Background: an optimization exercise with open tools, aiming at a short achievable clock period and few clock cycles. Do not read the settings as production practice.
RTL that was checked went through simulation tests only; none was proved equivalent to the original.
Not every run is shown, and edits may drop behaviour that the tests do not exercise.
Function not checked in runs 2, 4 and 5: the RTL went through the layout flow alone.
Power is estimated from default activity; no workload was simulated.

**config.mk**
```make
export PLATFORM = sky130hd
export DESIGN_NAME = mips_core
export DESIGN_NICKNAME = mips_core
export VERILOG_FILES = /design/flow/design.v
export SDC_FILE = /design/flow/constraint.sdc
export NUM_CORES = 4
export LEC_CHECK = 0
export CAP_MARGIN = 20
export CORE_MARGIN = 2
export CORE_UTILIZATION = 40
export PLACE_DENSITY = 0.6
export SLEW_MARGIN = 20
```
**constraint.sdc**
```tcl
create_clock -name core_clock -period 11.0 [get_ports {clk}]
set_input_delay 2.2000 -clock core_clock [delete_from_list [all_inputs] [get_ports {clk}]]
set_output_delay 2.2000 -clock core_clock [all_outputs]
set_load 0.01 [all_outputs]
```
**design.v**
```verilog
module extender (imm, imm_ext);
  input [15:0] imm;
  output reg [32-1:0] imm_ext;
  always @(*)
    if (imm[15] == 1)
      imm_ext = {16'b1111111111111111, imm};
    else
      imm_ext = {16'b0000000000000000, imm};
endmodule
module alu (val1, val2, opration, aluOut, zero, shamt);
    input [32-1:0] val1, val2;
    input [4-1:0] opration;
    input [4:0] shamt;
    output reg [32-1:0] aluOut;
    output zero;
    assign zero = (aluOut == 0);
    always @ ( * ) begin
    case (opration)
        4'b0001: aluOut <= val1 + val2;
        4'b0010: aluOut <= val1 - val2;
        4'b0100: aluOut <= val1 & val2;
        4'b0101:  aluOut <= val1 | val2;
        4'b1000: aluOut <= (val1 < val2) ? 1 : 0;
        4'b1110: aluOut <= ($unsigned(val1) < $unsigned(val2)) ? 1 : 0;
        4'b0011: aluOut <= val2 << shamt;
        4'b0110: aluOut <= val2 >> shamt;
        4'b0111: aluOut <= val2 << 16;
        4'b1010: aluOut <= val1 ^ val2;
        4'b1011: aluOut <= ~(val1 | val2);
        4'b1001: aluOut <= val1;
        4'b1100: aluOut <= $unsigned(val1) + $unsigned(val2);
        4'b1101: aluOut <= $unsigned(val1) - $unsigned(val2);
        4'b0000: aluOut <= 0;
        default: aluOut <= 0;
    endcase
    end
endmodule  
module decoder (
    input [32-1:0] instruction,
    output [6-1:0] opcode,
    output [6-1:0] funct,
    output [5-1:0] rs,
    output [5-1:0] rt,
    output [5-1:0] rd,
    output [16-1:0] imm,
    output [25:0] daddr,
    output [10:6] shamt
    );
    assign rs = instruction[25:21];
    assign rt = instruction[20:16];
    assign rd = instruction[15:11];
    assign funct = instruction[6-1:0];
    assign opcode = instruction[32-1:26];
    assign imm = instruction[16-1:0];
    assign daddr = instruction[25:0];
    assign shamt = instruction[10:6];
endmodule
module controller (opcode, funct, branch, jump, alu_op, mem_to_reg, mem_write, reg_dst, reg_write, alu_src, is_eq, jmp_src, jal);
    input [6-1:0] opcode;
    input [6-1:0] funct;
    output reg branch, jump ,reg_write, mem_to_reg, mem_write, reg_dst, alu_src, is_eq,jmp_src, jal;
    output reg [4-1:0] alu_op;
    always @ ( * ) begin
        jal <= 0;
        is_eq <= 0;
        reg_write <= 0;
        mem_to_reg <= 0;
        mem_write <= 0;
        reg_dst <= 0;
        alu_src <= 0;
        alu_op <= 0;
        branch <= 0;
        jump <= 0;
        jmp_src <= 0;
        if (opcode == 6'b000000) begin
            reg_write <= 1'b1;
            reg_dst <= 1'b1;
            jmp_src <= 1'b1;
            alu_op <= 4'b0000;
            case (funct)
                6'b100000: begin alu_op <= 4'b0001; end
                6'b100010: begin alu_op <= 4'b0010; end
                6'b100100: begin alu_op <= 4'b0100; end
                6'b100101: begin alu_op <= 4'b0101; end
                6'b101010: begin alu_op <= 4'b1000; end
                6'b101011: begin alu_op <= 4'b1110; end
                6'b100001: begin alu_op <= 4'b1100; end
                6'b100011: begin alu_op <= 4'b1101; end
                6'b000000: begin alu_op <= 4'b0011; end
                6'b000010: begin alu_op <= 4'b0110; end
                6'b100110: begin alu_op <= 4'b1010; end
                6'b100111: begin alu_op <= 4'b1011; end
                6'b001000: begin jump <= 1'b1; end
                6'b001001: begin jump <= 1'b1; jal <= 1'b1; alu_op <= 4'b1001; end
                default: begin alu_op <= 4'b0000; end
            endcase
        end else if (opcode == 6'b000101) begin 
            branch <= 1'b1;
            alu_op <= 4'b0010;
            is_eq <= 1'b0;
        end else if (opcode == 6'b100011) begin
            reg_write <= 1'b1;
            mem_to_reg <= 1'b1;
            alu_src <= 1'b1;
            alu_op <= 4'b0001;
        end else if (opcode == 6'b101011) begin
            mem_write <= 1'b1;
            alu_src <= 1'b1;
            alu_op <= 4'b0001;
        end else if (opcode == 6'b001000) begin
            reg_write <= 1'b1;
            alu_src <= 1'b1;
            alu_op <= 4'b0001;
        end else if(opcode == 6'b001001) begin
            reg_write <= 1'b1;
            alu_src <= 1'b1;
            alu_op <= 4'b1100;
        end else if (opcode == 6'b001010) begin
            reg_write <= 1'b1;
            alu_src <= 1'b1;
            alu_op <= 4'b1000;
        end else if (opcode == 6'b001100) begin
            reg_write <= 1'b1;
            alu_src <= 1'b1;
            alu_op <= 4'b0100;
        end else if (opcode == 6'b001101) begin
            reg_write <= 1'b1;
            alu_src <= 1'b1;
            alu_op <= 4'b0101;
        end else if (opcode == 6'b001111) begin
            reg_write <= 1'b1;
            alu_src <= 1'b1;
            alu_op <= 4'b0111;
        end else if (opcode == 6'b000100) begin
            branch <= 1'b1;
            alu_op <= 4'b0010;
            is_eq <= 1'b1;
        end else if (opcode == 6'b000010) begin
            jump <= 1'b1;
        end else if (opcode == 6'b000011) begin
            jump <= 1'b1;
            jal <= 1'b1;
            alu_op <= 4'b1001;
            reg_write <= 1'b1;
        end else begin
            reg_write <= 1'b0;
            mem_to_reg <= 1'b0;
            mem_write <= 1'b0;
            reg_dst <= 1'b0;
            alu_src <= 1'b0;
            alu_op <= 1'b0;
            branch <= 1'b0;
            jump <= 1'b0;
            is_eq <= 1'b0;
        end
    end
endmodule
module regfile (
    input         clk  ,
    input  [ 4:0] addr1,
    input  [ 4:0] addr2,
    output [31:0] data1,
    output [31:0] data2,
    input         write,
    input  [ 4:0] dest,
    input  [31:0] wdata
);
    reg [32-1:0] regMem [31:0];
    always @ (negedge clk) begin
      if (write) regMem[dest] <= wdata;
      regMem[0] <= 0;
    end
    assign data1 = (regMem[addr1]);
    assign data2 = (regMem[addr2]);
endmodule  
module mips_core (clk, rst, iaddr, idata, daddr, dwr, ddout, ddin);
	input  clk;
	input  rst;
	output [32-1:0]  iaddr;
	input  [32-1:0] idata;
	output [32-1:0]  daddr;
	output [32-1:0] ddout;
	input  [32-1:0] ddin;
	output        dwr;
	wire branch, jump, is_eq, jmp_src, jal;
	wire [25:0] address;
	wire [32-1:0] imm_ext;
	wire [5-1:0] rs;
	wire [5-1:0] rt;
	wire [5-1:0] rd;
	wire [15:0] imm;
	wire [6-1:0] opcode;
	wire [6-1:0] funct;
	wire reg_write, mem_to_reg, mem_write, reg_dst, alu_src;
	wire [4-1:0] alu_op;
	wire [4:0] shamt;
	wire [32-1:0] data1, data2;
	reg [5-1:0] write_reg;
	wire [32-1:0] result;
	wire [32-1:0] src_a;
	wire [32-1:0] src_b;
	wire [4-1:0] alucontrol;
	wire zero;
	wire [32-1:0] alu_out;
	reg [32-1:0] pc, pc_next;
	reg [32-1:0] instruction_pipeline_reg_fetch;
	reg [32-1:0] pc_plus_pipeline_reg_fetch;
	reg [5-1:0] rs_pipeline_reg_decode;
	reg [5-1:0] rt_pipeline_reg_decode;
	reg [5-1:0] rd_pipeline_reg_decode;
	reg [32-1:0] data1_pipeline_reg_decode;
	reg [32-1:0] data2_pipeline_reg_decode;
	reg [32-1:0] imm_ext_pipeline_reg_decode;
	reg [4-1:0] alu_op_pipeline_reg_decode;
	reg [4:0] shamt_pipeline_reg_decode;
	reg [4:0] write_reg_pipeline_reg_decode;
	reg reg_write_pipeline_reg_decode;
	reg mem_to_reg_pipeline_reg_decode;
	reg mem_write_pipeline_reg_decode;
	reg alu_src_pipeline_reg_decode;
	reg [32-1:0] data2_pipeline_reg_execute;
	reg [4:0] write_reg_pipeline_reg_execute;
	reg reg_write_pipeline_reg_execute;
	reg mem_to_reg_pipeline_reg_execute;
	reg mem_write_pipeline_reg_execute;
	reg [32-1:0] alu_out_pipeline_reg_execute;
	reg reg_write_pipeline_reg_memory;
	reg mem_to_reg_pipeline_reg_memory;
	reg [4:0] write_reg_pipeline_reg_memory;
	reg [32-1:0] alu_out_pipeline_reg_memory;
	reg [32-1:0] readdata_pipeline_reg_memory;
	reg lw_stall, branchstall;
	reg [1:0] ForwardAE, ForwardBE;
	reg taken;
	wire  flush_execute, stall_decode, stall_fetch;
	assign flush_execute = lw_stall | branchstall;
	assign stall_decode = lw_stall | branchstall;
	assign stall_fetch = lw_stall | branchstall;
	wire [32-1:0] real_data1, real_data2;
	wire ForwardAD, ForwardBD;
	always @(*) begin
		branchstall = 0;
		if (branch) begin
			if (reg_write_pipeline_reg_decode && 
				((write_reg_pipeline_reg_decode == rs) || (write_reg_pipeline_reg_decode == rt))) begin
				branchstall = 1;
			end 
			else begin
				if (mem_to_reg_pipeline_reg_execute && 
					((write_reg_pipeline_reg_execute == rs) || (write_reg_pipeline_reg_execute == rt)))
					branchstall = 1;
			end
			end else if (jump && jmp_src) begin 
			if (reg_write_pipeline_reg_decode && (write_reg_pipeline_reg_decode == rs)) begin
				branchstall = 1;
			end 
			else begin
				if (mem_to_reg_pipeline_reg_execute && (write_reg_pipeline_reg_execute == rs))
					branchstall = 1;
			end
		end
	end 
	always @(*) begin
		lw_stall <= 1'b0;
		if ((rs == rt_pipeline_reg_decode) || (rt == rt_pipeline_reg_decode)) begin
			if (mem_to_reg_pipeline_reg_decode) begin
				lw_stall <= 1'b1;
			end
		end
		if (rst)
			lw_stall <= 1'b0;
	end 
	always @(*) begin
		if ((rs_pipeline_reg_decode != 0) &&
		    (rs_pipeline_reg_decode == write_reg_pipeline_reg_execute) &&
			reg_write_pipeline_reg_execute) begin
			ForwardAE <= 2'b10;
		end
		else if ((rs_pipeline_reg_decode != 0) &&
				 (rs_pipeline_reg_decode == write_reg_pipeline_reg_memory) &&
				 reg_write_pipeline_reg_memory) begin
			ForwardAE <= 2'b01;
		end
		else begin
			ForwardAE <= 2'b00;
		end
		if ((rt_pipeline_reg_decode != 0) &&
			(rt_pipeline_reg_decode == write_reg_pipeline_reg_execute) &&
			reg_write_pipeline_reg_execute) begin
			ForwardBE <= 2'b10;
		end
		else if ((rt_pipeline_reg_decode != 0) &&
				 (rt_pipeline_reg_decode == write_reg_pipeline_reg_memory) &&
				 reg_write_pipeline_reg_memory) begin
			ForwardBE <= 2'b01;
		end
		else begin
			ForwardBE <= 2'b00;
		end
		if (rst) begin 
			ForwardBE <= 2'b00;
			ForwardAE <= 2'b00;
		end 
	end 
	assign ForwardAD = (rs != 0) && (rs == write_reg_pipeline_reg_execute) && reg_write_pipeline_reg_execute;
	assign ForwardBD = (rt != 0) && (rt == write_reg_pipeline_reg_execute) && reg_write_pipeline_reg_execute;
	always @(posedge clk) begin
		if (!stall_decode) begin 
			if (taken) begin
				instruction_pipeline_reg_fetch <= 0;
				pc_plus_pipeline_reg_fetch <= 0;
			end
			else begin
			instruction_pipeline_reg_fetch <= idata;
			pc_plus_pipeline_reg_fetch <= pc + 1;
			end
		end 
		if (!flush_execute) begin
			rs_pipeline_reg_decode <= (jal)? 5'b00000 : rs;
			rt_pipeline_reg_decode <= rt;
			rd_pipeline_reg_decode <= rd;
			shamt_pipeline_reg_decode <= shamt;
			data1_pipeline_reg_decode <= (jal)? pc_plus_pipeline_reg_fetch : data1;
			data2_pipeline_reg_decode <= data2;
			imm_ext_pipeline_reg_decode <= imm_ext;
			alu_op_pipeline_reg_decode <= alu_op;
			write_reg_pipeline_reg_decode <= write_reg;
			reg_write_pipeline_reg_decode <= reg_write;
			mem_to_reg_pipeline_reg_decode <= mem_to_reg;
			mem_write_pipeline_reg_decode <= mem_write;
			alu_src_pipeline_reg_decode <= alu_src;
		end 
		else begin
			rs_pipeline_reg_decode <= 0;
			rt_pipeline_reg_decode <= 0;
			rd_pipeline_reg_decode <= 0;
			data1_pipeline_reg_decode <= 0;
			data2_pipeline_reg_decode <= 0;
			shamt_pipeline_reg_decode <= 0;
			imm_ext_pipeline_reg_decode <= 0;
			alu_op_pipeline_reg_decode <= 0;
			write_reg_pipeline_reg_decode <= 0;
			reg_write_pipeline_reg_decode <= 0;
			mem_to_reg_pipeline_reg_decode <= 0;
			mem_write_pipeline_reg_decode <= 0;
			alu_src_pipeline_reg_decode <= 0;
		end
		data2_pipeline_reg_execute <= val2;
		write_reg_pipeline_reg_execute <= write_reg_pipeline_reg_decode;
		reg_write_pipeline_reg_execute <= reg_write_pipeline_reg_decode;
		mem_to_reg_pipeline_reg_execute <= mem_to_reg_pipeline_reg_decode;
		mem_write_pipeline_reg_execute <= mem_write_pipeline_reg_decode;
		alu_out_pipeline_reg_execute <= alu_out;
		reg_write_pipeline_reg_memory <= reg_write_pipeline_reg_execute;
		mem_to_reg_pipeline_reg_memory <= mem_to_reg_pipeline_reg_execute;
		write_reg_pipeline_reg_memory <= write_reg_pipeline_reg_execute;
		alu_out_pipeline_reg_memory <= alu_out_pipeline_reg_execute;
		readdata_pipeline_reg_memory <= ddin;
		if (rst)
		begin
			instruction_pipeline_reg_fetch <= 0;
			pc_plus_pipeline_reg_fetch <= 0;
			data1_pipeline_reg_decode <= 0;
			data2_pipeline_reg_decode <= 0;
			imm_ext_pipeline_reg_decode <= 0;
			alu_op_pipeline_reg_decode <= 0;
			shamt_pipeline_reg_decode <= 0;
			write_reg_pipeline_reg_decode <= 0;
			reg_write_pipeline_reg_decode <= 0;
			mem_to_reg_pipeline_reg_decode <= 0;
			mem_write_pipeline_reg_decode <= 0;
			alu_src_pipeline_reg_decode <= 0;
			data2_pipeline_reg_execute <= 0;
			write_reg_pipeline_reg_execute <= 0;
			reg_write_pipeline_reg_execute <= 0;
			mem_to_reg_pipeline_reg_execute <= 0;
			mem_write_pipeline_reg_execute <= 0;
			alu_out_pipeline_reg_execute <= 0;
			reg_write_pipeline_reg_memory <= 0;
			mem_to_reg_pipeline_reg_memory <= 0;
			write_reg_pipeline_reg_memory <= 0;
			alu_out_pipeline_reg_memory <= 0;
			readdata_pipeline_reg_memory <= 0;
		end
	end
	always @(posedge clk)
	begin
		if(rst)
			pc <= 0;
		else if (!stall_fetch)
			pc <= pc_next;
	end
	assign iaddr = pc;
	decoder decoder1(
		instruction_pipeline_reg_fetch,
		opcode,
		funct,
		rs,
		rt,
		rd,
		imm,
		address,
		shamt
	);
	controller controller(
		.opcode(opcode),
		.funct(funct),
		.branch(branch),
		.jump(jump),
		.alu_op(alu_op),
		.mem_to_reg(mem_to_reg),
		.mem_write(mem_write),
		.reg_dst(reg_dst), 
		.reg_write(reg_write),
		.alu_src(alu_src),
		.is_eq(is_eq),
		.jmp_src(jmp_src),
		.jal(jal)
	);
	always @(*)begin
		if (jal)begin
			write_reg = 5'b11111;
		end
		else if (reg_dst)begin
			write_reg = rd;
		end
		else begin
			write_reg = rt;
		end
	end 
	regfile regfile (
	.clk  (clk         ),
	.write(reg_write_pipeline_reg_memory),
	.addr1(rs          ),	
	.addr2(rt          ),
	.dest (write_reg_pipeline_reg_memory), 
	.wdata(result      ),
	.data1(data1	   ),
	.data2(data2	   )
	);
	assign real_data1 = (ForwardAD)? alu_out_pipeline_reg_execute : data1;
	assign real_data2 = (ForwardBD)? alu_out_pipeline_reg_execute : data2;
	always @(*)
	begin
		taken = 1'b1;
		if(jump) begin
			if (jmp_src)
				pc_next = real_data1;
			else
				pc_next = {pc_plus_pipeline_reg_fetch[31:13], address[12:0]};
		end else if(branch && ((is_eq && real_data1 == real_data2) || (!is_eq && real_data1 != real_data2))) begin 
				pc_next = pc_plus_pipeline_reg_fetch + imm_ext;
		end 
		else begin
			pc_next = pc + 1;
			taken = 1'b0;
		end 
		if(rst)
			taken = 1'b0;
	end
	extender extender (
		.imm(imm),
		.imm_ext(imm_ext)
	);
	wire [31:0] val1, val2;
	wire [4:0] shamtE;
	assign shamtE = shamt_pipeline_reg_decode;
	assign val1 = (ForwardAE[1])? alu_out_pipeline_reg_execute : (ForwardAE[0])? result : data1_pipeline_reg_decode;
	assign val2 = (ForwardBE[1])? alu_out_pipeline_reg_execute : (ForwardBE[0])? result : data2_pipeline_reg_decode;
	assign src_a = val1;
	assign src_b = alu_src_pipeline_reg_decode ? imm_ext_pipeline_reg_decode : val2;
	assign alucontrol = alu_op_pipeline_reg_decode;
	alu alu (
		.val1     (src_a     ),
		.val2     (src_b     ),
		.opration (alucontrol),
		.zero     (zero      ),
		.aluOut   (alu_out   ),
		.shamt	  (shamtE    )
	);
	assign daddr = alu_out_pipeline_reg_execute; 					  			 
	assign ddout = data2_pipeline_reg_execute;									 
	assign dwr   = mem_write_pipeline_reg_execute;
	assign result = mem_to_reg_pipeline_reg_memory ? readdata_pipeline_reg_memory : alu_out_pipeline_reg_memory;
endmodule 
```
**run.sh**
```bash
#!/bin/bash
# synth_recipe.tcl (not shown) runs the flow's synth.tcl, then flattens the netlist and writes it again
# the make line also repeats each setting of config.mk as NAME=value (left out here)
make -C /OpenROAD-flow-scripts/flow DESIGN_CONFIG=/design/flow/config.mk WORK_HOME=/design/flow/orfs CLKGATE_MAP_FILE= SYNTH_SCRIPT=/design/flow/synth_recipe.tcl finish
```
### Cell density map, run 1

22 x 22 tiles, from dark purple (low) to yellow (high), 0 to 100% covered.
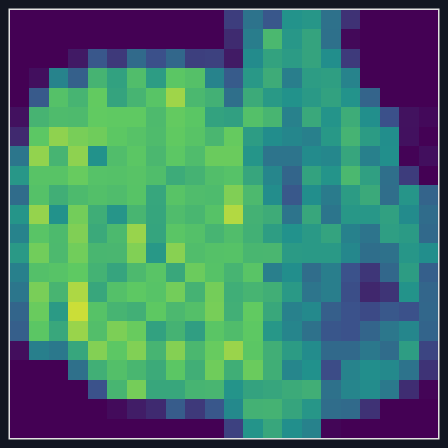
nearly empty tiles: 17%
emptiest ninth of the die: upper right
fullest tile: 92%
mean over tiles: 45%

### Cell placement, run 1

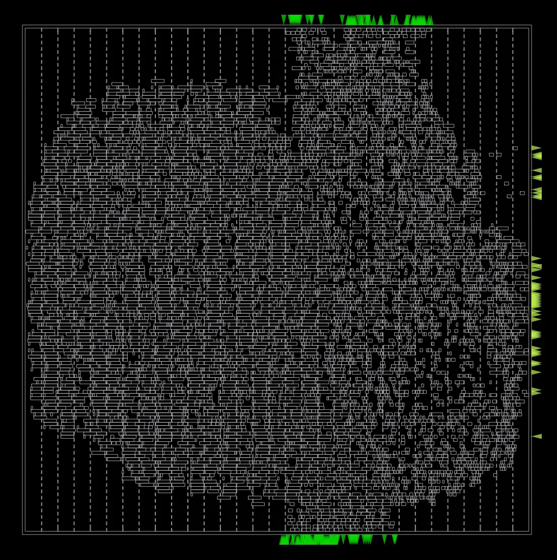
count of placed standard cells in the final layout, fillers left out: 9654
utilization after layout: 0.4760
layout filler cell count: 16526

==> implementation parameters, run 1 <==
Parameter                              Value

Critical path
  Cell depth of the worst setup path    14
  Crit-path slowest cell    sky130_fd_sc_hd__a211oi_2
  Kind of capture point of the worst setup path    flop
  Number of cells on the worst reg-to-reg path    14
  Signal arrival time at the worst endpoint    11.15 ns
  Number of buffers and inverters on the critical path    1
  Class of the most critical setup path    reg -> reg
  Delay-heaviest family, CP    compound AO/OA/AOI/OAI gates
  Crit path top cell by count    sky130_fd_sc_hd__mux2i_1
  Maximum fanout encountered on the critical timing path    38
  Required time of the critical path    11.71 ns
  Sequence of cells on the critical path    mux2i_1, a22o_1, a221oi_1, o22ai_1, a211oi_2, a22o_1, mux2i_1, a211o_1, nor4_4, a31oi_4, nor2_8, buf_12, mux2i_1, a221o_1
  Type of origin of the critical path    flop
  Worst stage delay on the critical path    0.91 ns

Routing
  Total routed wirelength    317500 µm
  Total length of routed met3 wires    37510 µm
  Number of vias per cell after detailed routing    6.466
  Detailed-route wire length on metal 1    113200 µm
  Detailed-router iteration count before antenna repair    9
  Number of nets still failing antenna checks after routing    0
  Total length of routed met2 wires    142200 µm
  Post-detailed-route DRC marker count    0
  Number of violations reported at the end of detailed-routing iteration 0    9682
  WL/cell    32.89 µm
  Via Count    62423
  Highest routing layer actually used    met5

Yosys
  Cells taking the most area after synthesis    sky130_fd_sc_hd__edfxtp_1, sky130_fd_sc_hd__mux4_2, sky130_fd_sc_hd__dfxtp_1, sky130_fd_sc_hd__mux2i_1, sky130_fd_sc_hd__nor2_1
  Portion of netlist area occupied by mux cells    0.1764
  Nets in the synthesized netlist    6317
  Asr flop ratio synth    0
  Count of distinct cell types in the synthesized netlist    108
  Cell accounting for the most synthesized area    sky130_fd_sc_hd__edfxtp_1
  Synthesized-area fraction occupied by xor and xnor cells    0.02064
  Syn_area_per_cell    12.01 µm²
  Largest family of logic cells by synthesized area    multiplexers
  Synthesized-area fraction occupied by ao, oa, aoi and oai cells    0.1441
  Proportion of synthesized chip area in sequential cells    0.4990
  Top_reg_cell synth    sky130_fd_sc_hd__edfxtp_1
  Number of enable flip-flop cells after synthesis    992
  Synth Instances    6114
  Adder and majority gate portion of the synthesized area    0.02355
  Netlist Area Pre-Place    73410 µm²
  Top cell type's share of synthesized area    0.4058
  Number of register bits inferred by synthesis    1334
  Simple-gate area share of the yosys netlist    0.09510
  Warning count from the yosys run    5
  Library cell with the highest instance count after synthesis    sky130_fd_sc_hd__edfxtp_1

Job
  Maxcap violations    0

Floorplanning
  Die width    432.4 µm
  I/O Pins    163
  Number of rows created at floorplan    157
  Die area    187000 µm²
  Core Region    182700 µm²
  Initial core utilization    0.4018
  Die span in y    432.4 µm

Placed design
  Cell total after placement    8364
  Post-detailed-placement half-perimeter wirelength    206800 µm
  Final weighted congestion in routability-driven placement    0.9938
  Port Buffer Count    162
  Pre-CTS setup slack    0.7481 ns

CTS
  CTS Buffer Depth    3
  TritonCTS clock tree    yes
  CTS-repair resized insts    0
  Clock insertion delay at the later pin of the skew report    0.82 ns
  Root Driver    sky130_fd_sc_hd__clkbuf_16
  Post-CTS Hold Fix Bufs    0
  Clock slew at the register clock pins of the worst setup and hold paths    0.06 ns
  Number of sinks driven by the clock tree    1334
  Number of buffers inserted during clock tree synthesis    154
  Count of H-tree levels built during CTS    4
  Buffers inserted by post-CTS timing repair    0

Power and ir drop
  Leakage dissipation    33.19 nW
  Clock power frac    0.464
  P_seq    5.61 mW
  Switch Pwr    5.058 mW
  Gate power share    0.166
  IR drop worst, VDD    0.0001338 V
  Total chip power    15.20 mW
  Flop pwr share    0.369
  Power dissipated in the clock network    7.06 mW
  Power consumed by combinational cells    2.52 mW
  Top Consumer    the clock network
  Total internal power    10.14 mW
  Net Sw Frac    0.3329
  PwrDens    174.8 nW/µm²

Global routing
  Met2 usage in global routing    0.5015
  Met3 usage in global routing    0.1017
  Grt total ovfl    0
  Wire length of the first global-routing pass    440600 µm
  Layer carrying the most global-route usage    met2
  Number of global-route vias before repair    61249
  Maximum number of pins on one net before global-route repair    118
  GRT Overall Usage    0.3308
  Met1 track demand over resource    0.3998
  Antenna violations before repair    27

Timing
  Max Clock Skew    0.06627 ns
  RSZ-0062 raised after global routing    false
  Slew margin rel.    0.1193
  Pin slew with the least headroom to its limit    1.316 ns
  Number of hold-slack violations in the final timing report    0
  Count of final setup violators    0
  Final setup margin    0.5592 ns
  Total Neg Setup Slack    0 ns
  Total count of max-transition violations in the final report    0

Layout
  Fraction of layout instances using a drive strength above 1    0.1477
  Synthesis-to-layout area growth    18.44%
  Final layout net count    7334

Hold path
  Depth of the worst hold-timing path    1
  Worst Hold Class    reg -> reg

Run status
  Run status  timing/DRC/antenna clean
Testbench counts for the RTL of run 1, summed over its fixed seeds: cycles 15,090.
### Clock network drawn from the DEF, run 1

Scale: 1 px per µm.
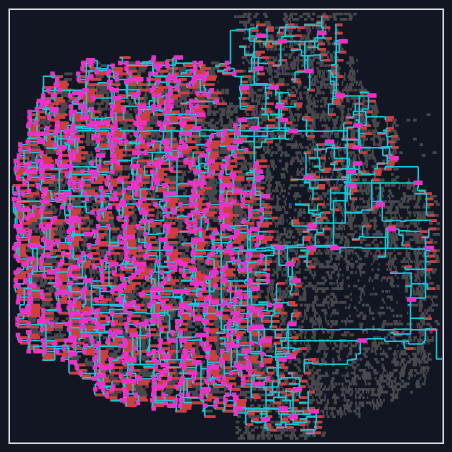
[cyan] clock wires | length: 22.9 mm
[red] flip-flops | count: 1334
[magenta] cells driving clock nets | count: 1146
flops lie: spread over the die

-- run 1: sequential cells by signal, summed over array words and instances (netlist names), 4 cells and up --
signal	flops
pc_plus_pipeline_reg_fetch	32
write_reg_pipeline_reg_decode	5
alu_op_pipeline_reg_decode	4
write_reg_pipeline_reg_memory	5
readdata_pipeline_reg_memory	32
imm_ext_pipeline_reg_decode	16
data1_pipeline_reg_decode	32
rt_pipeline_reg_decode	5
alu_out_pipeline_reg_execute	32
data2_pipeline_reg_decode	32
alu_out_pipeline_reg_memory	32
data2_pipeline_reg_execute	32
instruction_pipeline_reg_fetch	32
write_reg_pipeline_reg_execute	5
pc	32
regfile.regMem	992
rs_pipeline_reg_decode	5
-- run 1: stage by stage --
stage               hold WS (ns)  area [µm²]
CTS                       0.4579       86800
floorplan                 0.4138       73410
global route              0.4659       86930
finish                    0.4535       86950
global placement          0.4440       77510
detailed placement        0.4381       77590
-- run 1: cell usage in the layout, fill, tap and decap left out, types with 110 or more instances in the layout --
cell / count
sky130_fd_sc_hd__inv_1: 1144
sky130_fd_sc_hd__edfxtp_1: 992
sky130_fd_sc_hd__nor2_1: 434
sky130_fd_sc_hd__mux2i_1: 403
sky130_fd_sc_hd__nand2_1: 380
sky130_fd_sc_hd__mux4_2: 339
sky130_fd_sc_hd__a21oi_1: 334
sky130_fd_sc_hd__dfxtp_1: 327
sky130_fd_sc_hd__o21ai_0: 231
sky130_fd_sc_hd__buf_4: 190
sky130_fd_sc_hd__clkdlybuf4s50_1: 161
sky130_fd_sc_hd__clkbuf_16: 155
sky130_fd_sc_hd__a22oi_1: 136
sky130_fd_sc_hd__ha_1: 135
sky130_fd_sc_hd__mux2_2: 111
sky130_fd_sc_hd__nor2b_1: 110
-- run 1: layout make-up --
class                           count  area (µm²)
Inverter                          136       510.5
Sequential cell                  1334       36670
Fill cell                       16526       95740
Clock inverter                   1112        5270
Clock buffer                      165        3946
Multi-Input combinational cell   4147       34200
Antenna cell                        9       22.52
Tap cell                         2385        2984
Timing Repair Buffer              366        3352
-- run 1: path summary, 6_finish.rpt --
path / start / to / slack (ns)
max reg2reg: regfile.regMem[7][25] / pc[23] / 0.56
min: mem_write_pipeline_reg_decode / mem_write_pipeline_reg_execute / 0.45
max: regfile.regMem[7][25] / pc[23] / 0.56
min reg2reg: mem_write_pipeline_reg_decode / mem_write_pipeline_reg_execute / 0.45
### Pin placement, run 1

Scale: 1 px per µm. Pins as bars across the die edge, other pins in grey.
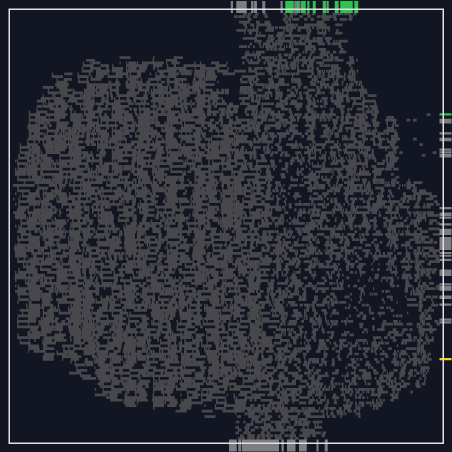

==> run 2: a larger rewrite; changed files in full <==
removed: run.sh
==> design.v <==
module mips_core (clk, rst, iaddr, idata, daddr, dwr, ddout, ddin);
	input  clk;
	input  rst;
	output [31:0] iaddr;
	input  [31:0] idata;
	output [31:0] daddr;
	output        dwr;
	output [31:0] ddout;
	input  [31:0] ddin;
	reg [31:0] pc;
	reg        vD;
	reg [31:0] irD;
	reg [31:0] pcp1D;
	reg [31:0] predD;
	reg        vE;
	reg [31:0] aE, bE, sdE;
	reg        fA_M, fA_W, fB_M, fB_W, fS_M, fS_W;
	reg [4:0]  shE;
	reg        opAddE, opSubE, opSltE, opAndE, opOrE, opXorE, opNorE, opSllE, opSrlE, opPassE;
	reg        wenE, memtoregE, swE, brE, jregE;
	reg [4:0]  wdE;
	reg [31:0] altE, predE;
	reg [31:0] resM, sdM;
	reg        wenM, memtoregM, dwrM;
	reg [4:0]  wdM;
	reg [31:0] resW;
	reg        wenW;
	reg [4:0]  wdW;
	reg [31:0] rf [1:31];
	reg [31:0] ras;
	reg [31:0] jt [0:3];
	reg [1:0]  pcloD, pcloE;
	reg        jalrE;
	assign iaddr = pc;
	wire [31:0] pcp1 = pc + 32'd1;
	wire [5:0] opF = idata[31:26];
	wire [5:0] fnF = idata[5:0];
	wire jF   = (opF == 6'h02) | (opF == 6'h03);
	wire bneF = (opF == 6'h05) & (idata[15:0] != 16'd0);
	wire jrF  = (opF == 6'h00) & (fnF == 6'h08);
	wire jalrF = (opF == 6'h00) & (fnF == 6'h09);
	wire [31:0] jTgtF = {pcp1[31:13], idata[12:0]};
	wire [32:0] bTgtF = {pc, 1'b1} + {{16{idata[15]}}, idata[15:0], 1'b1};
	wire [31:0] nextF = jF ? jTgtF : bneF ? bTgtF[32:1] : jrF ? ras : jalrF ? jt[pc[1:0]] : pcp1;
	wire [5:0] opD = irD[31:26];
	wire [5:0] fnD = irD[5:0];
	wire [4:0] rsD = irD[25:21];
	wire [4:0] rtD = irD[20:16];
	wire [4:0] rdD = irD[15:11];
	wire [31:0] seD = {{16{irD[15]}}, irD[15:0]};
	wire rtypeD = (opD == 6'h00);
	wire fAddD  = rtypeD & ((fnD == 6'h20) | (fnD == 6'h21));
	wire fSubD  = rtypeD & ((fnD == 6'h22) | (fnD == 6'h23));
	wire fAndD  = rtypeD & (fnD == 6'h24);
	wire fOrD   = rtypeD & (fnD == 6'h25);
	wire fXorD  = rtypeD & (fnD == 6'h26);
	wire fNorD  = rtypeD & (fnD == 6'h27);
	wire fSltD  = rtypeD & ((fnD == 6'h2a) | (fnD == 6'h2b));
	wire fSllD  = rtypeD & (fnD == 6'h00);
	wire fSrlD  = rtypeD & (fnD == 6'h02);
	wire jrD    = rtypeD & (fnD == 6'h08);
	wire jalrD  = rtypeD & (fnD == 6'h09);
	wire rRegD  = fAddD | fSubD | fAndD | fOrD | fXorD | fNorD | fSltD;
	wire iAddD  = (opD == 6'h08) | (opD == 6'h09);
	wire iAndD  = (opD == 6'h0c);
	wire iOrD   = (opD == 6'h0d);
	wire iSltD  = (opD == 6'h0a);
	wire luiD   = (opD == 6'h0f);
	wire lwD    = (opD == 6'h23);
	wire swD    = (opD == 6'h2b);
	wire beqD   = (opD == 6'h04);
	wire bneD   = (opD == 6'h05);
	wire jD     = (opD == 6'h02);
	wire jalD   = (opD == 6'h03);
	wire usesRsD = rRegD | jrD | jalrD | iAddD | iAndD | iOrD | iSltD | lwD | swD | beqD | bneD;
	wire usesRtD = rRegD | fSllD | fSrlD | swD | beqD | bneD;
	wire [4:0] wdD = (jalD | jalrD) ? 5'd31 : rtypeD ? rdD : rtD;
	wire writesD = rtypeD | iAddD | iAndD | iOrD | iSltD | luiD | lwD | jalD;
	wire wenD = writesD & (wdD != 5'd0);
	wire [31:0] rfA = (rsD == 5'd0) ? 32'd0 : rf[rsD];
	wire [31:0] rfB = (rtD == 5'd0) ? 32'd0 : rf[rtD];
	wire [31:0] rsvD = (wenW && wdW == rsD) ? resW : rfA;
	wire [31:0] rtvD = (wenW && wdW == rtD) ? resW : rfB;
	wire stallD = vD & vE & memtoregE & wenE &
	              ((usesRsD & (wdE == rsD)) | (usesRtD & (wdE == rtD)));
	wire [31:0] brTgtD = pcp1D + seD;
	wire immZeroD = (irD[15:0] == 16'd0);
	wire [31:0] A  = fA_M ? resM : fA_W ? resW : aE;
	wire [31:0] B  = fB_M ? resM : fB_W ? resW : bE;
	wire [31:0] SD = fS_M ? resM : fS_W ? resW : sdE;
	wire subE = opSubE | opSltE;
	wire [32:0] sumE = {1'b0, A} + {1'b0, B ^ {32{subE}}} + {32'd0, subE};
	wire ltE = ~sumE[32];
	wire [31:0] resE =
		({32{opAddE | opSubE}} & sumE[31:0]) |
		({32{opSltE}} & {31'd0, ltE}) |
		({32{opAndE}} & (A & B)) |
		({32{opOrE}}  & (A | B)) |
		({32{opXorE}} & (A ^ B)) |
		({32{opNorE}} & ~(A | B)) |
		({32{opSllE}} & (B << shE)) |
		({32{opSrlE}} & (B >> shE)) |
		({32{opPassE}} & bE);
	wire eqE = (A == B);
	wire redirE = vE & ((brE & eqE) | (jregE & (A != predE)));
	wire [31:0] tgtE = jregE ? A : altE;
	wire advD = vD & ~stallD & ~redirE;
	assign daddr = resM;
	assign ddout = sdM;
	assign dwr   = dwrM;
	always @(posedge clk) begin
		if (rst) begin
			pc <= 32'd0;
			vD <= 1'b0;
		end else if (redirE) begin
			pc <= tgtE;
			vD <= 1'b0;
		end else if (!stallD) begin
			pc <= nextF;
			vD <= 1'b1;
		end
		if (!stallD) begin
			irD <= idata;
			pcp1D <= pcp1;
			predD <= nextF;
			pcloD <= pc[1:0];
		end
		if (rst) begin
			vE <= 1'b0;
			wenE <= 1'b0;
			memtoregE <= 1'b0;
			swE <= 1'b0;
			brE <= 1'b0;
			jregE <= 1'b0;
			jalrE <= 1'b0;
		end else begin
			jalrE <= advD & jalrD;
			vE <= advD;
			wenE <= advD & wenD;
			memtoregE <= advD & lwD;
			swE <= advD & swD;
			brE <= advD & (beqD | bneD) & ~immZeroD;
			jregE <= advD & (jrD | jalrD);
		end
		wdE <= wdD;
		aE <= rsvD;
		bE <= luiD ? {irD[15:0], 16'd0} :
		      (jalD | jalrD) ? pcp1D :
		      (iAddD | iAndD | iOrD | iSltD | lwD | swD) ? seD :
		      (rRegD | fSllD | fSrlD | beqD | bneD) ? rtvD : 32'd0;
		sdE <= rtvD;
		shE <= irD[10:6];
		fA_M <= wenE & (wdE == rsD);
		fA_W <= wenM & (wdM == rsD);
		fB_M <= (rRegD | fSllD | fSrlD | beqD | bneD) & wenE & (wdE == rtD);
		fB_W <= (rRegD | fSllD | fSrlD | beqD | bneD) & wenM & (wdM == rtD);
		fS_M <= wenE & (wdE == rtD);
		fS_W <= wenM & (wdM == rtD);
		opAddE <= fAddD | iAddD | lwD | swD;
		opSubE <= fSubD;
		opSltE <= fSltD | iSltD;
		opAndE <= fAndD | iAndD;
		opOrE  <= fOrD | iOrD;
		opXorE <= fXorD;
		opNorE <= fNorD;
		opSllE <= fSllD;
		opSrlE <= fSrlD;
		opPassE <= luiD | jalD | jalrD | (rtypeD & ~rRegD & ~fSllD & ~fSrlD);
		altE <= beqD ? brTgtD : pcp1D;
		predE <= predD;
		pcloE <= pcloD;
		if (rst) begin
			jt[0] <= 32'd0;
			jt[1] <= 32'd0;
			jt[2] <= 32'd0;
			jt[3] <= 32'd0;
		end else if (jalrE)
			jt[pcloE] <= A;
		if (rst)
			ras <= 32'd0;
		else if (advD & (jalD | jalrD))
			ras <= pcp1D;
		if (rst) begin
			wenM <= 1'b0;
			memtoregM <= 1'b0;
			dwrM <= 1'b0;
		end else begin
			wenM <= wenE;
			memtoregM <= memtoregE;
			dwrM <= swE;
		end
		wdM <= wdE;
		resM <= resE;
		sdM <= SD;
		if (rst)
			wenW <= 1'b0;
		else
			wenW <= wenM;
		wdW <= wdM;
		resW <= memtoregM ? ddin : resM;
		if (wenW)
			rf[wdW] <= resW;
	end
endmodule
==> flow/run.sh <==
#!/bin/bash
# The standard layout, with the timing repair passes aiming for a setup slack
# well beyond the clock period's (the constraints themselves are unchanged).
set -euo pipefail
bash standard.sh SETUP_SLACK_MARGIN=7.5 TNS_END_PERCENT=20 finish > standard.log 2>&1
==> standard.sh <==
#!/bin/bash
# synth_recipe.tcl (not shown) runs the flow's synth.tcl, then flattens the netlist and writes it again
# the make line also repeats each setting of config.mk as NAME=value (left out here)
make -C /OpenROAD-flow-scripts/flow DESIGN_CONFIG=/design/flow/config.mk WORK_HOME=/design/flow/orfs CLKGATE_MAP_FILE= SYNTH_SCRIPT=/design/flow/synth_recipe.tcl "${@:-finish}"
==> config.mk <==
export PLATFORM = sky130hd
export DESIGN_NAME = mips_core
export DESIGN_NICKNAME = mips_core
export VERILOG_FILES = /design/flow/design.v
export SDC_FILE = /design/flow/constraint.sdc
export NUM_CORES = 4
export LEC_CHECK = 0
export ABC_CLOCK_PERIOD_IN_PS = 3000
export CAP_MARGIN = 20
export CORE_MARGIN = 2
export CORE_UTILIZATION = 30
export PLACE_DENSITY = 0.5
export SLEW_MARGIN = 20
### Pin placement, run 2

Scale: 1 px per µm. Pins as bars across the die edge, other pins in grey.
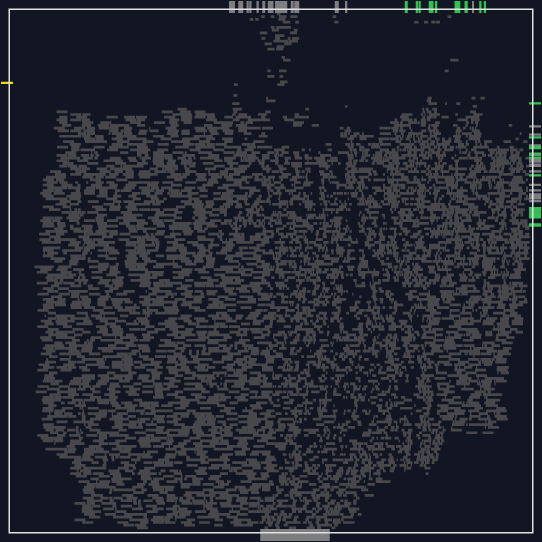
[green] `iaddr` | pins: 32 | direction: output | edge: 16 right, 16 top
[yellow] `clk` | pins: 1 | direction: input | edge: left

### Cell density map, run 2

26 x 26 tiles, from dark purple (low) to yellow (high), 0 to 100% covered.
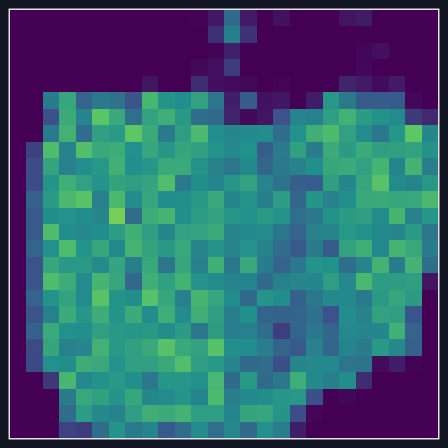
fullest tile: 79%
mean over tiles: 34%
tiles over 75% full: 0.10%

==> implementation parameters, run 2 <==
Parameter                              Value

Routing
  Detailed-route wire length on metal 1    128100 µm (+13%)
  Detailed-router iteration count before antenna repair    9 (unchanged)
  Total length of routed met3 wires    23790 µm (-37%)
  WL/cell    33.38 µm (+1.5%)
  Via Count    56410 (-9.6%)
  Number of violations reported at the end of detailed-routing iteration 0    6495 (-33%)
  Number of vias per cell after detailed routing    5.689 (-12%)
  Total length of routed met2 wires    157900 µm (+11%)
  Number of nets still failing antenna checks after routing    0 (unchanged)
  Post-detailed-route DRC marker count    0 (unchanged)
  Highest routing layer actually used    met5

Floorplanning
  Die width    522.0 µm (+21%)
  Die area    272500 µm² (+46%)
  Initial core utilization    0.3010 (-0.1008)
  Core Region    267400 µm² (+46%)
  Die span in y    522.0 µm (+21%)
  I/O Pins    163 (unchanged)

Timing
  Pin slew with the least headroom to its limit    1.134 ns (-0.1822 ns)
  Final setup margin    6.597 ns (+6.038 ns)
  Count of final setup violators    0 (unchanged)
  Final worst hold slack    0.3365 ns (-0.1170 ns)
  Max Clock Skew    0.08312 ns (+0.01684 ns)
  Slew margin rel.    0.2440 (+0.1247)
  Number of hold-slack violations in the final timing report    0 (unchanged)
  Total Neg Setup Slack    0 ns (unchanged)
  RSZ-0062 raised after global routing    true

Yosys
  Count of distinct cell types in the synthesized netlist    90 (-17%)
  Syn_area_per_cell    13.86 µm² (+15%)
  Cell accounting for the most synthesized area    sky130_fd_sc_hd__edfxtp_1
  Library cell with the highest instance count after synthesis    sky130_fd_sc_hd__edfxtp_1
  Top cell type's share of synthesized area    0.4543 (+0.04855)
  Cells taking the most area after synthesis    sky130_fd_sc_hd__edfxtp_1, sky130_fd_sc_hd__mux4_2, sky130_fd_sc_hd__dfxtp_1, sky130_fd_sc_hd__mux2i_1, sky130_fd_sc_hd__ha_1
  Top_reg_cell synth    sky130_fd_sc_hd__edfxtp_1
  Warning count from the yosys run    1 (-4)
  Synth Instances    5808 (-5.0%)
  Number of enable flip-flop cells after synthesis    1218 (+23%)
  Nets in the synthesized netlist    6035 (-4.5%)
  Asr flop ratio synth    0 (unchanged)
  Number of register bits inferred by synthesis    1600 (+20%)
  Netlist Area Pre-Place    80500 µm² (+9.7%)
  Proportion of synthesized chip area in sequential cells    0.5493 (+0.05029)

Critical path
  Worst stage delay on the critical path    0.37 ns (-0.54 ns)
  Crit-path slowest cell    sky130_fd_sc_hd__fa_2
  Endpoint of the worst-slack reg-to-reg timing path    resM[29]
  Signal arrival time at the worst endpoint    5.17 ns (-5.98 ns)
  Class of the most critical setup path    in -> reg
  Critical R2R Launch    fB_W
  Maximum fanout encountered on the critical timing path    3 (-92%)
  Number of cells on the worst reg-to-reg path    14 (unchanged)
  Crit path top cell by count    sky130_fd_sc_hd__buf_4
  FF-to-FF setup slack    7.02 ns (+6.46 ns)
  First element of the critical path    idata[0]
  Kind of capture point of the worst setup path    flop
  Termination of the worst setup path    pc[18]
  Type of origin of the critical path    input port
  Required time of the critical path    11.77 ns (+0.06 ns)

Placed design
  Final weighted congestion in routability-driven placement    0.9452 (-4.9%)
  Cell total after placement    9260 (+11%)
  Pre-CTS setup slack    4.515 ns (+3.767 ns)
  Post-detailed-placement half-perimeter wirelength    204200 µm (-1.2%)
  Instance area at placement    86580 µm² (+12%)

CTS
  Root Driver    sky130_fd_sc_hd__clkbuf_16
  Clock insertion delay at the later pin of the skew report    0.88 ns (+0.06 ns)
  Count of H-tree levels built during CTS    4 (unchanged)
  TritonCTS clock tree    yes
  Number of buffers inserted during clock tree synthesis    181 (+18%)
  Number of sinks driven by the clock tree    1600 (+20%)
  Clock slew at the register clock pins of the worst setup and hold paths    0.06 ns (about the same)

Layout
  Fraction of layout instances using a drive strength above 1    0.3044 (+0.1567)
  Finished layout cell area    98070 µm² (+13%)
  Synthesis-to-layout area growth    21.82%
  Flip-flop count of the largest register, all copies and words added    992 (unchanged)
  Register with the most flip-flops    rf
  Final layout net count    6420 (-12%)
  Commonest cells after routing, fill and taps aside    sky130_fd_sc_hd__edfxtp_1, sky130_fd_sc_hd__mux4_2, sky130_fd_sc_hd__nor2_1
  Most common cell after layout, fill and taps aside    sky130_fd_sc_hd__edfxtp_1
  Utilization after layout    0.3667 (-0.1093)
  Registers with the most flip-flops    rf (992), jt (128)

Hold path
  Worst Hold Class    reg -> reg

Global routing
  GRT Overall Usage    0.2361 (-0.09468)
  Grt total ovfl    0 (unchanged)
  Number of global-route vias before repair    55213 (-9.9%)
  Antenna violations before repair    20 (-26%)
  Wire length of the first global-routing pass    451100 µm (+2.4%)
  Maximum number of pins on one net before global-route repair    111 (-5.9%)

Power and ir drop
  IR drop worst, VDD    0.0001391 V (+4.0%)
  Total chip power    14.82 mW (-2.4%)
  Leakage dissipation    34.14 nW (+2.9%)

Run status
  Run status  timing/DRC/antenna clean

Job
  Maxcap violations    0 (unchanged)
### Cell placement, run 2

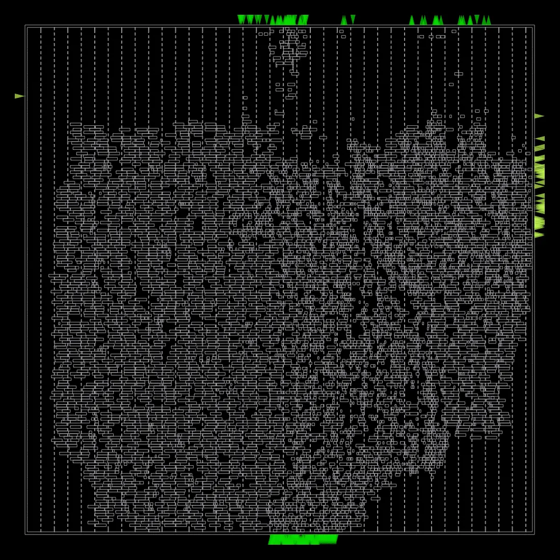
number of rows created at floorplan: 190
sequential share of cell area: 0.4536
layout filler cell count: 25389
count of placed standard cells in the final layout, fillers left out: 9916

## run 2: cell types whose count changed after synthesis, sizes merged, moves of 69 or more
| cell | change |
|---|---|
| o22ai | -75 |
| a221oi | -94 |
| a22oi | -130 |
| buf | -73 |
| mux4 | +273 |
| edfxtp | +226 |
| a21oi | -69 |
| nor2b | -99 |
## run 2: per-layer routing
| metal | GRT usage | up-vias |
|---|---|---|
| met3 | 0.03564 | 635 |
| met2 | 0.3851 | 2667 |
| met5 | 0 | - |
| met4 | 0.1314 | 4 |
| met1 | 0.3002 | 29538 |
| li1 | - | 23566 |
## run 2: how the worst min path moves through the flow
stage,start,endpoint,slack [ns],cells past startpoint
global route,predD[30],predE[30],0.33,0
global placement,predD[29],predE[29],0.32,0
finish,predD[30],predE[30],0.34,0
floorplan,pcloD[0],pcloE[0],0.32,0
detailed placement,predD[20],predE[20],0.33,0
CTS,predD[30],predE[30],0.32,0
## run 2: power breakdown
| group | total (mW) | leakage, nW | internal (mW) | switching [mW] |
|---|---|---|---|---|
| clock network | 6.20 | 2.93 | 3.53 | 2.67 |
| registers | 6.74 | 14.8 | 6.60 | 0.146 |
| logic | 1.88 | 16.4 | 0.751 | 1.13 |
| total | 14.8 | 34.1 | 10.9 | 3.95 |
## run 2: logic make-up after synthesis
logic type      synth area share
flops                     0.5493
simple gates             0.06526
compound gates           0.08540
mux                       0.2266
buf+inv                  0.02737
xor+xnor                 0.02067
fa+ha+maj                0.02543
## run 2: repair_timing
| item | in CTS | in global routing |
|---|---|---|
| resized for setup | 618 | 331 |
| gates cloned | 19 | 4 |
| endpoints found under the setup margin | 637 | 580 |
| setup buffers | 170 | 109 |
| pin swaps | 152 | 33 |
| hold buffers | 0 | 0 |
## run 2: layout make-up
cell class,instances,area [µm²],area share
Antenna cell,20,50.05,0.0005103
Timing Repair Buffer,629,6397,0.06523
Timing Repair inverter,1,8.758,0.00008931
Clock buffer,239,4918,0.05015
Tap cell,3552,4444,0.04532
Clock inverter,95,1132,0.01155
Sequential cell,1600,44480,0.4536
Multi-Input combinational cell,3656,36090,0.3680
Inverter,124,544.3,0.005550
## run 2: critical path: cells and delay by family
kind / cells / cell delay, ns
adders and majority gates: 2 / 0.50
muxes: 1 / 0.28
xor gates and xnor gates: 1 / 0.16
and+or+nand+nor: 1 / 0.12
AOI/OAI and AO/OA: 6 / 1.11
buffers and inverters: 7 / 0.80
### Clock network drawn from the DEF, run 2

Scale: 1 px per µm.
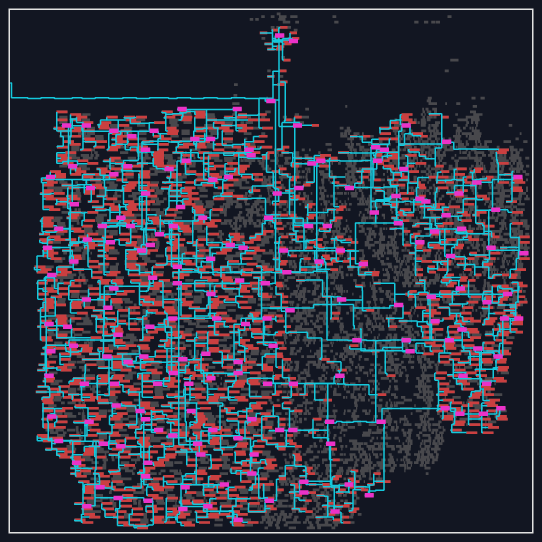

==> inputs of run 3 (changes only) <==
--- a/design.v
+++ b/design.v
@@ -11,7 +11,6 @@
 	reg        vD;
 	reg [31:0] irD;
 	reg [31:0] pcp1D;
-	reg [31:0] predD;
 	reg        vE;
 	reg [31:0] aE, bE, sdE;
 	reg        fA_M, fA_W, fB_M, fB_W, fS_M, fS_W;
@@ -28,20 +27,8 @@
 	reg [4:0]  wdW;
 	reg [31:0] rf [1:31];
 	reg [31:0] ras;
-	reg [31:0] jt [0:3];
-	reg [1:0]  pcloD, pcloE;
-	reg        jalrE;
 	assign iaddr = pc;
 	wire [31:0] pcp1 = pc + 32'd1;
-	wire [5:0] opF = idata[31:26];
-	wire [5:0] fnF = idata[5:0];
-	wire jF   = (opF == 6'h02) | (opF == 6'h03);
-	wire bneF = (opF == 6'h05) & (idata[15:0] != 16'd0);
-	wire jrF  = (opF == 6'h00) & (fnF == 6'h08);
-	wire jalrF = (opF == 6'h00) & (fnF == 6'h09);
-	wire [31:0] jTgtF = {pcp1[31:13], idata[12:0]};
-	wire [32:0] bTgtF = {pc, 1'b1} + {{16{idata[15]}}, idata[15:0], 1'b1};
-	wire [31:0] nextF = jF ? jTgtF : bneF ? bTgtF[32:1] : jrF ? ras : jalrF ? jt[pc[1:0]] : pcp1;
 	wire [5:0] opD = irD[31:26];
 	wire [5:0] fnD = irD[5:0];
 	wire [4:0] rsD = irD[25:21];
@@ -84,7 +71,11 @@
 	wire stallD = vD & vE & memtoregE & wenE &
 	              ((usesRsD & (wdE == rsD)) | (usesRtD & (wdE == rtD)));
 	wire [31:0] brTgtD = pcp1D + seD;
+	wire [31:0] jTgtD  = {pcp1D[31:13], irD[12:0]};
 	wire immZeroD = (irD[15:0] == 16'd0);
+	wire jSeqD = (irD[12:0] == pcp1D[12:0]);
+	wire redirKindD = ((jD | jalD) & ~jSeqD) | (bneD & ~immZeroD) | jrD;
+	wire [31:0] tgtD = (jD | jalD) ? jTgtD : bneD ? brTgtD : ras;
 	wire [31:0] A  = fA_M ? resM : fA_W ? resW : aE;
 	wire [31:0] B  = fB_M ? resM : fB_W ? resW : bE;
 	wire [31:0] SD = fS_M ? resM : fS_W ? resW : sdE;
@@ -104,6 +95,7 @@
 	wire eqE = (A == B);
 	wire redirE = vE & ((brE & eqE) | (jregE & (A != predE)));
 	wire [31:0] tgtE = jregE ? A : altE;
+	wire redirD = vD & ~stallD & ~redirE & redirKindD;
 	wire advD = vD & ~stallD & ~redirE;
 	assign daddr = resM;
 	assign ddout = sdM;
@@ -115,15 +107,16 @@
 		end else if (redirE) begin
 			pc <= tgtE;
 			vD <= 1'b0;
-		end else if (!stallD) begin
-			pc <= nextF;
+		end else if (stallD) begin
+			pc <= pc;
+		end else if (redirD) begin
+			pc <= tgtD;
+			vD <= 1'b0;
+		end else begin
+			pc <= pcp1;
 			vD <= 1'b1;
-		end
-		if (!stallD) begin
 			irD <= idata;
 			pcp1D <= pcp1;
-			predD <= nextF;
-			pcloD <= pc[1:0];
 		end
 		if (rst) begin
 			vE <= 1'b0;
@@ -132,9 +125,7 @@
 			swE <= 1'b0;
 			brE <= 1'b0;
 			jregE <= 1'b0;
-			jalrE <= 1'b0;
 		end else begin
-			jalrE <= advD & jalrD;
 			vE <= advD;
 			wenE <= advD & wenD;
 			memtoregE <= advD & lwD;
@@ -167,15 +158,7 @@
 		opSrlE <= fSrlD;
 		opPassE <= luiD | jalD | jalrD | (rtypeD & ~rRegD & ~fSllD & ~fSrlD);
 		altE <= beqD ? brTgtD : pcp1D;
-		predE <= predD;
-		pcloE <= pcloD;
-		if (rst) begin
-			jt[0] <= 32'd0;
-			jt[1] <= 32'd0;
-			jt[2] <= 32'd0;
-			jt[3] <= 32'd0;
-		end else if (jalrE)
-			jt[pcloE] <= A;
+		predE <= jrD ? ras : pcp1D;
 		if (rst)
 			ras <= 32'd0;
 		else if (advD & (jalD | jalrD))
==> run.sh (new file) <==
#!/bin/bash
# synth_recipe.tcl (not shown) runs the flow's synth.tcl, then flattens the netlist and writes it again
# the make line also repeats each setting of config.mk as NAME=value (left out here)
make -C /OpenROAD-flow-scripts/flow DESIGN_CONFIG=/design/flow/config.mk WORK_HOME=/design/flow/orfs CLKGATE_MAP_FILE= SYNTH_SCRIPT=/design/flow/synth_recipe.tcl finish
--- a/config.mk
+++ b/config.mk
@@ -10,4 +10,5 @@
 export CORE_MARGIN = 2
 export CORE_UTILIZATION = 30
 export PLACE_DENSITY = 0.5
+export SETUP_SLACK_MARGIN = 5
 export SLEW_MARGIN = 20
removed: flow/run.sh
removed: standard.sh
### Clock network drawn from the DEF, run 3

Scale: 1 px per µm.
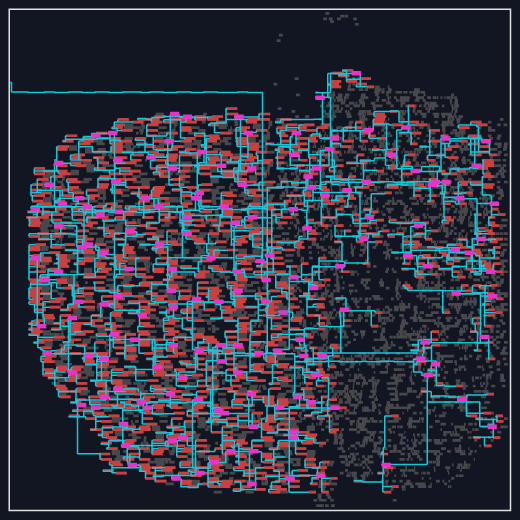
[red] flip-flops | count: 1433
[magenta] cells driving clock nets | count: 161
[cyan] clock wires | length: 20.0 mm
routed clock nets: 162

### Pin placement, run 3

Scale: 1 px per µm. Pins as bars across the die edge, other pins in grey.
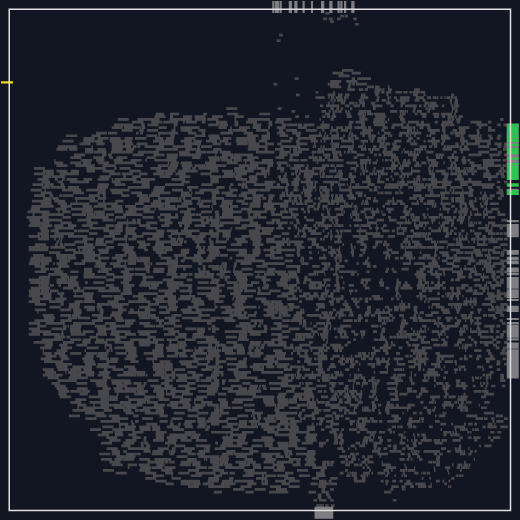
[yellow] `clk` | pins: 1 | direction: input | edge: left
[green] `iaddr` | pins: 32 | direction: output | edge: right

==> implementation parameters, run 3 <==
Parameter                              Value

CTS
  Clock slew at the register clock pins of the worst setup and hold paths    0.06 ns (about the same)
  Number of buffers inserted during clock tree synthesis    161 (-11%)
  Clock insertion delay at the later pin of the skew report    0.83 ns (-0.05 ns)
  CTS Buffer Depth    3
  TritonCTS clock tree    yes
  Root Driver    sky130_fd_sc_hd__clkbuf_16
  Post-CTS Hold Fix Bufs    0 (unchanged)
  Number of sinks driven by the clock tree    1433 (-10%)
  Buffers inserted by post-CTS timing repair    0 (-100%)
  Count of H-tree levels built during CTS    4 (unchanged)

Yosys
  Count of distinct cell types in the synthesized netlist    89 (-1.1%)
  Syn_area_per_cell    13.52 µm² (-2.5%)
  Synth cell count leaders    sky130_fd_sc_hd__edfxtp_1, sky130_fd_sc_hd__mux4_2, sky130_fd_sc_hd__nand2_1
  Warning count from the yosys run    1 (unchanged)
  Netlist Area Pre-Place    73730 µm² (-8.4%)
  Top_reg_cell synth    sky130_fd_sc_hd__edfxtp_1
  Top cell type's share of synthesized area    0.4301 (-0.02425)
  Cells taking the most area after synthesis    sky130_fd_sc_hd__edfxtp_1, sky130_fd_sc_hd__mux4_2, sky130_fd_sc_hd__dfxtp_1, sky130_fd_sc_hd__mux2i_1, sky130_fd_sc_hd__nand2_1
  Nets in the synthesized netlist    5649 (-6.4%)
  Cell accounting for the most synthesized area    sky130_fd_sc_hd__edfxtp_1
  Number of register bits inferred by synthesis    1433 (-10%)
  Asr flop ratio synth    0 (unchanged)
  Proportion of synthesized chip area in sequential cells    0.5324 (-0.01689)
  Library cell with the highest instance count after synthesis    sky130_fd_sc_hd__edfxtp_1
  Synth Instances    5454 (-6.1%)
  Number of enable flip-flop cells after synthesis    1056 (-13%)

Power and ir drop
  Net Sw Frac    0.2828 (+0.01657)
  Clock power frac    0.393 (-0.025)
  Flop pwr share    0.453 (-0.002)
  Total internal power    9.693 mW (-11%)
  Leakage dissipation    28.84 nW (-16%)
  PwrDens    159.2 nW/µm²
  Gate power share    0.154 (+0.027)
  Switch Pwr    3.823 mW (-3.2%)
  IR drop worst, VDD    0.0001705 V (+23%)

Routing
  Post-detailed-route DRC marker count    0 (unchanged)
  Via Count    51788 (-8.2%)
  Total routed wirelength    300800 µm
  Number of violations reported at the end of detailed-routing iteration 0    6396 (-1.5%)
  Total length of routed met3 wires    22610 µm (-4.9%)
  WL/cell    33.70 µm (+0.97%)
  Highest routing layer actually used    met5
  Detailed-route wire length on metal 1    123400 µm (-3.7%)
  Detailed-router iteration count before antenna repair    8 (-1)
  Number of vias per cell after detailed routing    5.803 (+2.0%)
  Number of nets still failing antenna checks after routing    0 (unchanged)
  Total length of routed met2 wires    138600 µm (-12%)

Layout
  Fraction of layout instances using a drive strength above 1    0.2081 (-0.09624)
  Final layout net count    5758 (-10%)
  Finished layout cell area    84880 µm² (-13%)
  Count of placed standard cells in the final layout, fillers left out    8925 (-10%)
  Commonest cells after routing, fill and taps aside    sky130_fd_sc_hd__edfxtp_1, sky130_fd_sc_hd__mux4_2, sky130_fd_sc_hd__nand2_1
  Synthesis-to-layout area growth    15.12%
  Flip-flop count of the largest register, all copies and words added    992 (unchanged)
  Layout filler cell count    23505 (-7.4%)
  Register with the most flip-flops    rf
  Most common cell after layout, fill and taps aside    sky130_fd_sc_hd__edfxtp_1

Timing
  Crit share post-route    0.5351
  Clock period minus final worst setup slack    5.886 ns
  Number of hold-slack violations in the final timing report    0 (unchanged)
  Count of final setup violators    0 (unchanged)
  Max Clock Skew    0.05719 ns (-0.02593 ns)
  Slew margin rel.    0.1037 (-0.1403)
  RSZ-0062 raised after global routing    false
  Total count of max-transition violations in the final report    0
  Pin slew with the least headroom to its limit    1.335 ns (+0.2015 ns)
  FMAX    0.1699 GHz
  Final setup margin    5.114 ns (-1.483 ns)
  Total Neg Setup Slack    0 ns (unchanged)

Job
  Maxcap violations    0 (unchanged)

Floorplanning
  I/O Pins    163 (unchanged)
  Die span in y    499.8 µm (-4.3%)
  Die width    499.8 µm (-4.3%)
  Core Region    245300 µm² (-8.3%)
  Initial core utilization    0.3006 (-0.0003734)
  Number of rows created at floorplan    182 (-4.2%)
  Die area    249800 µm² (-8.3%)

Global routing
  Number of global-route vias before repair    51352 (-7.0%)
  Wire length of the first global-routing pass    415300 µm (-7.9%)
  Antenna violations before repair    26 (+30%)
  Grt total ovfl    0 (unchanged)
  Maximum number of pins on one net before global-route repair    129 (+16%)
  GRT Overall Usage    0.2353 (-0.0008226)

Critical path
  Crit-path slowest cell    sky130_fd_sc_hd__nor4_1
  Crit path top cell by count    sky130_fd_sc_hd__buf_4
  Number of buffers and inverters on the critical path    5 (-2)
  Class of the most critical setup path    reg -> reg
  Sequence of cells on the critical path    buf_4, mux2i_1, o21ai_0, buf_4, inv_1, ha_1, nor4_1, nand4_1, nor3_1, a21oi_4, buf_4, nand2_1, nor2_4, buf_4, mux2_1
  Number of cells on the worst reg-to-reg path    15 (+1)
  Cell depth of the worst setup path    15 (-3)
  Critical R2R Launch    fA_W
  Type of origin of the critical path    flop
  Delay-heaviest family, CP    simple AND/OR/NAND/NOR gates
  Signal arrival time at the worst endpoint    6.59 ns (+1.42 ns)
  Kind of capture point of the worst setup path    flop
  Maximum fanout encountered on the critical timing path    42 (+39)
  Required time of the critical path    11.70 ns (-0.07 ns)
  FF-to-FF setup slack    5.11 ns (-1.91 ns)
  Worst stage delay on the critical path    0.79 ns (+0.42 ns)

Placed design
  Port Buffer Count    162
  Instance area at placement    79700 µm² (-7.9%)
  Final weighted congestion in routability-driven placement    0.9500 (+0.51%)
  Pre-CTS setup slack    4.836 ns (+0.3208 ns)
  Post-detailed-placement half-perimeter wirelength    205000 µm (+0.38%)
  Cell total after placement    8619 (-6.9%)

Hold path
  Worst Hold Class    reg -> reg
  Depth of the worst hold-timing path    0 (unchanged)
  Worst Hold Endpoint    wdM[3]
  Worst hold start    wdE[3]

Run status
  Run status  timing/DRC/antenna clean
Testbench counts for the RTL of run 3, summed over its fixed seeds: cycles 14,659.
### Cell density map, run 3

25 x 25 tiles, from dark purple (low) to yellow (high), 0 to 100% covered.
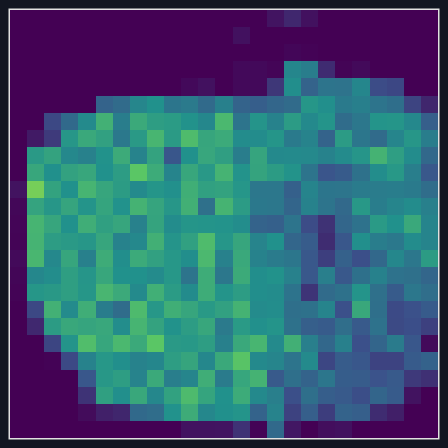
tiles over 75% full: 0.20%
nearly empty tiles: 25%
mean over tiles: 32%
fullest tile: 79%
emptiest ninth of the die: upper left

-- run 3: what timing repair did --
action	4_1_cts	5_1_grt
pin swaps	0	1
resized for setup	2	4
gates cloned	0	1
setup endpoints to repair	10	43
-- run 3: power by group through the flow --
| stage | clock [mW] | combinational, mW | sequential [mW] |
|---|---|---|---|
| final | 5.32 | 2.08 | 6.12 |
| after global routing | 5.61 | 2.18 | 6.12 |
| after CTS | 5.41 | 2.06 | 6.12 |
| after detailed placement | 0 | 2.05 | 6.23 |
| after global placement | 0 | 2.05 | 6.23 |
| after floorplan | 0 | 1.19 | 6.15 |
-- run 3: stage by stage --
stage          utilization  total power, mW  hold WS (ns)
2_1_floorplan            -            7.341        0.3730
5_1_grt             0.3460            13.91        0.4098
3_3_place_gp        0.3246            8.280        0.3893
6_report            0.3461            13.52        0.3961
4_1_cts             0.3460            13.58        0.4003
3_5_place_dp        0.3250            8.283        0.3847
-- run 3: how the worst max path moves through the flow --
stage | startpoint | slack [ns] | end
global placement | fA_W | 4.15 | flop
detailed placement | fA_W | 4.84 | flop
floorplan | fA_M | 6.63 | resM[30]
CTS | fA_M | 5.04 | flop
finish | fA_W | 5.11 | flop
global route | fA_M | 5.03 | flop
-- run 3: cells by family (layout without fill, tap and decap cells) --
group | count (synthesis) | in the layout | synth area share
compound gates | 1046 | 1046 | 0.09318
xor+xnor | 139 | 139 | 0.01651
fa+ha+maj | 129 | 129 | 0.02209
buf+inv | 525 | 768 | 0.02776
flops | 1433 | 1433 | 0.5324
mux | 992 | 992 | 0.2359
other cells | 0 | 7 | 0
simple gates | 1190 | 1191 | 0.07215
-- run 3: final cells by class --
type / instances / area, µm² / share of cell area
Inverter: 112 / 420.4 / 0.004953
Clock inverter: 86 / 792.0 / 0.009331
Multi-Input combinational cell: 3497 / 32780 / 0.3862
Sequential cell: 1433 / 39320 / 0.4632
Antenna cell: 7 / 17.52 / 0.0002064
Clock buffer: 212 / 4349 / 0.05124
Timing Repair Buffer: 358 / 3178 / 0.03744
Tap cell: 3220 / 4029 / 0.04746
-- run 3: metal layers --
layer  vias up  global-route usage
met3       565             0.03776
met5         -                   0
met4         4              0.1107
li1      21712                   -
met1     26888              0.3135
met2      2619              0.3749
### Wire density map, run 3

25 x 25 tiles, from dark purple (low) to yellow (high), scaled to the fullest tile. Values are wire area over tile area, all layers added.
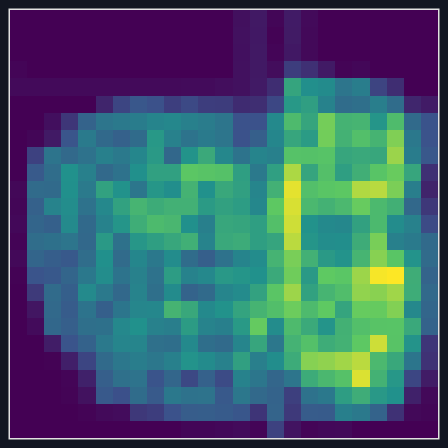

## Run 4: files that changed since run 3, shown whole
removed: run.sh
==> design.v <==
module mips_core (clk, rst, iaddr, idata, daddr, dwr, ddout, ddin);
	input  clk;
	input  rst;
	output [31:0] iaddr;
	input  [31:0] idata;
	output [31:0] daddr;
	output        dwr;
	output [31:0] ddout;
	input  [31:0] ddin;
	reg [31:0] pc;
	reg        vD;
	reg [31:0] irD;
	reg [31:0] pcp1D;
	reg [31:0] predD;
	reg        vE;
	reg [31:0] aE, bE, sdE;
	reg        fA_M, fA_W, fB_M, fB_W, fS_M, fS_W;
	reg [4:0]  shE;
	reg        opAddE, opSubE, opSltE, opAndE, opOrE, opXorE, opNorE, opSllE, opSrlE, opPassE;
	reg        wenE, memtoregE, swE, brE, jregE;
	reg [4:0]  wdE;
	reg [31:0] altE, predE;
	reg [31:0] resM, sdM;
	reg        wenM, memtoregM, dwrM;
	reg [4:0]  wdM;
	reg [31:0] resW;
	reg        wenW;
	reg [4:0]  wdW;
	reg [31:0] rf [1:31];
	reg [31:0] rsOH, rtOH;    
	reg [31:0] ras;
	reg [31:0] jt [0:3];
	reg [1:0]  pcloD, pcloE;
	reg        jalrE;
	assign iaddr = pc;
	wire [31:0] pcp1 = pc + 32'd1;
	wire [5:0] opF = idata[31:26];
	wire [5:0] fnF = idata[5:0];
	wire jF   = (opF == 6'h02) | (opF == 6'h03);
	wire bneF = (opF == 6'h05) & (idata[15:0] != 16'd0);
	wire jrF  = (opF == 6'h00) & (fnF == 6'h08);
	wire jalrF = (opF == 6'h00) & (fnF == 6'h09);
	wire [31:0] jTgtF = {pcp1[31:13], idata[12:0]};
	wire [15:0] bg0 = {pc[15:1] & idata[15:1], pc[0] | idata[0]};
	wire [15:0] bp0 = pc[15:0] ^ idata[15:0];
	wire [15:0] bg1 = bg0 | (bp0 & {bg0[14:0], 1'b0});
	wire [15:0] bp1 = bp0 & {bp0[14:0], 1'b0};
	wire [15:0] bg2 = bg1 | (bp1 & {bg1[13:0], 2'b0});
	wire [15:0] bp2 = bp1 & {bp1[13:0], 2'b0};
	wire [15:0] bg3 = bg2 | (bp2 & {bg2[11:0], 4'b0});
	wire [15:0] bp3 = bp2 & {bp2[11:0], 4'b0};
	wire [15:0] bg4 = bg3 | (bp3 & {bg3[7:0], 8'b0});
	wire [15:0] bTgtLo = bp0 ^ {bg4[14:0], 1'b1};
	wire bC16 = bg4[15];
	wire [15:0] pcHiP1 = pc[31:16] + 16'd1;
	wire [15:0] pcHiM1 = pc[31:16] - 16'd1;
	wire [15:0] bTgtHi = idata[15] ? (bC16 ? pc[31:16] : pcHiM1) : (bC16 ? pcHiP1 : pc[31:16]);
	wire [31:0] bTgtF = {bTgtHi, bTgtLo};
	wire [31:0] nextF = jF ? jTgtF : bneF ? bTgtF : jrF ? ras : jalrF ? jt[pc[1:0]] : pcp1;
	wire [5:0] opD = irD[31:26];
	wire [5:0] fnD = irD[5:0];
	wire [4:0] rsD = irD[25:21];
	wire [4:0] rtD = irD[20:16];
	wire [4:0] rdD = irD[15:11];
	wire [31:0] seD = {{16{irD[15]}}, irD[15:0]};
	wire rtypeD = (opD == 6'h00);
	wire fAddD  = rtypeD & ((fnD == 6'h20) | (fnD == 6'h21));
	wire fSubD  = rtypeD & ((fnD == 6'h22) | (fnD == 6'h23));
	wire fAndD  = rtypeD & (fnD == 6'h24);
	wire fOrD   = rtypeD & (fnD == 6'h25);
	wire fXorD  = rtypeD & (fnD == 6'h26);
	wire fNorD  = rtypeD & (fnD == 6'h27);
	wire fSltD  = rtypeD & ((fnD == 6'h2a) | (fnD == 6'h2b));
	wire fSllD  = rtypeD & (fnD == 6'h00);
	wire fSrlD  = rtypeD & (fnD == 6'h02);
	wire jrD    = rtypeD & (fnD == 6'h08);
	wire jalrD  = rtypeD & (fnD == 6'h09);
	wire rRegD  = fAddD | fSubD | fAndD | fOrD | fXorD | fNorD | fSltD;
	wire iAddD  = (opD == 6'h08) | (opD == 6'h09);
	wire iAndD  = (opD == 6'h0c);
	wire iOrD   = (opD == 6'h0d);
	wire iSltD  = (opD == 6'h0a);
	wire luiD   = (opD == 6'h0f);
	wire lwD    = (opD == 6'h23);
	wire swD    = (opD == 6'h2b);
	wire beqD   = (opD == 6'h04);
	wire bneD   = (opD == 6'h05);
	wire jD     = (opD == 6'h02);
	wire jalD   = (opD == 6'h03);
	wire usesRsD = rRegD | jrD | jalrD | iAddD | iAndD | iOrD | iSltD | lwD | swD | beqD | bneD;
	wire usesRtD = rRegD | fSllD | fSrlD | swD | beqD | bneD;
	wire [4:0] wdD = (jalD | jalrD) ? 5'd31 : rtypeD ? rdD : rtD;
	wire writesD = rtypeD | iAddD | iAndD | iOrD | iSltD | luiD | lwD | jalD;
	wire wenD = writesD & (wdD != 5'd0);
	reg [31:0] rfA, rfB;
	integer ri;
	always @(*) begin
		rfA = 32'd0;
		rfB = 32'd0;
		for (ri = 1; ri < 32; ri = ri + 1) begin
			rfA = rfA | ({32{rsOH[ri]}} & rf[ri]);
			rfB = rfB | ({32{rtOH[ri]}} & rf[ri]);
		end
	end
	wire [31:0] rsvD = (wenW && wdW == rsD) ? resW : rfA;
	wire [31:0] rtvD = (wenW && wdW == rtD) ? resW : rfB;
	wire stallD = vD & vE & memtoregE & wenE &
	              ((usesRsD & (wdE == rsD)) | (usesRtD & (wdE == rtD)));
	wire [31:0] brTgtD = pcp1D + seD;
	wire immZeroD = (irD[15:0] == 16'd0);
	wire [31:0] A  = fA_M ? resM : fA_W ? resW : aE;
	wire [31:0] B  = fB_M ? resM : fB_W ? resW : bE;
	wire [31:0] SD = fS_M ? resM : fS_W ? resW : sdE;
	wire subE = opSubE | opSltE;
	wire [32:0] sumE = {1'b0, A} + {1'b0, B ^ {32{subE}}} + {32'd0, subE};
	wire ltE = ~sumE[32];
	wire [31:0] resE =
		({32{opAddE | opSubE}} & sumE[31:0]) |
		({32{opSltE}} & {31'd0, ltE}) |
		({32{opAndE}} & (A & B)) |
		({32{opOrE}}  & (A | B)) |
		({32{opXorE}} & (A ^ B)) |
		({32{opNorE}} & ~(A | B)) |
		({32{opSllE}} & (B << shE)) |
		({32{opSrlE}} & (B >> shE)) |
		({32{opPassE}} & bE);
	wire eqE = (A == B);
	wire rsFromE = wenE & (wdE == rsD);
	wire rtFromE = wenE & (wdE == rtD);
	wire sumOpE = (opAddE | opSubE) & ~memtoregE;
	wire [31:0] Ysum = B ^ {32{opSubE}};
	wire [31:0] psum = A ^ Ysum;
	wire [31:0] csum = {psum[30:0] | A[30:0], opSubE};
	wire sumZeroD = (psum == csum);
	wire resolvD = (rsD == rtD) |
	               (sumOpE & rsFromE & (rtD == 5'd0)) |
	               (sumOpE & rtFromE & (rsD == 5'd0));
	wire eqD = (rsD == rtD) | sumZeroD;
	wire brMayD = (beqD | bneD) & ~immZeroD;
	wire redirD = vD & brMayD & resolvD & eqD & ~stallD & ~redirE;
	wire [31:0] tgtD = beqD ? brTgtD : pcp1D;
	wire redirE = vE & ((brE & eqE) | (jregE & (A != predE)));
	wire [31:0] tgtE = jregE ? A : altE;
	wire advD = vD & ~stallD & ~redirE;
	assign daddr = resM;
	assign ddout = sdM;
	assign dwr   = dwrM;
	always @(posedge clk) begin
		if (rst) begin
			pc <= 32'd0;
			vD <= 1'b0;
		end else if (redirE) begin
			pc <= tgtE;
			vD <= 1'b0;
		end else if (redirD) begin
			pc <= tgtD;
			vD <= 1'b0;
		end else if (!stallD) begin
			pc <= nextF;
			vD <= 1'b1;
		end
		if (!stallD) begin
			irD <= idata;
			rsOH <= 32'd1 << idata[25:21];
			rtOH <= 32'd1 << idata[20:16];
			pcp1D <= pcp1;
			predD <= nextF;
			pcloD <= pc[1:0];
		end
		if (rst) begin
			vE <= 1'b0;
			wenE <= 1'b0;
			memtoregE <= 1'b0;
			swE <= 1'b0;
			brE <= 1'b0;
			jregE <= 1'b0;
			jalrE <= 1'b0;
		end else begin
			jalrE <= advD & jalrD;
			vE <= advD;
			wenE <= advD & wenD;
			memtoregE <= advD & lwD;
			swE <= advD & swD;
			brE <= advD & brMayD & ~resolvD;
			jregE <= advD & (jrD | jalrD);
		end
		wdE <= wdD;
		aE <= rsvD;
		bE <= luiD ? {irD[15:0], 16'd0} :
		      (jalD | jalrD) ? pcp1D :
		      (iAddD | iAndD | iOrD | iSltD | lwD | swD) ? seD :
		      (rRegD | fSllD | fSrlD | beqD | bneD) ? rtvD : 32'd0;
		sdE <= rtvD;
		shE <= irD[10:6];
		fA_M <= wenE & (wdE == rsD);
		fA_W <= wenM & (wdM == rsD);
		fB_M <= (rRegD | fSllD | fSrlD | beqD | bneD) & wenE & (wdE == rtD);
		fB_W <= (rRegD | fSllD | fSrlD | beqD | bneD) & wenM & (wdM == rtD);
		fS_M <= wenE & (wdE == rtD);
		fS_W <= wenM & (wdM == rtD);
		opAddE <= fAddD | iAddD | lwD | swD;
		opSubE <= fSubD;
		opSltE <= fSltD | iSltD;
		opAndE <= fAndD | iAndD;
		opOrE  <= fOrD | iOrD;
		opXorE <= fXorD;
		opNorE <= fNorD;
		opSllE <= fSllD;
		opSrlE <= fSrlD;
		opPassE <= luiD | jalD | jalrD | (rtypeD & ~rRegD & ~fSllD & ~fSrlD);
		altE <= beqD ? brTgtD : pcp1D;
		predE <= predD;
		pcloE <= pcloD;
		if (rst) begin
			jt[0] <= 32'd0;
			jt[1] <= 32'd0;
			jt[2] <= 32'd0;
			jt[3] <= 32'd0;
		end else if (jalrE)
			jt[pcloE] <= A;
		if (rst)
			ras <= 32'd0;
		else if (advD & (jalD | jalrD))
			ras <= pcp1D;
		if (rst) begin
			wenM <= 1'b0;
			memtoregM <= 1'b0;
			dwrM <= 1'b0;
		end else begin
			wenM <= wenE;
			memtoregM <= memtoregE;
			dwrM <= swE;
		end
		wdM <= wdE;
		resM <= resE;
		sdM <= SD;
		if (rst)
			wenW <= 1'b0;
		else
			wenW <= wenM;
		wdW <= wdM;
		resW <= memtoregM ? ddin : resM;
		if (wenW)
			rf[wdW] <= resW;
	end
endmodule
==> flow/run.sh <==
#!/bin/bash
# The standard layout, with two changes to how it is made:
#  - the timing repair passes aim for a setup slack well beyond the clock
#    period's (the constraints themselves are unchanged);
#  - adders are left to ABC's delay-driven mapping instead of being mapped
#    to full-adder cells first (the registers are unchanged).
set -euo pipefail
bash standard.sh SETUP_SLACK_MARGIN=7.5 TNS_END_PERCENT=20 ADDER_MAP_FILE= finish > standard.log 2>&1
==> standard.sh <==
#!/bin/bash
# synth_recipe.tcl (not shown) runs the flow's synth.tcl, then flattens the netlist and writes it again
# the make line also repeats each setting of config.mk as NAME=value (left out here)
make -C /OpenROAD-flow-scripts/flow DESIGN_CONFIG=/design/flow/config.mk WORK_HOME=/design/flow/orfs CLKGATE_MAP_FILE= SYNTH_SCRIPT=/design/flow/synth_recipe.tcl "${@:-finish}"
==> config.mk <==
export PLATFORM = sky130hd
export DESIGN_NAME = mips_core
export DESIGN_NICKNAME = mips_core
export VERILOG_FILES = /design/flow/design.v
export SDC_FILE = /design/flow/constraint.sdc
export NUM_CORES = 4
export LEC_CHECK = 0
export ABC_CLOCK_PERIOD_IN_PS = 1500
export CAP_MARGIN = 20
export CORE_MARGIN = 2
export CORE_UTILIZATION = 30
export PLACE_DENSITY = 0.5
export SLEW_MARGIN = 20
### Wire density map, run 4

26 x 26 tiles, from dark purple (low) to yellow (high), scaled to the fullest tile. Values are wire area over tile area, all layers added.
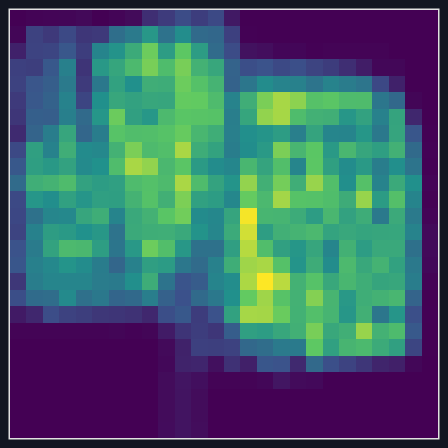
emptiest ninth of the die: lower left
fullest tile: 0.85
mean over tiles: 0.30
tiles over half the peak: 38%
nearly empty tiles: 27%

### Cell placement, run 4

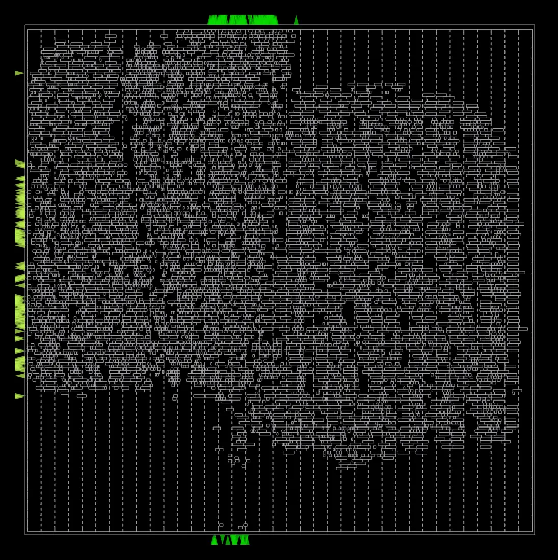
utilization after layout: 0.3706
number of rows created at floorplan: 187
Core Region: 259900 µm²

### Cell density map, run 4

26 x 26 tiles, from dark purple (low) to yellow (high), 0 to 100% covered.
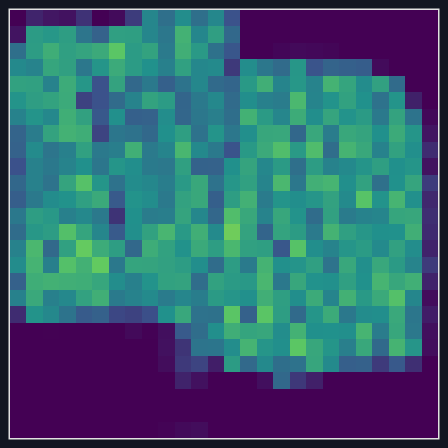
nearly empty tiles: 24%
tiles over 75% full: 0.40%
fullest tile: 78%
mean over tiles: 35%

==> implementation parameters, run 4 <==
Parameter                              Value

Run status
  Run status  timing/DRC/antenna clean

Yosys
  Top cell type's share of synthesized area    0.4894 (+0.05928)
  Count of distinct cell types in the synthesized netlist    89 (unchanged)
  Number of register bits inferred by synthesis    1652 (+15%)
  Top_reg_cell synth    sky130_fd_sc_hd__edfxtp_1
  Cell accounting for the most synthesized area    sky130_fd_sc_hd__edfxtp_1
  Warning count from the yosys run    1 (unchanged)
  Synth cell count leaders    sky130_fd_sc_hd__edfxtp_1, sky130_fd_sc_hd__nor2_1, sky130_fd_sc_hd__clkbuf_1
  Nets in the synthesized netlist    6760 (+20%)
  Proportion of synthesized chip area in sequential cells    0.5842 (+0.05173)
  Library cell with the highest instance count after synthesis    sky130_fd_sc_hd__edfxtp_1
  Netlist Area Pre-Place    78550 µm² (+6.5%)
  Number of enable flip-flop cells after synthesis    1280 (+21%)
  Cells taking the most area after synthesis    sky130_fd_sc_hd__edfxtp_1, sky130_fd_sc_hd__dfxtp_1, sky130_fd_sc_hd__a22oi_1, sky130_fd_sc_hd__a221oi_1, sky130_fd_sc_hd__a22o_1
  Asr flop ratio synth    0 (unchanged)
  Synth Instances    6694 (+23%)
  Syn_area_per_cell    11.73 µm² (-13%)

Power and ir drop
  IR drop worst, VDD    0.0001787 V (+4.9%)
  PwrDens    166.3 nW/µm² (+4.5%)
  Switch Pwr    4.673 mW (+22%)
  Leakage dissipation    32.30 nW (+12%)
  Total internal power    11.35 mW (+17%)
  Clock power frac    0.387 (-0.006)
  Gate power share    0.157 (+0.003)
  Net Sw Frac    0.2916 (+0.008781)
  Flop pwr share    0.456 (+0.003)

Layout
  Final layout net count    7105 (+23%)
  Registers with the most flip-flops    rf (992), jt (128)
  Most common cell after layout, fill and taps aside    sky130_fd_sc_hd__edfxtp_1
  Flip-flop count of the largest register, all copies and words added    992 (unchanged)
  Commonest cells after routing, fill and taps aside    sky130_fd_sc_hd__edfxtp_1, sky130_fd_sc_hd__nor2_1, sky130_fd_sc_hd__buf_4
  Synthesis-to-layout area growth    22.65%
  Fraction of layout instances using a drive strength above 1    0.1979 (-0.01028)
  Register with the most flip-flops    rf

Placed design
  Pre-CTS setup slack    4.778 ns (-0.05825 ns)
  Post-detailed-placement half-perimeter wirelength    262200 µm (+28%)
  Final weighted congestion in routability-driven placement    0.9921 (+4.4%)
  Port Buffer Count    162 (unchanged)

Hold path
  Worst hold start    predD[7]
  Depth of the worst hold-timing path    0 (unchanged)
  Worst Hold Class    reg -> reg

Routing
  Number of nets still failing antenna checks after routing    0 (unchanged)
  Number of vias per cell after detailed routing    6.569 (+13%)
  Number of violations reported at the end of detailed-routing iteration 0    13462 (+110%)
  Detailed-route wire length on metal 1    153700 µm (+25%)
  Highest routing layer actually used    met5
  Total length of routed met2 wires    182000 µm (+31%)
  Post-detailed-route DRC marker count    0 (unchanged)
  Total routed wirelength    435500 µm (+45%)
  WL/cell    40.70 µm (+21%)
  Total length of routed met3 wires    61190 µm (+170%)
  Via Count    70295 (+36%)
  Detailed-router iteration count before antenna repair    10 (+2)

Critical path
  Number of buffers and inverters on the critical path    5 (unchanged)
  Class of the most critical setup path    reg -> reg
  Signal arrival time at the worst endpoint    5.28 ns (-1.31 ns)
  Maximum fanout encountered on the critical timing path    8 (-81%)
  Number of cells on the worst reg-to-reg path    18 (+3)
  Crit-path slowest cell    sky130_fd_sc_hd__dfxtp_1
  Worst stage delay on the critical path    0.76 ns (-0.03 ns)
  Kind of capture point of the worst setup path    flop
  First element of the critical path    bE[27]
  Delay-heaviest family, CP    compound AO/OA/AOI/OAI gates
  Cell depth of the worst setup path    18 (+3)
  FF-to-FF setup slack    6.41 ns (+1.30 ns)
  Crit path top cell by count    sky130_fd_sc_hd__buf_6
  Type of origin of the critical path    flop
  Sequence of cells on the critical path    mux2i_1, o21ai_2, nand2_1, and2_2, a221o_1, a221oi_1, nand3_1, o21ai_2, nand4_1, a2111oi_4, buf_6, buf_6, buf_12, buf_16, buf_6, mux2i_1, o21ai_1, nor2b_2
  Required time of the critical path    11.69 ns (about the same)
  Critical R2R Launch    bE[27]

CTS
  Buffers inserted by post-CTS timing repair    189 (+189)
  CTS Buffer Depth    3 (unchanged)
  Root Driver    sky130_fd_sc_hd__clkbuf_16
  TritonCTS clock tree    yes
  Number of buffers inserted during clock tree synthesis    178 (+11%)
  Count of H-tree levels built during CTS    4 (unchanged)
  Number of sinks driven by the clock tree    1652 (+15%)
  Clock slew at the register clock pins of the worst setup and hold paths    0.06 ns (about the same)
  Post-CTS Hold Fix Bufs    0 (unchanged)
  CTS-repair resized insts    613 (+611)
  Clock insertion delay at the later pin of the skew report    0.90 ns (+0.07 ns)

Global routing
  Wire length of the first global-routing pass    578800 µm (+39%)
  Met2 usage in global routing    0.4623 (+0.08736)
  Antenna violations before repair    37 (+42%)
  Layer carrying the most global-route usage    met2
  GRT Overall Usage    0.3167 (+0.08142)
  Maximum number of pins on one net before global-route repair    79 (-39%)
  Grt total ovfl    0 (unchanged)
  Number of global-route vias before repair    66690 (+30%)
  Met3 usage in global routing    0.1096 (+0.07184)
  Met1 track demand over resource    0.3888 (+0.07536)

Timing
  Crit share post-route    0.4171 (-0.1180)
  Number of hold-slack violations in the final timing report    0 (unchanged)
  Total Neg Setup Slack    0 ns (unchanged)
  Final setup margin    6.411 ns (+1.298 ns)
  RSZ-0062 raised after global routing    true
  Pin slew with the least headroom to its limit    1.355 ns (+0.01972 ns)
  Max Clock Skew    0.08924 ns (+0.03205 ns)
  Clock period minus final worst setup slack    4.589 ns (-1.298 ns)
  Count of final setup violators    0 (unchanged)
  Total count of max-transition violations in the final report    0 (unchanged)
  FMAX    0.2179 GHz (+28%)
  Slew margin rel.    0.08959 (-0.01412)

Floorplanning
  Die span in y    515.7 µm (+3.2%)
  Initial core utilization    0.3022 (+0.001524)
  Die width    515.7 µm (+3.2%)
  Die area    265900 µm² (+6.5%)
  I/O Pins    163 (unchanged)

Job
  Maxcap violations    0 (unchanged)
[run 4: changes by cell type in the layout (fill, tap and decap cells not counted), moves of 95 or more]
cell / before / now
sky130_fd_sc_hd__xnor2_1: 75 / 174
sky130_fd_sc_hd__nor2_1: 235 / 506
sky130_fd_sc_hd__ha_1: 127 / 0
sky130_fd_sc_hd__a22oi_1: 11 / 443
sky130_fd_sc_hd__a22o_1: 8 / 267
sky130_fd_sc_hd__nor3_1: 37 / 143
sky130_fd_sc_hd__mux4_2: 589 / 77
sky130_fd_sc_hd__a221oi_1: 7 / 265
sky130_fd_sc_hd__nand2_1: 584 / 438
sky130_fd_sc_hd__nand4_1: 29 / 160
sky130_fd_sc_hd__buf_4: 188 / 447
sky130_fd_sc_hd__edfxtp_1: 1056 / 1280
sky130_fd_sc_hd__mux2i_1: 331 / 144
sky130_fd_sc_hd__a211oi_1: 139 / 44
[run 4: per-stage QoR]
stage          hold slack (ns)  cells  total power, mW  instance area, µm²
3_3_place_gp            0.3232  10086            9.480               85070
5_1_grt                 0.3257  10690            16.33               96310
3_5_place_dp            0.3269  10089            9.476               85120
4_1_cts                 0.3177  10631            15.85               95460
2_1_floorplan           0.3233   6694            8.308               78660
6_report                0.3220  10701            16.03               96340
[run 4: final timing paths]
check,to
max,flop
min,predE[7]
max reg2reg,flop
min reg2reg,predE[7]
[run 4: final cells by class]
type | count | area, µm²
antenna | 13 | 32.53
clock buffer | 228 | 4756
clock inverter | 105 | 1170
fill | 25145 | 163600
inverter | 73 | 280.3
multi-input combinational | 4401 | 32750
sequential | 1652 | 45940
tap | 3496 | 4374
timing repair buffer | 732 | 7028
timing repair inverter | 1 | 5.005
[run 4: worst reg2reg max path, delay by kind of cell, from the launching register on]
| family | cells | cell delay [ns] |
|---|---|---|
| simple gates | 5 | 1.03 |
| mux | 2 | 0.41 |
| flops | 1 | 0.76 |
| buf+inv | 5 | 0.60 |
| compound gates | 6 | 1.65 |
[run 4: kinds of logic after synthesis]
family,synth area share
fa+ha+maj,0.003313
buf+inv,0.03203
xor+xnor,0.03446
flops,0.5842
simple gates,0.09820
mux,0.05677
compound gates,0.1911
[run 4: power by group through the flow]
stage               sequential [mW]  combinational [mW]  clock (mW)
detailed placement             7.41                2.06           0
global placement               7.42                2.06           0
finish                         7.31                2.51        6.21
CTS                            7.29                2.33        6.23
global route                   7.30                2.54        6.48
floorplan                      7.39               0.920           0
### Pin placement, run 4

Scale: 1 px per µm. Pins as bars across the die edge, other pins in grey.
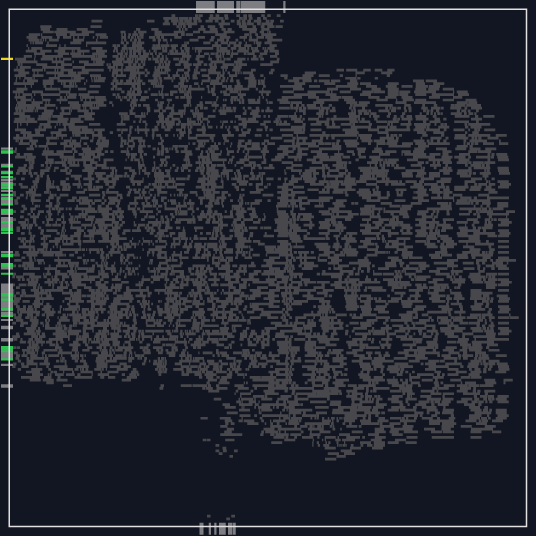

## Run 5: files that changed since run 4, shown whole
==> design.v <==
module mips_core (clk, rst, iaddr, idata, daddr, dwr, ddout, ddin);
	input  clk;
	input  rst;
	output [31:0] iaddr;
	input  [31:0] idata;
	output [31:0] daddr;
	output        dwr;
	output [31:0] ddout;
	input  [31:0] ddin;
	reg [31:0] pc;
	reg        vD;
	reg [31:0] irD;
	reg [31:0] pcp1D;
	reg [31:0] predD;
	reg        vE;
	reg [31:0] aE, bE, sdE;
	reg        fA_M, fA_W, fB_M, fB_W, fS_M, fS_W;
	reg        fA_L, fB_L, fS_L;    
	reg [4:0]  shE;
	reg        opAddE, opSubE, opSltE, opAndE, opOrE, opXorE, opNorE, opSllE, opSrlE, opPassE;
	reg        wenE, memtoregE, swE, brE, brNtE, jregE;
	reg [4:0]  wdE;
	reg [31:0] altE, predE;
	reg [31:0] resM, sdM;
	reg        wenM, memtoregM, dwrM;
	reg [4:0]  wdM;
	reg [31:0] resW;
	reg        wenW;
	reg [4:0]  wdW;
	reg [31:0] rf [1:31];
	reg [31:0] rsOH, rtOH;    
	reg [31:0] ras;
	reg [31:0] jt [0:3];
	reg [1:0]  pcloD, pcloE;
	reg        jalrE;
	assign iaddr = pc;
	wire [31:0] pcp1 = pc + 32'd1;
	wire [5:0] opF = idata[31:26];
	wire [5:0] fnF = idata[5:0];
	wire jF   = (opF == 6'h02) | (opF == 6'h03);
	wire shortF = (idata[15:7] == 9'h000) | (idata[15:7] == 9'h1ff);
	wire bneF = (opF == 6'h05) & (idata[15:0] != 16'd0) & shortF;
	wire jrF  = (opF == 6'h00) & (fnF == 6'h08);
	wire jalrF = (opF == 6'h00) & (fnF == 6'h09);
	wire [31:0] jTgtF = {pcp1[31:13], idata[12:0]};
	wire [7:0] bg0 = {pc[7:1] & idata[7:1], pc[0] | idata[0]};
	wire [7:0] bp0 = pc[7:0] ^ idata[7:0];
	wire [7:0] bg1 = bg0 | (bp0 & {bg0[6:0], 1'b0});
	wire [7:0] bp1 = bp0 & {bp0[6:0], 1'b0};
	wire [7:0] bg2 = bg1 | (bp1 & {bg1[5:0], 2'b0});
	wire [7:0] bp2 = bp1 & {bp1[5:0], 2'b0};
	wire [7:0] bg3 = bg2 | (bp2 & {bg2[3:0], 4'b0});
	wire [7:0] bTgtLo = bp0 ^ {bg3[6:0], 1'b1};
	wire bC8 = bg3[7];
	wire [23:0] pcHiP1 = pc[31:8] + 24'd1;
	wire [23:0] pcHiM1 = pc[31:8] - 24'd1;
	wire [23:0] bTgtHi = idata[7] ? (bC8 ? pc[31:8] : pcHiM1) : (bC8 ? pcHiP1 : pc[31:8]);
	wire [31:0] bTgtF = {bTgtHi, bTgtLo};
	wire [31:0] nextF = jF ? jTgtF : bneF ? bTgtF : jrF ? ras : jalrF ? jt[pc[1:0]] : pcp1;
	wire [5:0] opD = irD[31:26];
	wire [5:0] fnD = irD[5:0];
	wire [4:0] rsD = irD[25:21];
	wire [4:0] rtD = irD[20:16];
	wire [4:0] rdD = irD[15:11];
	wire [31:0] seD = {{16{irD[15]}}, irD[15:0]};
	wire rtypeD = (opD == 6'h00);
	wire fAddD  = rtypeD & ((fnD == 6'h20) | (fnD == 6'h21));
	wire fSubD  = rtypeD & ((fnD == 6'h22) | (fnD == 6'h23));
	wire fAndD  = rtypeD & (fnD == 6'h24);
	wire fOrD   = rtypeD & (fnD == 6'h25);
	wire fXorD  = rtypeD & (fnD == 6'h26);
	wire fNorD  = rtypeD & (fnD == 6'h27);
	wire fSltD  = rtypeD & ((fnD == 6'h2a) | (fnD == 6'h2b));
	wire fSllD  = rtypeD & (fnD == 6'h00);
	wire fSrlD  = rtypeD & (fnD == 6'h02);
	wire jrD    = rtypeD & (fnD == 6'h08);
	wire jalrD  = rtypeD & (fnD == 6'h09);
	wire rRegD  = fAddD | fSubD | fAndD | fOrD | fXorD | fNorD | fSltD;
	wire iAddD  = (opD == 6'h08) | (opD == 6'h09);
	wire iAndD  = (opD == 6'h0c);
	wire iOrD   = (opD == 6'h0d);
	wire iSltD  = (opD == 6'h0a);
	wire luiD   = (opD == 6'h0f);
	wire lwD    = (opD == 6'h23);
	wire swD    = (opD == 6'h2b);
	wire beqD   = (opD == 6'h04);
	wire bneD   = (opD == 6'h05);
	wire jD     = (opD == 6'h02);
	wire jalD   = (opD == 6'h03);
	wire usesRsD = rRegD | jrD | jalrD | iAddD | iAndD | iOrD | iSltD | lwD | swD | beqD | bneD;
	wire usesRtD = rRegD | fSllD | fSrlD | swD | beqD | bneD;
	wire [4:0] wdD = (jalD | jalrD) ? 5'd31 : rtypeD ? rdD : rtD;
	wire writesD = rtypeD | iAddD | iAndD | iOrD | iSltD | luiD | lwD | jalD;
	wire wenD = writesD & (wdD != 5'd0);
	reg [31:0] rfA, rfB;
	integer ri;
	always @(*) begin
		rfA = 32'd0;
		rfB = 32'd0;
		for (ri = 1; ri < 32; ri = ri + 1) begin
			rfA = rfA | ({32{rsOH[ri]}} & rf[ri]);
			rfB = rfB | ({32{rtOH[ri]}} & rf[ri]);
		end
	end
	wire [31:0] rsvD = (wenW && wdW == rsD) ? resW : rfA;
	wire [31:0] rtvD = (wenW && wdW == rtD) ? resW : rfB;
	wire stallD = 1'b0;
	wire [31:0] brTgtD = pcp1D + seD;
	wire immZeroD = (irD[15:0] == 16'd0);
	wire [31:0] Anl = fA_M ? resM : fA_W ? resW : aE;
	wire [31:0] Bnl = fB_M ? resM : fB_W ? resW : bE;
	wire [31:0] A  = fA_L ? ddin : Anl;
	wire [31:0] B  = fB_L ? ddin : Bnl;
	wire [31:0] SD = fS_L ? ddin : fS_M ? resM : fS_W ? resW : sdE;
	wire [31:0] addE = A + B;
	wire [31:0] subE = A - B;
	wire ltE = (A < B);
	wire [31:0] resE =
		({32{opAddE}} & addE) |
		({32{opSubE}} & subE) |
		({32{opSltE}} & {31'd0, ltE}) |
		({32{opAndE}} & (A & B)) |
		({32{opOrE}}  & (A | B)) |
		({32{opXorE}} & (A ^ B)) |
		({32{opNorE}} & ~(A | B)) |
		({32{opSllE}} & (B << shE)) |
		({32{opSrlE}} & (B >> shE)) |
		({32{opPassE}} & bE);
	wire aR = ~fA_L & ~fA_M & ~fA_W;
	wire aW = ~fA_L & ~fA_M & fA_W;
	wire bR = ~fB_L & ~fB_M & ~fB_W;
	wire bW = ~fB_L & ~fB_M & fB_W;
	wire eqRegE = (aR & bR & (aE == bE)) |
	           (aR & fB_M & (aE == resM)) |
	           (aR & bW & (aE == resW)) |
	           (fA_M & bR & (resM == bE)) |
	           (fA_M & fB_M) |
	           (fA_M & bW & (resM == resW)) |
	           (aW & bR & (resW == bE)) |
	           (aW & fB_M & (resW == resM)) |
	           (aW & bW);
	wire eqE = fA_L ? (fB_L | (ddin == Bnl)) : fB_L ? (ddin == Anl) : eqRegE;
	wire predOkE = fA_L ? (ddin == predE) :
	               (aR & (aE == predE)) | (fA_M & (resM == predE)) | (aW & (resW == predE));
	wire rsFromE = wenE & (wdE == rsD);
	wire rtFromE = wenE & (wdE == rtD);
	wire sumOpE = (opAddE | opSubE) & ~memtoregE;
	wire [31:0] Ysum = bE ^ {32{opSubE}};
	wire [31:0] pszR = aE ^ Ysum;
	wire [31:0] pszM = resM ^ Ysum;
	wire [31:0] pszW = resW ^ Ysum;
	wire szR = (pszR == {pszR[30:0] | aE[30:0], opSubE});
	wire szM = (pszM == {pszM[30:0] | resM[30:0], opSubE});
	wire szW = (pszW == {pszW[30:0] | resW[30:0], opSubE});
	wire sumZeroD = (aR & szR) | (fA_M & szM) | (aW & szW);
	wire resolvD = (rsD == rtD) |
	               (sumOpE & ~fA_L & bR & rsFromE & (rtD == 5'd0)) |
	               (sumOpE & ~fA_L & bR & rtFromE & (rsD == 5'd0));
	wire eqD = (rsD == rtD) | sumZeroD;
	wire brMayD = (beqD | bneD) & ~immZeroD;
	wire shortD = (irD[15:7] == 9'h000) | (irD[15:7] == 9'h1ff);
	wire brNtD = beqD | ~shortD;
	wire redirD = vD & brMayD & resolvD & (eqD ^ (bneD & ~shortD)) & ~stallD & ~redirE;
	wire [31:0] tgtD = brNtD ? brTgtD : pcp1D;
	wire redirE = vE & ((brE & (eqE ^ brNtE)) | (jregE & ~predOkE));
	wire [31:0] tgtE = jregE ? A : altE;
	wire advD = vD & ~stallD & ~redirE;
	assign daddr = resM;
	assign ddout = sdM;
	assign dwr   = dwrM;
	always @(posedge clk) begin
		if (rst) begin
			pc <= 32'd0;
			vD <= 1'b0;
		end else if (redirE) begin
			pc <= tgtE;
			vD <= 1'b0;
		end else if (redirD) begin
			pc <= tgtD;
			vD <= 1'b0;
		end else if (!stallD) begin
			pc <= nextF;
			vD <= 1'b1;
		end
		if (!stallD) begin
			irD <= idata;
			rsOH <= 32'd1 << idata[25:21];
			rtOH <= 32'd1 << idata[20:16];
			pcp1D <= pcp1;
			predD <= nextF;
			pcloD <= pc[1:0];
		end
		if (rst) begin
			vE <= 1'b0;
			wenE <= 1'b0;
			memtoregE <= 1'b0;
			swE <= 1'b0;
			brE <= 1'b0;
			brNtE <= 1'b0;
			jregE <= 1'b0;
			jalrE <= 1'b0;
		end else begin
			jalrE <= advD & jalrD;
			vE <= advD;
			wenE <= advD & wenD;
			memtoregE <= advD & lwD;
			swE <= advD & swD;
			brE <= advD & brMayD & ~resolvD;
			brNtE <= bneD & ~shortD;
			jregE <= advD & (jrD | jalrD);
		end
		wdE <= wdD;
		aE <= rsvD;
		bE <= luiD ? {irD[15:0], 16'd0} :
		      (jalD | jalrD) ? pcp1D :
		      (iAddD | iAndD | iOrD | iSltD | lwD | swD) ? seD :
		      (rRegD | fSllD | fSrlD | beqD | bneD) ? rtvD : 32'd0;
		sdE <= rtvD;
		shE <= irD[10:6];
		fA_L <= wenE & memtoregE & (wdE == rsD);
		fA_M <= wenE & ~memtoregE & (wdE == rsD);
		fA_W <= wenM & (wdM == rsD);
		fB_L <= (rRegD | fSllD | fSrlD | beqD | bneD) & wenE & memtoregE & (wdE == rtD);
		fB_M <= (rRegD | fSllD | fSrlD | beqD | bneD) & wenE & ~memtoregE & (wdE == rtD);
		fB_W <= (rRegD | fSllD | fSrlD | beqD | bneD) & wenM & (wdM == rtD);
		fS_L <= wenE & memtoregE & (wdE == rtD);
		fS_M <= wenE & ~memtoregE & (wdE == rtD);
		fS_W <= wenM & (wdM == rtD);
		opAddE <= fAddD | iAddD | lwD | swD;
		opSubE <= fSubD;
		opSltE <= fSltD | iSltD;
		opAndE <= fAndD | iAndD;
		opOrE  <= fOrD | iOrD;
		opXorE <= fXorD;
		opNorE <= fNorD;
		opSllE <= fSllD;
		opSrlE <= fSrlD;
		opPassE <= luiD | jalD | jalrD | (rtypeD & ~rRegD & ~fSllD & ~fSrlD);
		altE <= brNtD ? brTgtD : pcp1D;
		predE <= predD;
		pcloE <= pcloD;
		if (rst) begin
			jt[0] <= 32'd0;
			jt[1] <= 32'd0;
			jt[2] <= 32'd0;
			jt[3] <= 32'd0;
		end else if (jalrE)
			jt[pcloE] <= A;
		if (rst)
			ras <= 32'd0;
		else if (vD & ~stallD & (jalD | jalrD))
			ras <= pcp1D;
		if (rst) begin
			wenM <= 1'b0;
			memtoregM <= 1'b0;
			dwrM <= 1'b0;
		end else begin
			wenM <= wenE;
			memtoregM <= memtoregE;
			dwrM <= swE;
		end
		wdM <= wdE;
		resM <= resE;
		sdM <= SD;
		if (rst)
			wenW <= 1'b0;
		else
			wenW <= wenM;
		wdW <= wdM;
		resW <= memtoregM ? ddin : resM;
		if (wenW)
			rf[wdW] <= resW;
	end
endmodule
==> flow/run.sh <==
#!/bin/bash
# The standard layout, with these changes to how it is made:
#  - the timing repair passes aim for a setup slack well beyond the clock
#    period's (the constraints themselves are unchanged), over all endpoints;
#  - adders are left to ABC's delay-driven mapping instead of being mapped
#    to full-adder cells first (the registers are unchanged);
#  - every input and output port still gets its own buffer, but a buf_8
#    rather than the default smallest buffer.
set -euo pipefail
bash standard.sh SETUP_SLACK_MARGIN=7.5 TNS_END_PERCENT=100 ADDER_MAP_FILE= \
  'BUFFER_PORTS_ARGS=-buffer_cell sky130_fd_sc_hd__buf_8' finish > standard.log 2>&1
### Pin placement, run 5

Scale: 1 px per µm. Pins as bars across the die edge, other pins in grey.
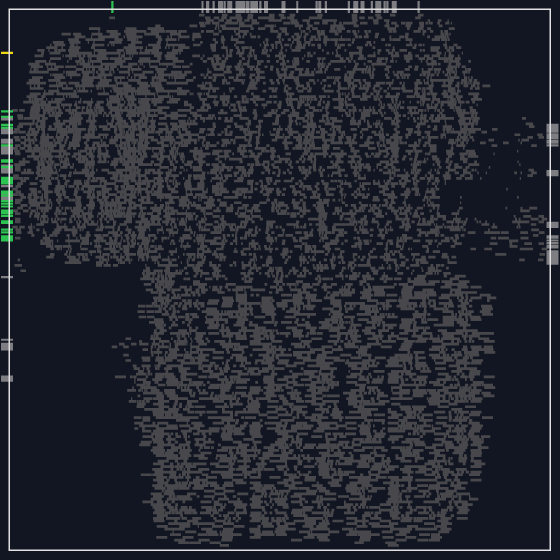
[yellow] `clk` | pins: 1 | direction: input | edge: left
[green] `iaddr` | pins: 32 | direction: output | edge: 31 left, 1 top

### Cell density map, run 5

27 x 27 tiles, from dark purple (low) to yellow (high), 0 to 100% covered.
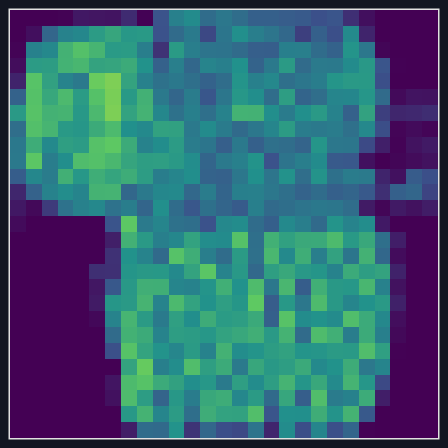
fullest tile: 80%
mean over tiles: 35%
emptiest ninth of the die: lower left
nearly empty tiles: 21%

==> implementation parameters, run 5 <==
Parameter                              Value

Layout
  Commonest cells after routing, fill and taps aside    sky130_fd_sc_hd__edfxtp_1, sky130_fd_sc_hd__nor2_1, sky130_fd_sc_hd__nand2_1
  Registers with the most flip-flops    rf (992), jt (128)
  Clock distribution area overhead in the final layout    0.06079 (-0.0007151)
  Total area of sequential cells    44780 µm² (-2.5%)
  Count of non-CTS buffers in the layout    776 (+6.0%)
  Register with the most flip-flops    rf
  Layout filler cell count    27788 (+11%)
  FFs & Latches    1654 (+0.12%)
  Synthesis-to-layout area growth    23.40%
  Fraction of standard cell area in multi-input logic    0.3900 (+0.05003)
  Diodes inserted    14 (+1)
  Non-clock inverter instance count of the final layout    88 (+19%)
  Most common cell after layout, fill and taps aside    sky130_fd_sc_hd__edfxtp_1
  Finished layout cell area    106200 µm² (+10%)
  Count of multi-input combinational gates    5585 (+27%)
  Utilization after layout    0.3723 (+0.001671)
  Count of clock buffers in the final design    221 (-3.1%)
  Count of placed standard cells in the final layout, fillers left out    12230 (+14%)
  Final-layout non-clock buffer area share    0.07931 (+0.006356)
  Fraction of layout instances using a drive strength above 1    0.2413 (+0.04345)
  Area of the multi-input gates    41410 µm² (+26%)
  Sequential share of cell area    0.4217 (-0.05516)
  Flip-flop count of the largest register, all copies and words added    992 (unchanged)
  Largest cell class    registers
  Final layout net count    8366 (+18%)

Yosys
  Synth cell count leaders    sky130_fd_sc_hd__edfxtp_1, sky130_fd_sc_hd__nor2_1, sky130_fd_sc_hd__clkbuf_1, sky130_fd_sc_hd__nand2_1, sky130_fd_sc_hd__dfxtp_1
  Warning count from the yosys run    1 (unchanged)
  Top_reg_cell synth    sky130_fd_sc_hd__edfxtp_1
  Number of register bits inferred by synthesis    1654 (+0.12%)
  Library cell with the highest instance count after synthesis    sky130_fd_sc_hd__edfxtp_1
  Cell accounting for the most synthesized area    sky130_fd_sc_hd__edfxtp_1
  Nets in the synthesized netlist    8154 (+21%)
  Count of distinct cell types in the synthesized netlist    130 (+46%)
  Netlist Area Pre-Place    86040 µm² (+9.5%)
  Proportion of synthesized chip area in sequential cells    0.5151 (-0.06905)
  Syn_area_per_cell    10.64 µm² (-9.3%)
  Asr flop ratio synth    0 (unchanged)
  Cells taking the most area after synthesis    sky130_fd_sc_hd__edfxtp_1, sky130_fd_sc_hd__dfxtp_1, sky130_fd_sc_hd__xnor2_1, sky130_fd_sc_hd__a22oi_1, sky130_fd_sc_hd__nor2_1
  Top cell type's share of synthesized area    0.3909 (-0.09848)
  Number of enable flip-flop cells after synthesis    1120 (-13%)
  Synth Instances    8088 (+21%)

Timing
  Count of final setup violators    0 (unchanged)
  Pin slew with the least headroom to its limit    1.361 ns (+0.006029 ns)
  Final setup margin    6.212 ns (-0.1992 ns)
  Total count of max-transition violations in the final report    0 (unchanged)
  Number of hold-slack violations in the final timing report    0 (unchanged)
  Clock period minus final worst setup slack    4.788 ns (+0.1992 ns)
  Slew margin rel.    0.09252 (+0.002932)
  FMAX    0.2089 GHz (-4.2%)
  Crit share post-route    0.4353 (+0.01811)
  Total Neg Setup Slack    0 ns (unchanged)
  Max Clock Skew    0.1042 ns (+0.01499 ns)
  RSZ-0062 raised after global routing    true
  Final worst hold slack    0.2882 ns (-0.03374 ns)

CTS
  Buffers inserted by post-CTS timing repair    230 (+22%)
  Clock insertion delay at the later pin of the skew report    0.90 ns (about the same)
  Post-CTS Hold Fix Bufs    0 (unchanged)
  Number of sinks driven by the clock tree    1654 (+0.12%)
  Number of buffers inserted during clock tree synthesis    195 (+9.6%)
  Count of H-tree levels built during CTS    4 (unchanged)
  CTS Buffer Depth    4 (+1)
  CTS-repair resized insts    595 (-2.9%)
  Root Driver    sky130_fd_sc_hd__clkbuf_16
  TritonCTS clock tree    yes
  Clock slew at the register clock pins of the worst setup and hold paths    0.06 ns (about the same)

Routing
  Post-detailed-route DRC marker count    0 (unchanged)
  WL/cell    40.14 µm (-1.4%)
  Number of violations reported at the end of detailed-routing iteration 0    16296 (+21%)
  Total routed wirelength    491000 µm (+13%)
  Via Count    80528 (+15%)
  Detailed-router iteration count before antenna repair    14 (+4)
  Number of nets still failing antenna checks after routing    0 (unchanged)
  Number of vias per cell after detailed routing    6.584 (+0.24%)

Placed design
  Port Buffer Count    162 (unchanged)
  Cell total after placement    11512 (+14%)
  Final weighted congestion in routability-driven placement    0.9732 (-1.9%)
  Instance area at placement    92760 µm² (+9.0%)
  Pre-CTS setup slack    4.646 ns (-0.1322 ns)
  Post-detailed-placement half-perimeter wirelength    297600 µm (+13%)

Critical path
  Maximum fanout encountered on the critical timing path    7 (-1)
  Required time of the critical path    11.68 ns (about the same)
  Type of origin of the critical path    input port
  Signal arrival time at the worst endpoint    5.47 ns (+0.19 ns)
  Class of the most critical setup path    in -> reg
  Kind of capture point of the worst setup path    flop

Power and ir drop
  Clock power frac    0.387 (about the same)
  Total chip power    17.36 mW (+8.3%)
  Switch Pwr    5.361 mW (+15%)
  Leakage dissipation    36.25 nW (+12%)
  Net Sw Frac    0.3088 (+0.01718)
  IR drop worst, VDD    0.0001313 V (-27%)
  Total internal power    12.00 mW (+5.7%)
  Gate power share    0.197 (+0.040)
  PwrDens    163.5 nW/µm² (-1.7%)
  Flop pwr share    0.417 (-0.039)

Global routing
  GRT Overall Usage    0.3212 (+0.004539)
  Maximum number of pins on one net before global-route repair    104 (+32%)
  Wire length of the first global-routing pass    651200 µm (+13%)
  Grt total ovfl    0 (unchanged)
  Antenna violations before repair    24 (-35%)
  Number of global-route vias before repair    75121 (+13%)

Floorplanning
  Die width    539.6 µm (+4.6%)
  Initial core utilization    0.3017 (-0.0004783)
  Die span in y    539.6 µm (+4.6%)
  Core Region    285200 µm² (+9.7%)
  Die area    291100 µm² (+9.5%)
  Tapcell count    3762 (+7.6%)
  Number of rows created at floorplan    196 (+4.8%)
  I/O Pins    163 (unchanged)

Hold path
  Worst Hold Class    reg -> reg

Run status
  Run status  timing/DRC/antenna clean

Job
  Maxcap violations    0 (unchanged)
### Wire density map, run 5

27 x 27 tiles, from dark purple (low) to yellow (high), scaled to the fullest tile. Values are wire area over tile area, all layers added.
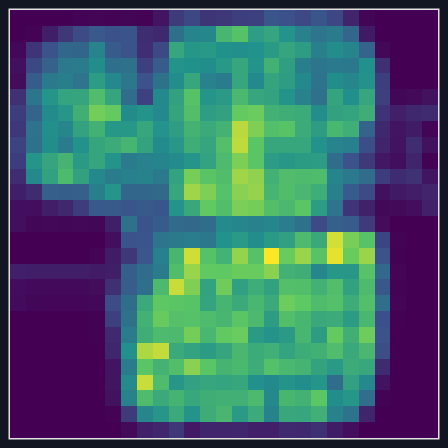
emptiest ninth of the die: lower left
nearly empty tiles: 20%
mean over tiles: 0.30
fullest tile: 0.83
tiles over half the peak: 40%

-- run 5: changes by cell type in the layout (fill, tap and decap cells not counted), sizes merged, moves of 58 or more --
cell / change
a21oi: +155
buf: +189
clkdlybuf4s50: -136
dfxtp: +162
edfxtp: -160
mux2i: +77
nand2: +117
nor2: +117
nor4: +58
xnor2: +215
xor2: +144
-- run 5: critical path: stages --
cell and delay (ns):
sky130_fd_sc_hd__buf_8 0.12, sky130_fd_sc_hd__xnor2_1 0.22, sky130_fd_sc_hd__a221oi_4 0.44, sky130_fd_sc_hd__nand2_2 0.13
sky130_fd_sc_hd__o41ai_4 0.33, sky130_fd_sc_hd__buf_4 0.20, sky130_fd_sc_hd__a41oi_4 0.15, sky130_fd_sc_hd__nand4bb_4 0.25
sky130_fd_sc_hd__o221ai_4 0.21, sky130_fd_sc_hd__a31oi_4 0.14, sky130_fd_sc_hd__buf_6 0.16, sky130_fd_sc_hd__buf_6 0.10
sky130_fd_sc_hd__buf_6 0.12, sky130_fd_sc_hd__o2111a_1 0.22, sky130_fd_sc_hd__a31oi_1 0.17, sky130_fd_sc_hd__a311oi_1 0.07
sky130_fd_sc_hd__nand4b_1 0.23
-- run 5: worst paths after layout --
kind                  start         to  slack, ns  cells past startpoint
hold / removal    predD[12]  predE[12]       0.29                      0
setup reg to reg       fA_L   resM[28]       6.28                     20
hold reg to reg   predD[12]  predE[12]       0.29                      0
setup / recovery    ddin[6]   resM[28]       6.21                     17
-- run 5: logic make-up (layout without fill, tap and decap cells) --
| family | Yosys count | count (layout) | share of synthesized area |
|---|---|---|---|
| DFF | 1654 | 1654 | 0.5151 |
| buffers and inverters | 860 | 1215 | 0.04501 |
| and+or+nand+nor | 2200 | 2211 | 0.1210 |
| xor gates and xnor gates | 668 | 668 | 0.06800 |
| muxes | 364 | 364 | 0.05098 |
| adders and majority gates | 38 | 38 | 0.004537 |
| AOI/OAI and AO/OA | 2304 | 2304 | 0.1954 |
| other | 0 | 14 | 0 |
-- run 5: power by group through the flow --
stage	clock [mW]	combinational, mW	sequential [mW]
detailed placement	0	2.85	7.36
global route	6.96	3.51	7.22
CTS	6.73	3.14	7.21
finish	6.71	3.42	7.23
floorplan	0	1.65	7.20
global placement	0	2.84	7.36
-- run 5: layer usage --
layer  wire (µm)  GRT usage
met5          29          0
met3       74490     0.1183
met2      195200     0.4466
met4       32470     0.1671
met1      188800     0.4309
### Clock network drawn from the DEF, run 5

Scale: 1 px per µm.
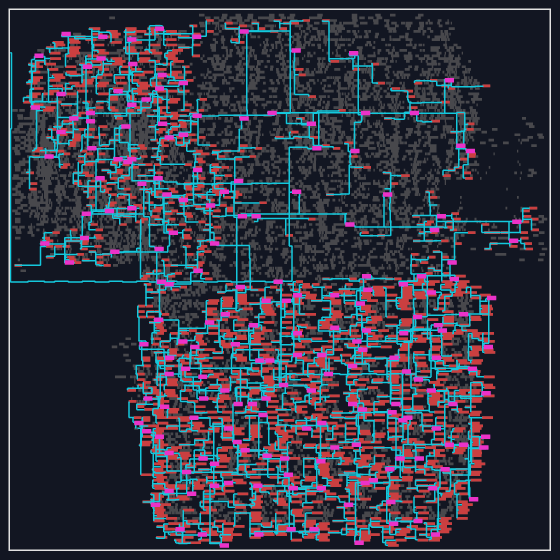

==> inputs of run 6 (changes only) <==
--- a/design.v
+++ b/design.v
@@ -30,7 +30,7 @@
 	reg [31:0] rf [1:31];
 	reg [31:0] rsOH, rtOH;    
 	reg [31:0] ras;
-	reg [31:0] jt [0:3];
+	reg [31:0] jt0, jt1, jt2, jt3;    
 	reg [1:0]  pcloD, pcloE;
 	reg        jalrE;
 	assign iaddr = pc;
@@ -56,7 +56,8 @@
 	wire [23:0] pcHiM1 = pc[31:8] - 24'd1;
 	wire [23:0] bTgtHi = idata[7] ? (bC8 ? pc[31:8] : pcHiM1) : (bC8 ? pcHiP1 : pc[31:8]);
 	wire [31:0] bTgtF = {bTgtHi, bTgtLo};
-	wire [31:0] nextF = jF ? jTgtF : bneF ? bTgtF : jrF ? ras : jalrF ? jt[pc[1:0]] : pcp1;
+	wire [31:0] jtF = pc[1] ? (pc[0] ? jt3 : jt2) : (pc[0] ? jt1 : jt0);
+	wire [31:0] nextF = jF ? jTgtF : bneF ? bTgtF : jrF ? ras : jalrF ? jtF : pcp1;
 	wire [5:0] opD = irD[31:26];
 	wire [5:0] fnD = irD[5:0];
 	wire [4:0] rsD = irD[25:21];
@@ -104,13 +105,16 @@
 	end
 	wire [31:0] rsvD = (wenW && wdW == rsD) ? resW : rfA;
 	wire [31:0] rtvD = (wenW && wdW == rtD) ? resW : rfB;
-	wire stallD = 1'b0;
+	wire aluRsD = usesRsD & ~(beqD | bneD | jrD | jalrD);
+	wire aluRtD = usesRtD & ~(beqD | bneD | swD);
+	wire stallD = vD & vE & memtoregE & wenE &
+	              ((aluRsD & (wdE == rsD)) | (aluRtD & (wdE == rtD)));
 	wire [31:0] brTgtD = pcp1D + seD;
 	wire immZeroD = (irD[15:0] == 16'd0);
 	wire [31:0] Anl = fA_M ? resM : fA_W ? resW : aE;
 	wire [31:0] Bnl = fB_M ? resM : fB_W ? resW : bE;
-	wire [31:0] A  = fA_L ? ddin : Anl;
-	wire [31:0] B  = fB_L ? ddin : Bnl;
+	wire [31:0] A  = Anl;    
+	wire [31:0] B  = Bnl;
 	wire [31:0] SD = fS_L ? ddin : fS_M ? resM : fS_W ? resW : sdE;
 	wire [31:0] addE = A + B;
 	wire [31:0] subE = A - B;
@@ -163,7 +167,7 @@
 	wire redirD = vD & brMayD & resolvD & (eqD ^ (bneD & ~shortD)) & ~stallD & ~redirE;
 	wire [31:0] tgtD = brNtD ? brTgtD : pcp1D;
 	wire redirE = vE & ((brE & (eqE ^ brNtE)) | (jregE & ~predOkE));
-	wire [31:0] tgtE = jregE ? A : altE;
+	wire [31:0] tgtE = jregE ? (fA_L ? ddin : Anl) : altE;
 	wire advD = vD & ~stallD & ~redirE;
 	assign daddr = resM;
 	assign ddout = sdM;
@@ -240,12 +244,16 @@
 		predE <= predD;
 		pcloE <= pcloD;
 		if (rst) begin
-			jt[0] <= 32'd0;
-			jt[1] <= 32'd0;
-			jt[2] <= 32'd0;
-			jt[3] <= 32'd0;
-		end else if (jalrE)
-			jt[pcloE] <= A;
+			jt0 <= 32'd0;
+			jt1 <= 32'd0;
+			jt2 <= 32'd0;
+			jt3 <= 32'd0;
+		end else if (jalrE) begin
+			if (pcloE == 2'd0) jt0 <= fA_L ? ddin : Anl;
+			if (pcloE == 2'd1) jt1 <= fA_L ? ddin : Anl;
+			if (pcloE == 2'd2) jt2 <= fA_L ? ddin : Anl;
+			if (pcloE == 2'd3) jt3 <= fA_L ? ddin : Anl;
+		end
 		if (rst)
 			ras <= 32'd0;
 		else if (vD & ~stallD & (jalD | jalrD))
### Clock network drawn from the DEF, run 6

Scale: 1 px per µm.
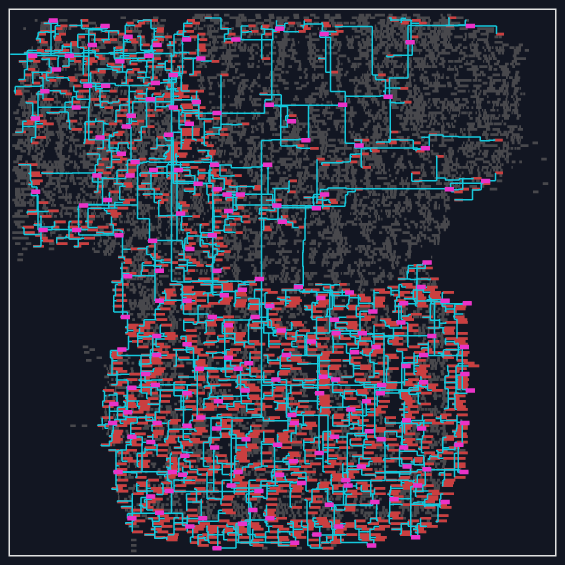
[cyan] clock wires | length: 23.5 mm
[magenta] cells driving clock nets | count: 188
[red] flip-flops | count: 1654
routed clock nets: 189

### Pin placement, run 6

Pins as bars across the die edge, other pins in grey.
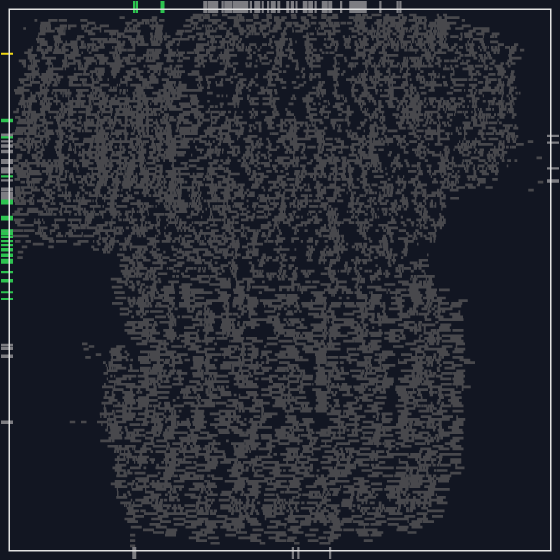
[yellow] `clk` | pins: 1 | direction: input | edge: left
[green] `iaddr` | pins: 32 | direction: output | edge: 28 left, 4 top
all pins by edge: 92 top, 60 left, 6 bottom, 5 right

==> implementation parameters, run 6 <==
Parameter                              Value

CTS
  Clock slew at the register clock pins of the worst setup and hold paths    0.06 ns (about the same)
  TritonCTS clock tree    yes
  Buffers inserted by post-CTS timing repair    358 (+56%)

Power and ir drop
  PwrDens    157.5 nW/µm² (-3.7%)
  Net Sw Frac    0.3196 (+0.01079)
  Total chip power    17.63 mW (+1.5%)
  IR drop worst, VDD    0.0001162 V (-12%)

Timing
  FMAX    0.2378 GHz (+14%)
  Clock period minus final worst setup slack    4.205 ns (-0.5828 ns)
  Final worst hold slack    0.3000 ns (+0.01179 ns)
  Max Clock Skew    0.1131 ns (+0.008893 ns)
  Total count of max-transition violations in the final report    0 (unchanged)
  Crit share post-route    0.3823 (-0.05298)

Layout
  Total area of sequential cells    44980 µm² (+0.45%)
  Diodes inserted    41 (+27)
  Count of clock buffers in the final design    242 (+9.5%)
  Non-clock inverter instance count of the final layout    60 (-32%)
  Area of the multi-input gates    44280 µm² (+6.9%)
  Count of non-CTS buffers in the layout    1003 (+29%)
  Fraction of standard cell area in multi-input logic    0.3956 (+0.005583)
  Count of multi-input combinational gates    5853 (+4.8%)

Global routing
  Number of global-route vias before repair    79579 (+5.9%)
  Maximum number of pins on one net before global-route repair    103 (-0.96%)

Routing
  Number of nets still failing antenna checks after routing    0 (unchanged)
  Detailed-router iteration count before antenna repair    10 (-4)
  WL/cell    41.39 µm (+3.1%)
  Post-detailed-route DRC marker count    0 (unchanged)

Yosys
  Proportion of synthesized chip area in sequential cells    0.5085 (-0.006615)
  Netlist Area Pre-Place    87790 µm² (+2.0%)
  Asr flop ratio synth    0 (unchanged)
  Synth cell count leaders    sky130_fd_sc_hd__edfxtp_1, sky130_fd_sc_hd__nor2_1, sky130_fd_sc_hd__clkbuf_1
  Warning count from the yosys run    1 (unchanged)
  Syn_area_per_cell    10.47 µm² (-1.6%)

Critical path
  Number of cells on the worst reg-to-reg path    15 (-25%)

Hold path
  Worst Hold Class    reg -> reg
  Worst Hold Endpoint    predE[0]

Run status
  Run status  timing/DRC/antenna clean
Testbench counts for the RTL of run 6, summed over its fixed seeds: cycles 12,979.
### Cell placement, run 6

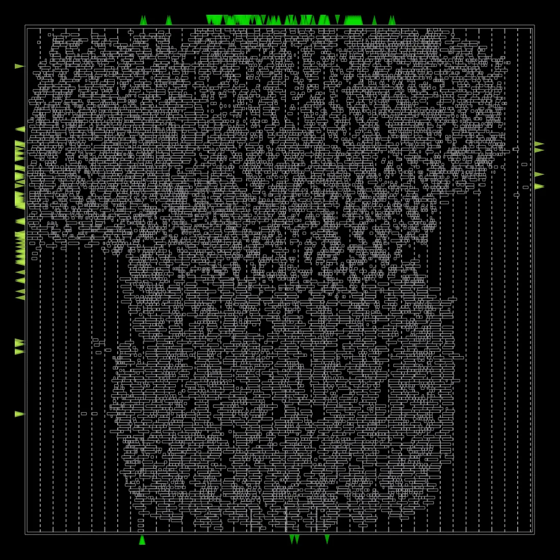
layout filler cell count: 28153
Core Region: 291100 µm²
utilization after layout: 0.3846

run 6: cell types whose count changed after synthesis, moves of 43 or more:
cell	before	now
sky130_fd_sc_hd__a211oi_1	64	210
sky130_fd_sc_hd__a21oi_1	446	392
sky130_fd_sc_hd__clkbuf_1	572	616
sky130_fd_sc_hd__nand2_1	572	525
sky130_fd_sc_hd__nor2_1	673	767
sky130_fd_sc_hd__nor2b_1	26	83
sky130_fd_sc_hd__o211ai_1	56	99
run 6: per-layer routing:
| metal | wire, µm | vias to the layer above | global-route usage |
|---|---|---|---|
| met2 | 211200 | 8291 | 0.4720 |
| met3 | 79020 | 1995 | 0.1217 |
| met4 | 41300 | 14 | 0.2155 |
| met1 | 200100 | 42938 | 0.4504 |
| met5 | 84 | - | 0.0009740 |
| li1 | - | 33310 | - |
run 6: cell families (layout without fill, tap and decap cells):
| group | after synthesis | count (layout) | synth area share |
|---|---|---|---|
| AOI/OAI and AO/OA | 2525 | 2525 | 0.2103 |
| and+or+nand+nor | 2352 | 2356 | 0.1293 |
| DFF | 1654 | 1654 | 0.5085 |
| buffers and inverters | 886 | 1400 | 0.04016 |
| xor gates and xnor gates | 598 | 598 | 0.05990 |
| muxes | 332 | 332 | 0.04699 |
| adders and majority gates | 42 | 42 | 0.004874 |
| other | 0 | 41 | 0 |
run 6: how the worst max path moves through the flow:
stage                     startpoint      end  slack, ns  cells after the start
after global placement       ddin[1]   pc[12]       4.76                     11
after CTS                   idata[1]   pc[30]       6.95                     13
after floorplan              irD[28]  ras[26]       5.92                     15
after detailed placement     ddin[1]   pc[12]       4.74                     11
final                          bE[6]   pc[23]       6.79                     15
after global routing        idata[1]   pc[12]       6.84                     14
run 6: power by group through the flow:
stage | Clock [mW] | Combinational, mW | Sequential (mW)
CTS | 6.38 | 3.68 | 7.22
global route | 6.61 | 4.03 | 7.23
floorplan | 0 | 1.65 | 7.25
finish | 6.39 | 3.99 | 7.25
global placement | 0 | 3.11 | 7.36
detailed placement | 0 | 3.12 | 7.36

==> layout pictures side by side <==
Wire density map.
shot_01.png
22 x 22 tiles, from dark purple (low) to yellow (high), scaled to the fullest tile. Values are wire area over tile area, all layers added.
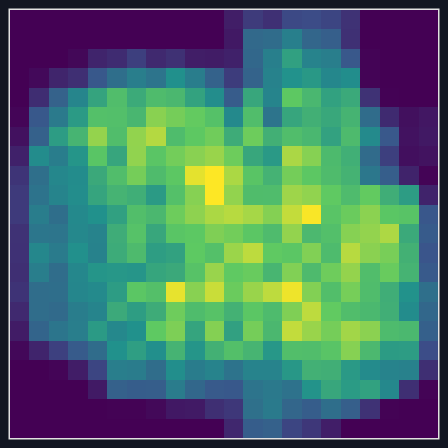
shot_02.png
27 x 27 tiles, from dark purple (low) to yellow (high), scaled to the fullest tile. Values are wire area over tile area, all layers added.
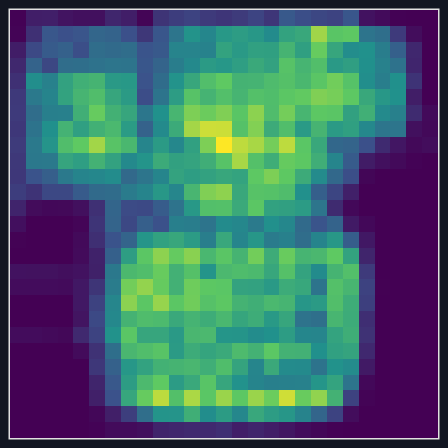
shot_03.png
26 x 26 tiles, from dark purple (low) to yellow (high), scaled to the fullest tile. Values are wire area over tile area, all layers added.
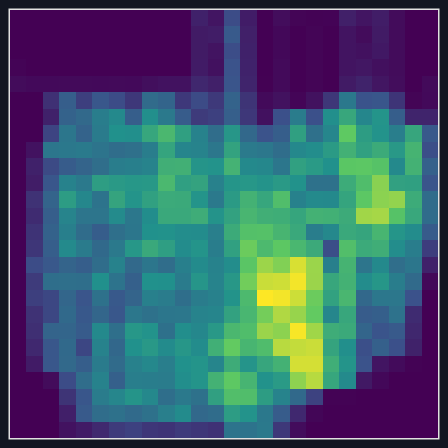
shot_02.png: run 6
shot_01.png: run 1
shot_03.png: run 2

Key to shot_03.png:
mean over tiles: 0.20
emptiest ninth of the die: upper left
nearly empty tiles: 20%

[port drivers added, routing unchanged]
The flow's constraints put no driver on any port. The routed layouts listed below were extracted and timed again, unchanged, in two steps. Step 1 sets driving cells, clkbuf_16 on the clock port and buf_2 on the other inputs (assumed; they add their load-dependent delay and slew). Step 2, shift: input delay + t, output delay - t, t = (earliest + latest rising clock arrival at the registers) / 2. This alone moves slack from input paths to output paths. Slacks: no drivers / after step 1 / after step 2; pairs: no drivers / after step 1.
| run | shift t [ns] | slack for setup (ns) | hold WS [ns] | slew at the worst register clock pin (ns) | worst slew at a driven data input, ns |
|---|---|---|---|---|---|
| run 2 | 0.936 | 6.597 / 6.639 / 5.703 | 0.336 / 0.336 / 0.336 | 0.07 / 0.07 | 0.14 |
| run 3 | 0.896 | 5.114 / 5.114 / 5.114 | 0.396 / 0.396 / 0.396 | 0.07 / 0.07 | 0.09 |
| run 4 | 0.951 | 6.411 / 6.411 / 5.746 | 0.322 / 0.322 / 0.322 | 0.07 / 0.07 | 0.11 |
| run 5 | 0.943 | 6.212 / 6.198 / 5.256 | 0.288 / 0.288 / 0.288 | 0.08 / 0.08 | 0.21 |
| run 6 | 0.965 | 6.795 / 6.795 / 5.875 | 0.300 / 0.300 / 0.300 | 0.08 / 0.08 | 0.14 |
After both steps setup and hold are still met in every run listed. For run 5, which loses most, drivers alone change the setup slack by -0.014 ns; drivers and shift together by -0.956 ns.
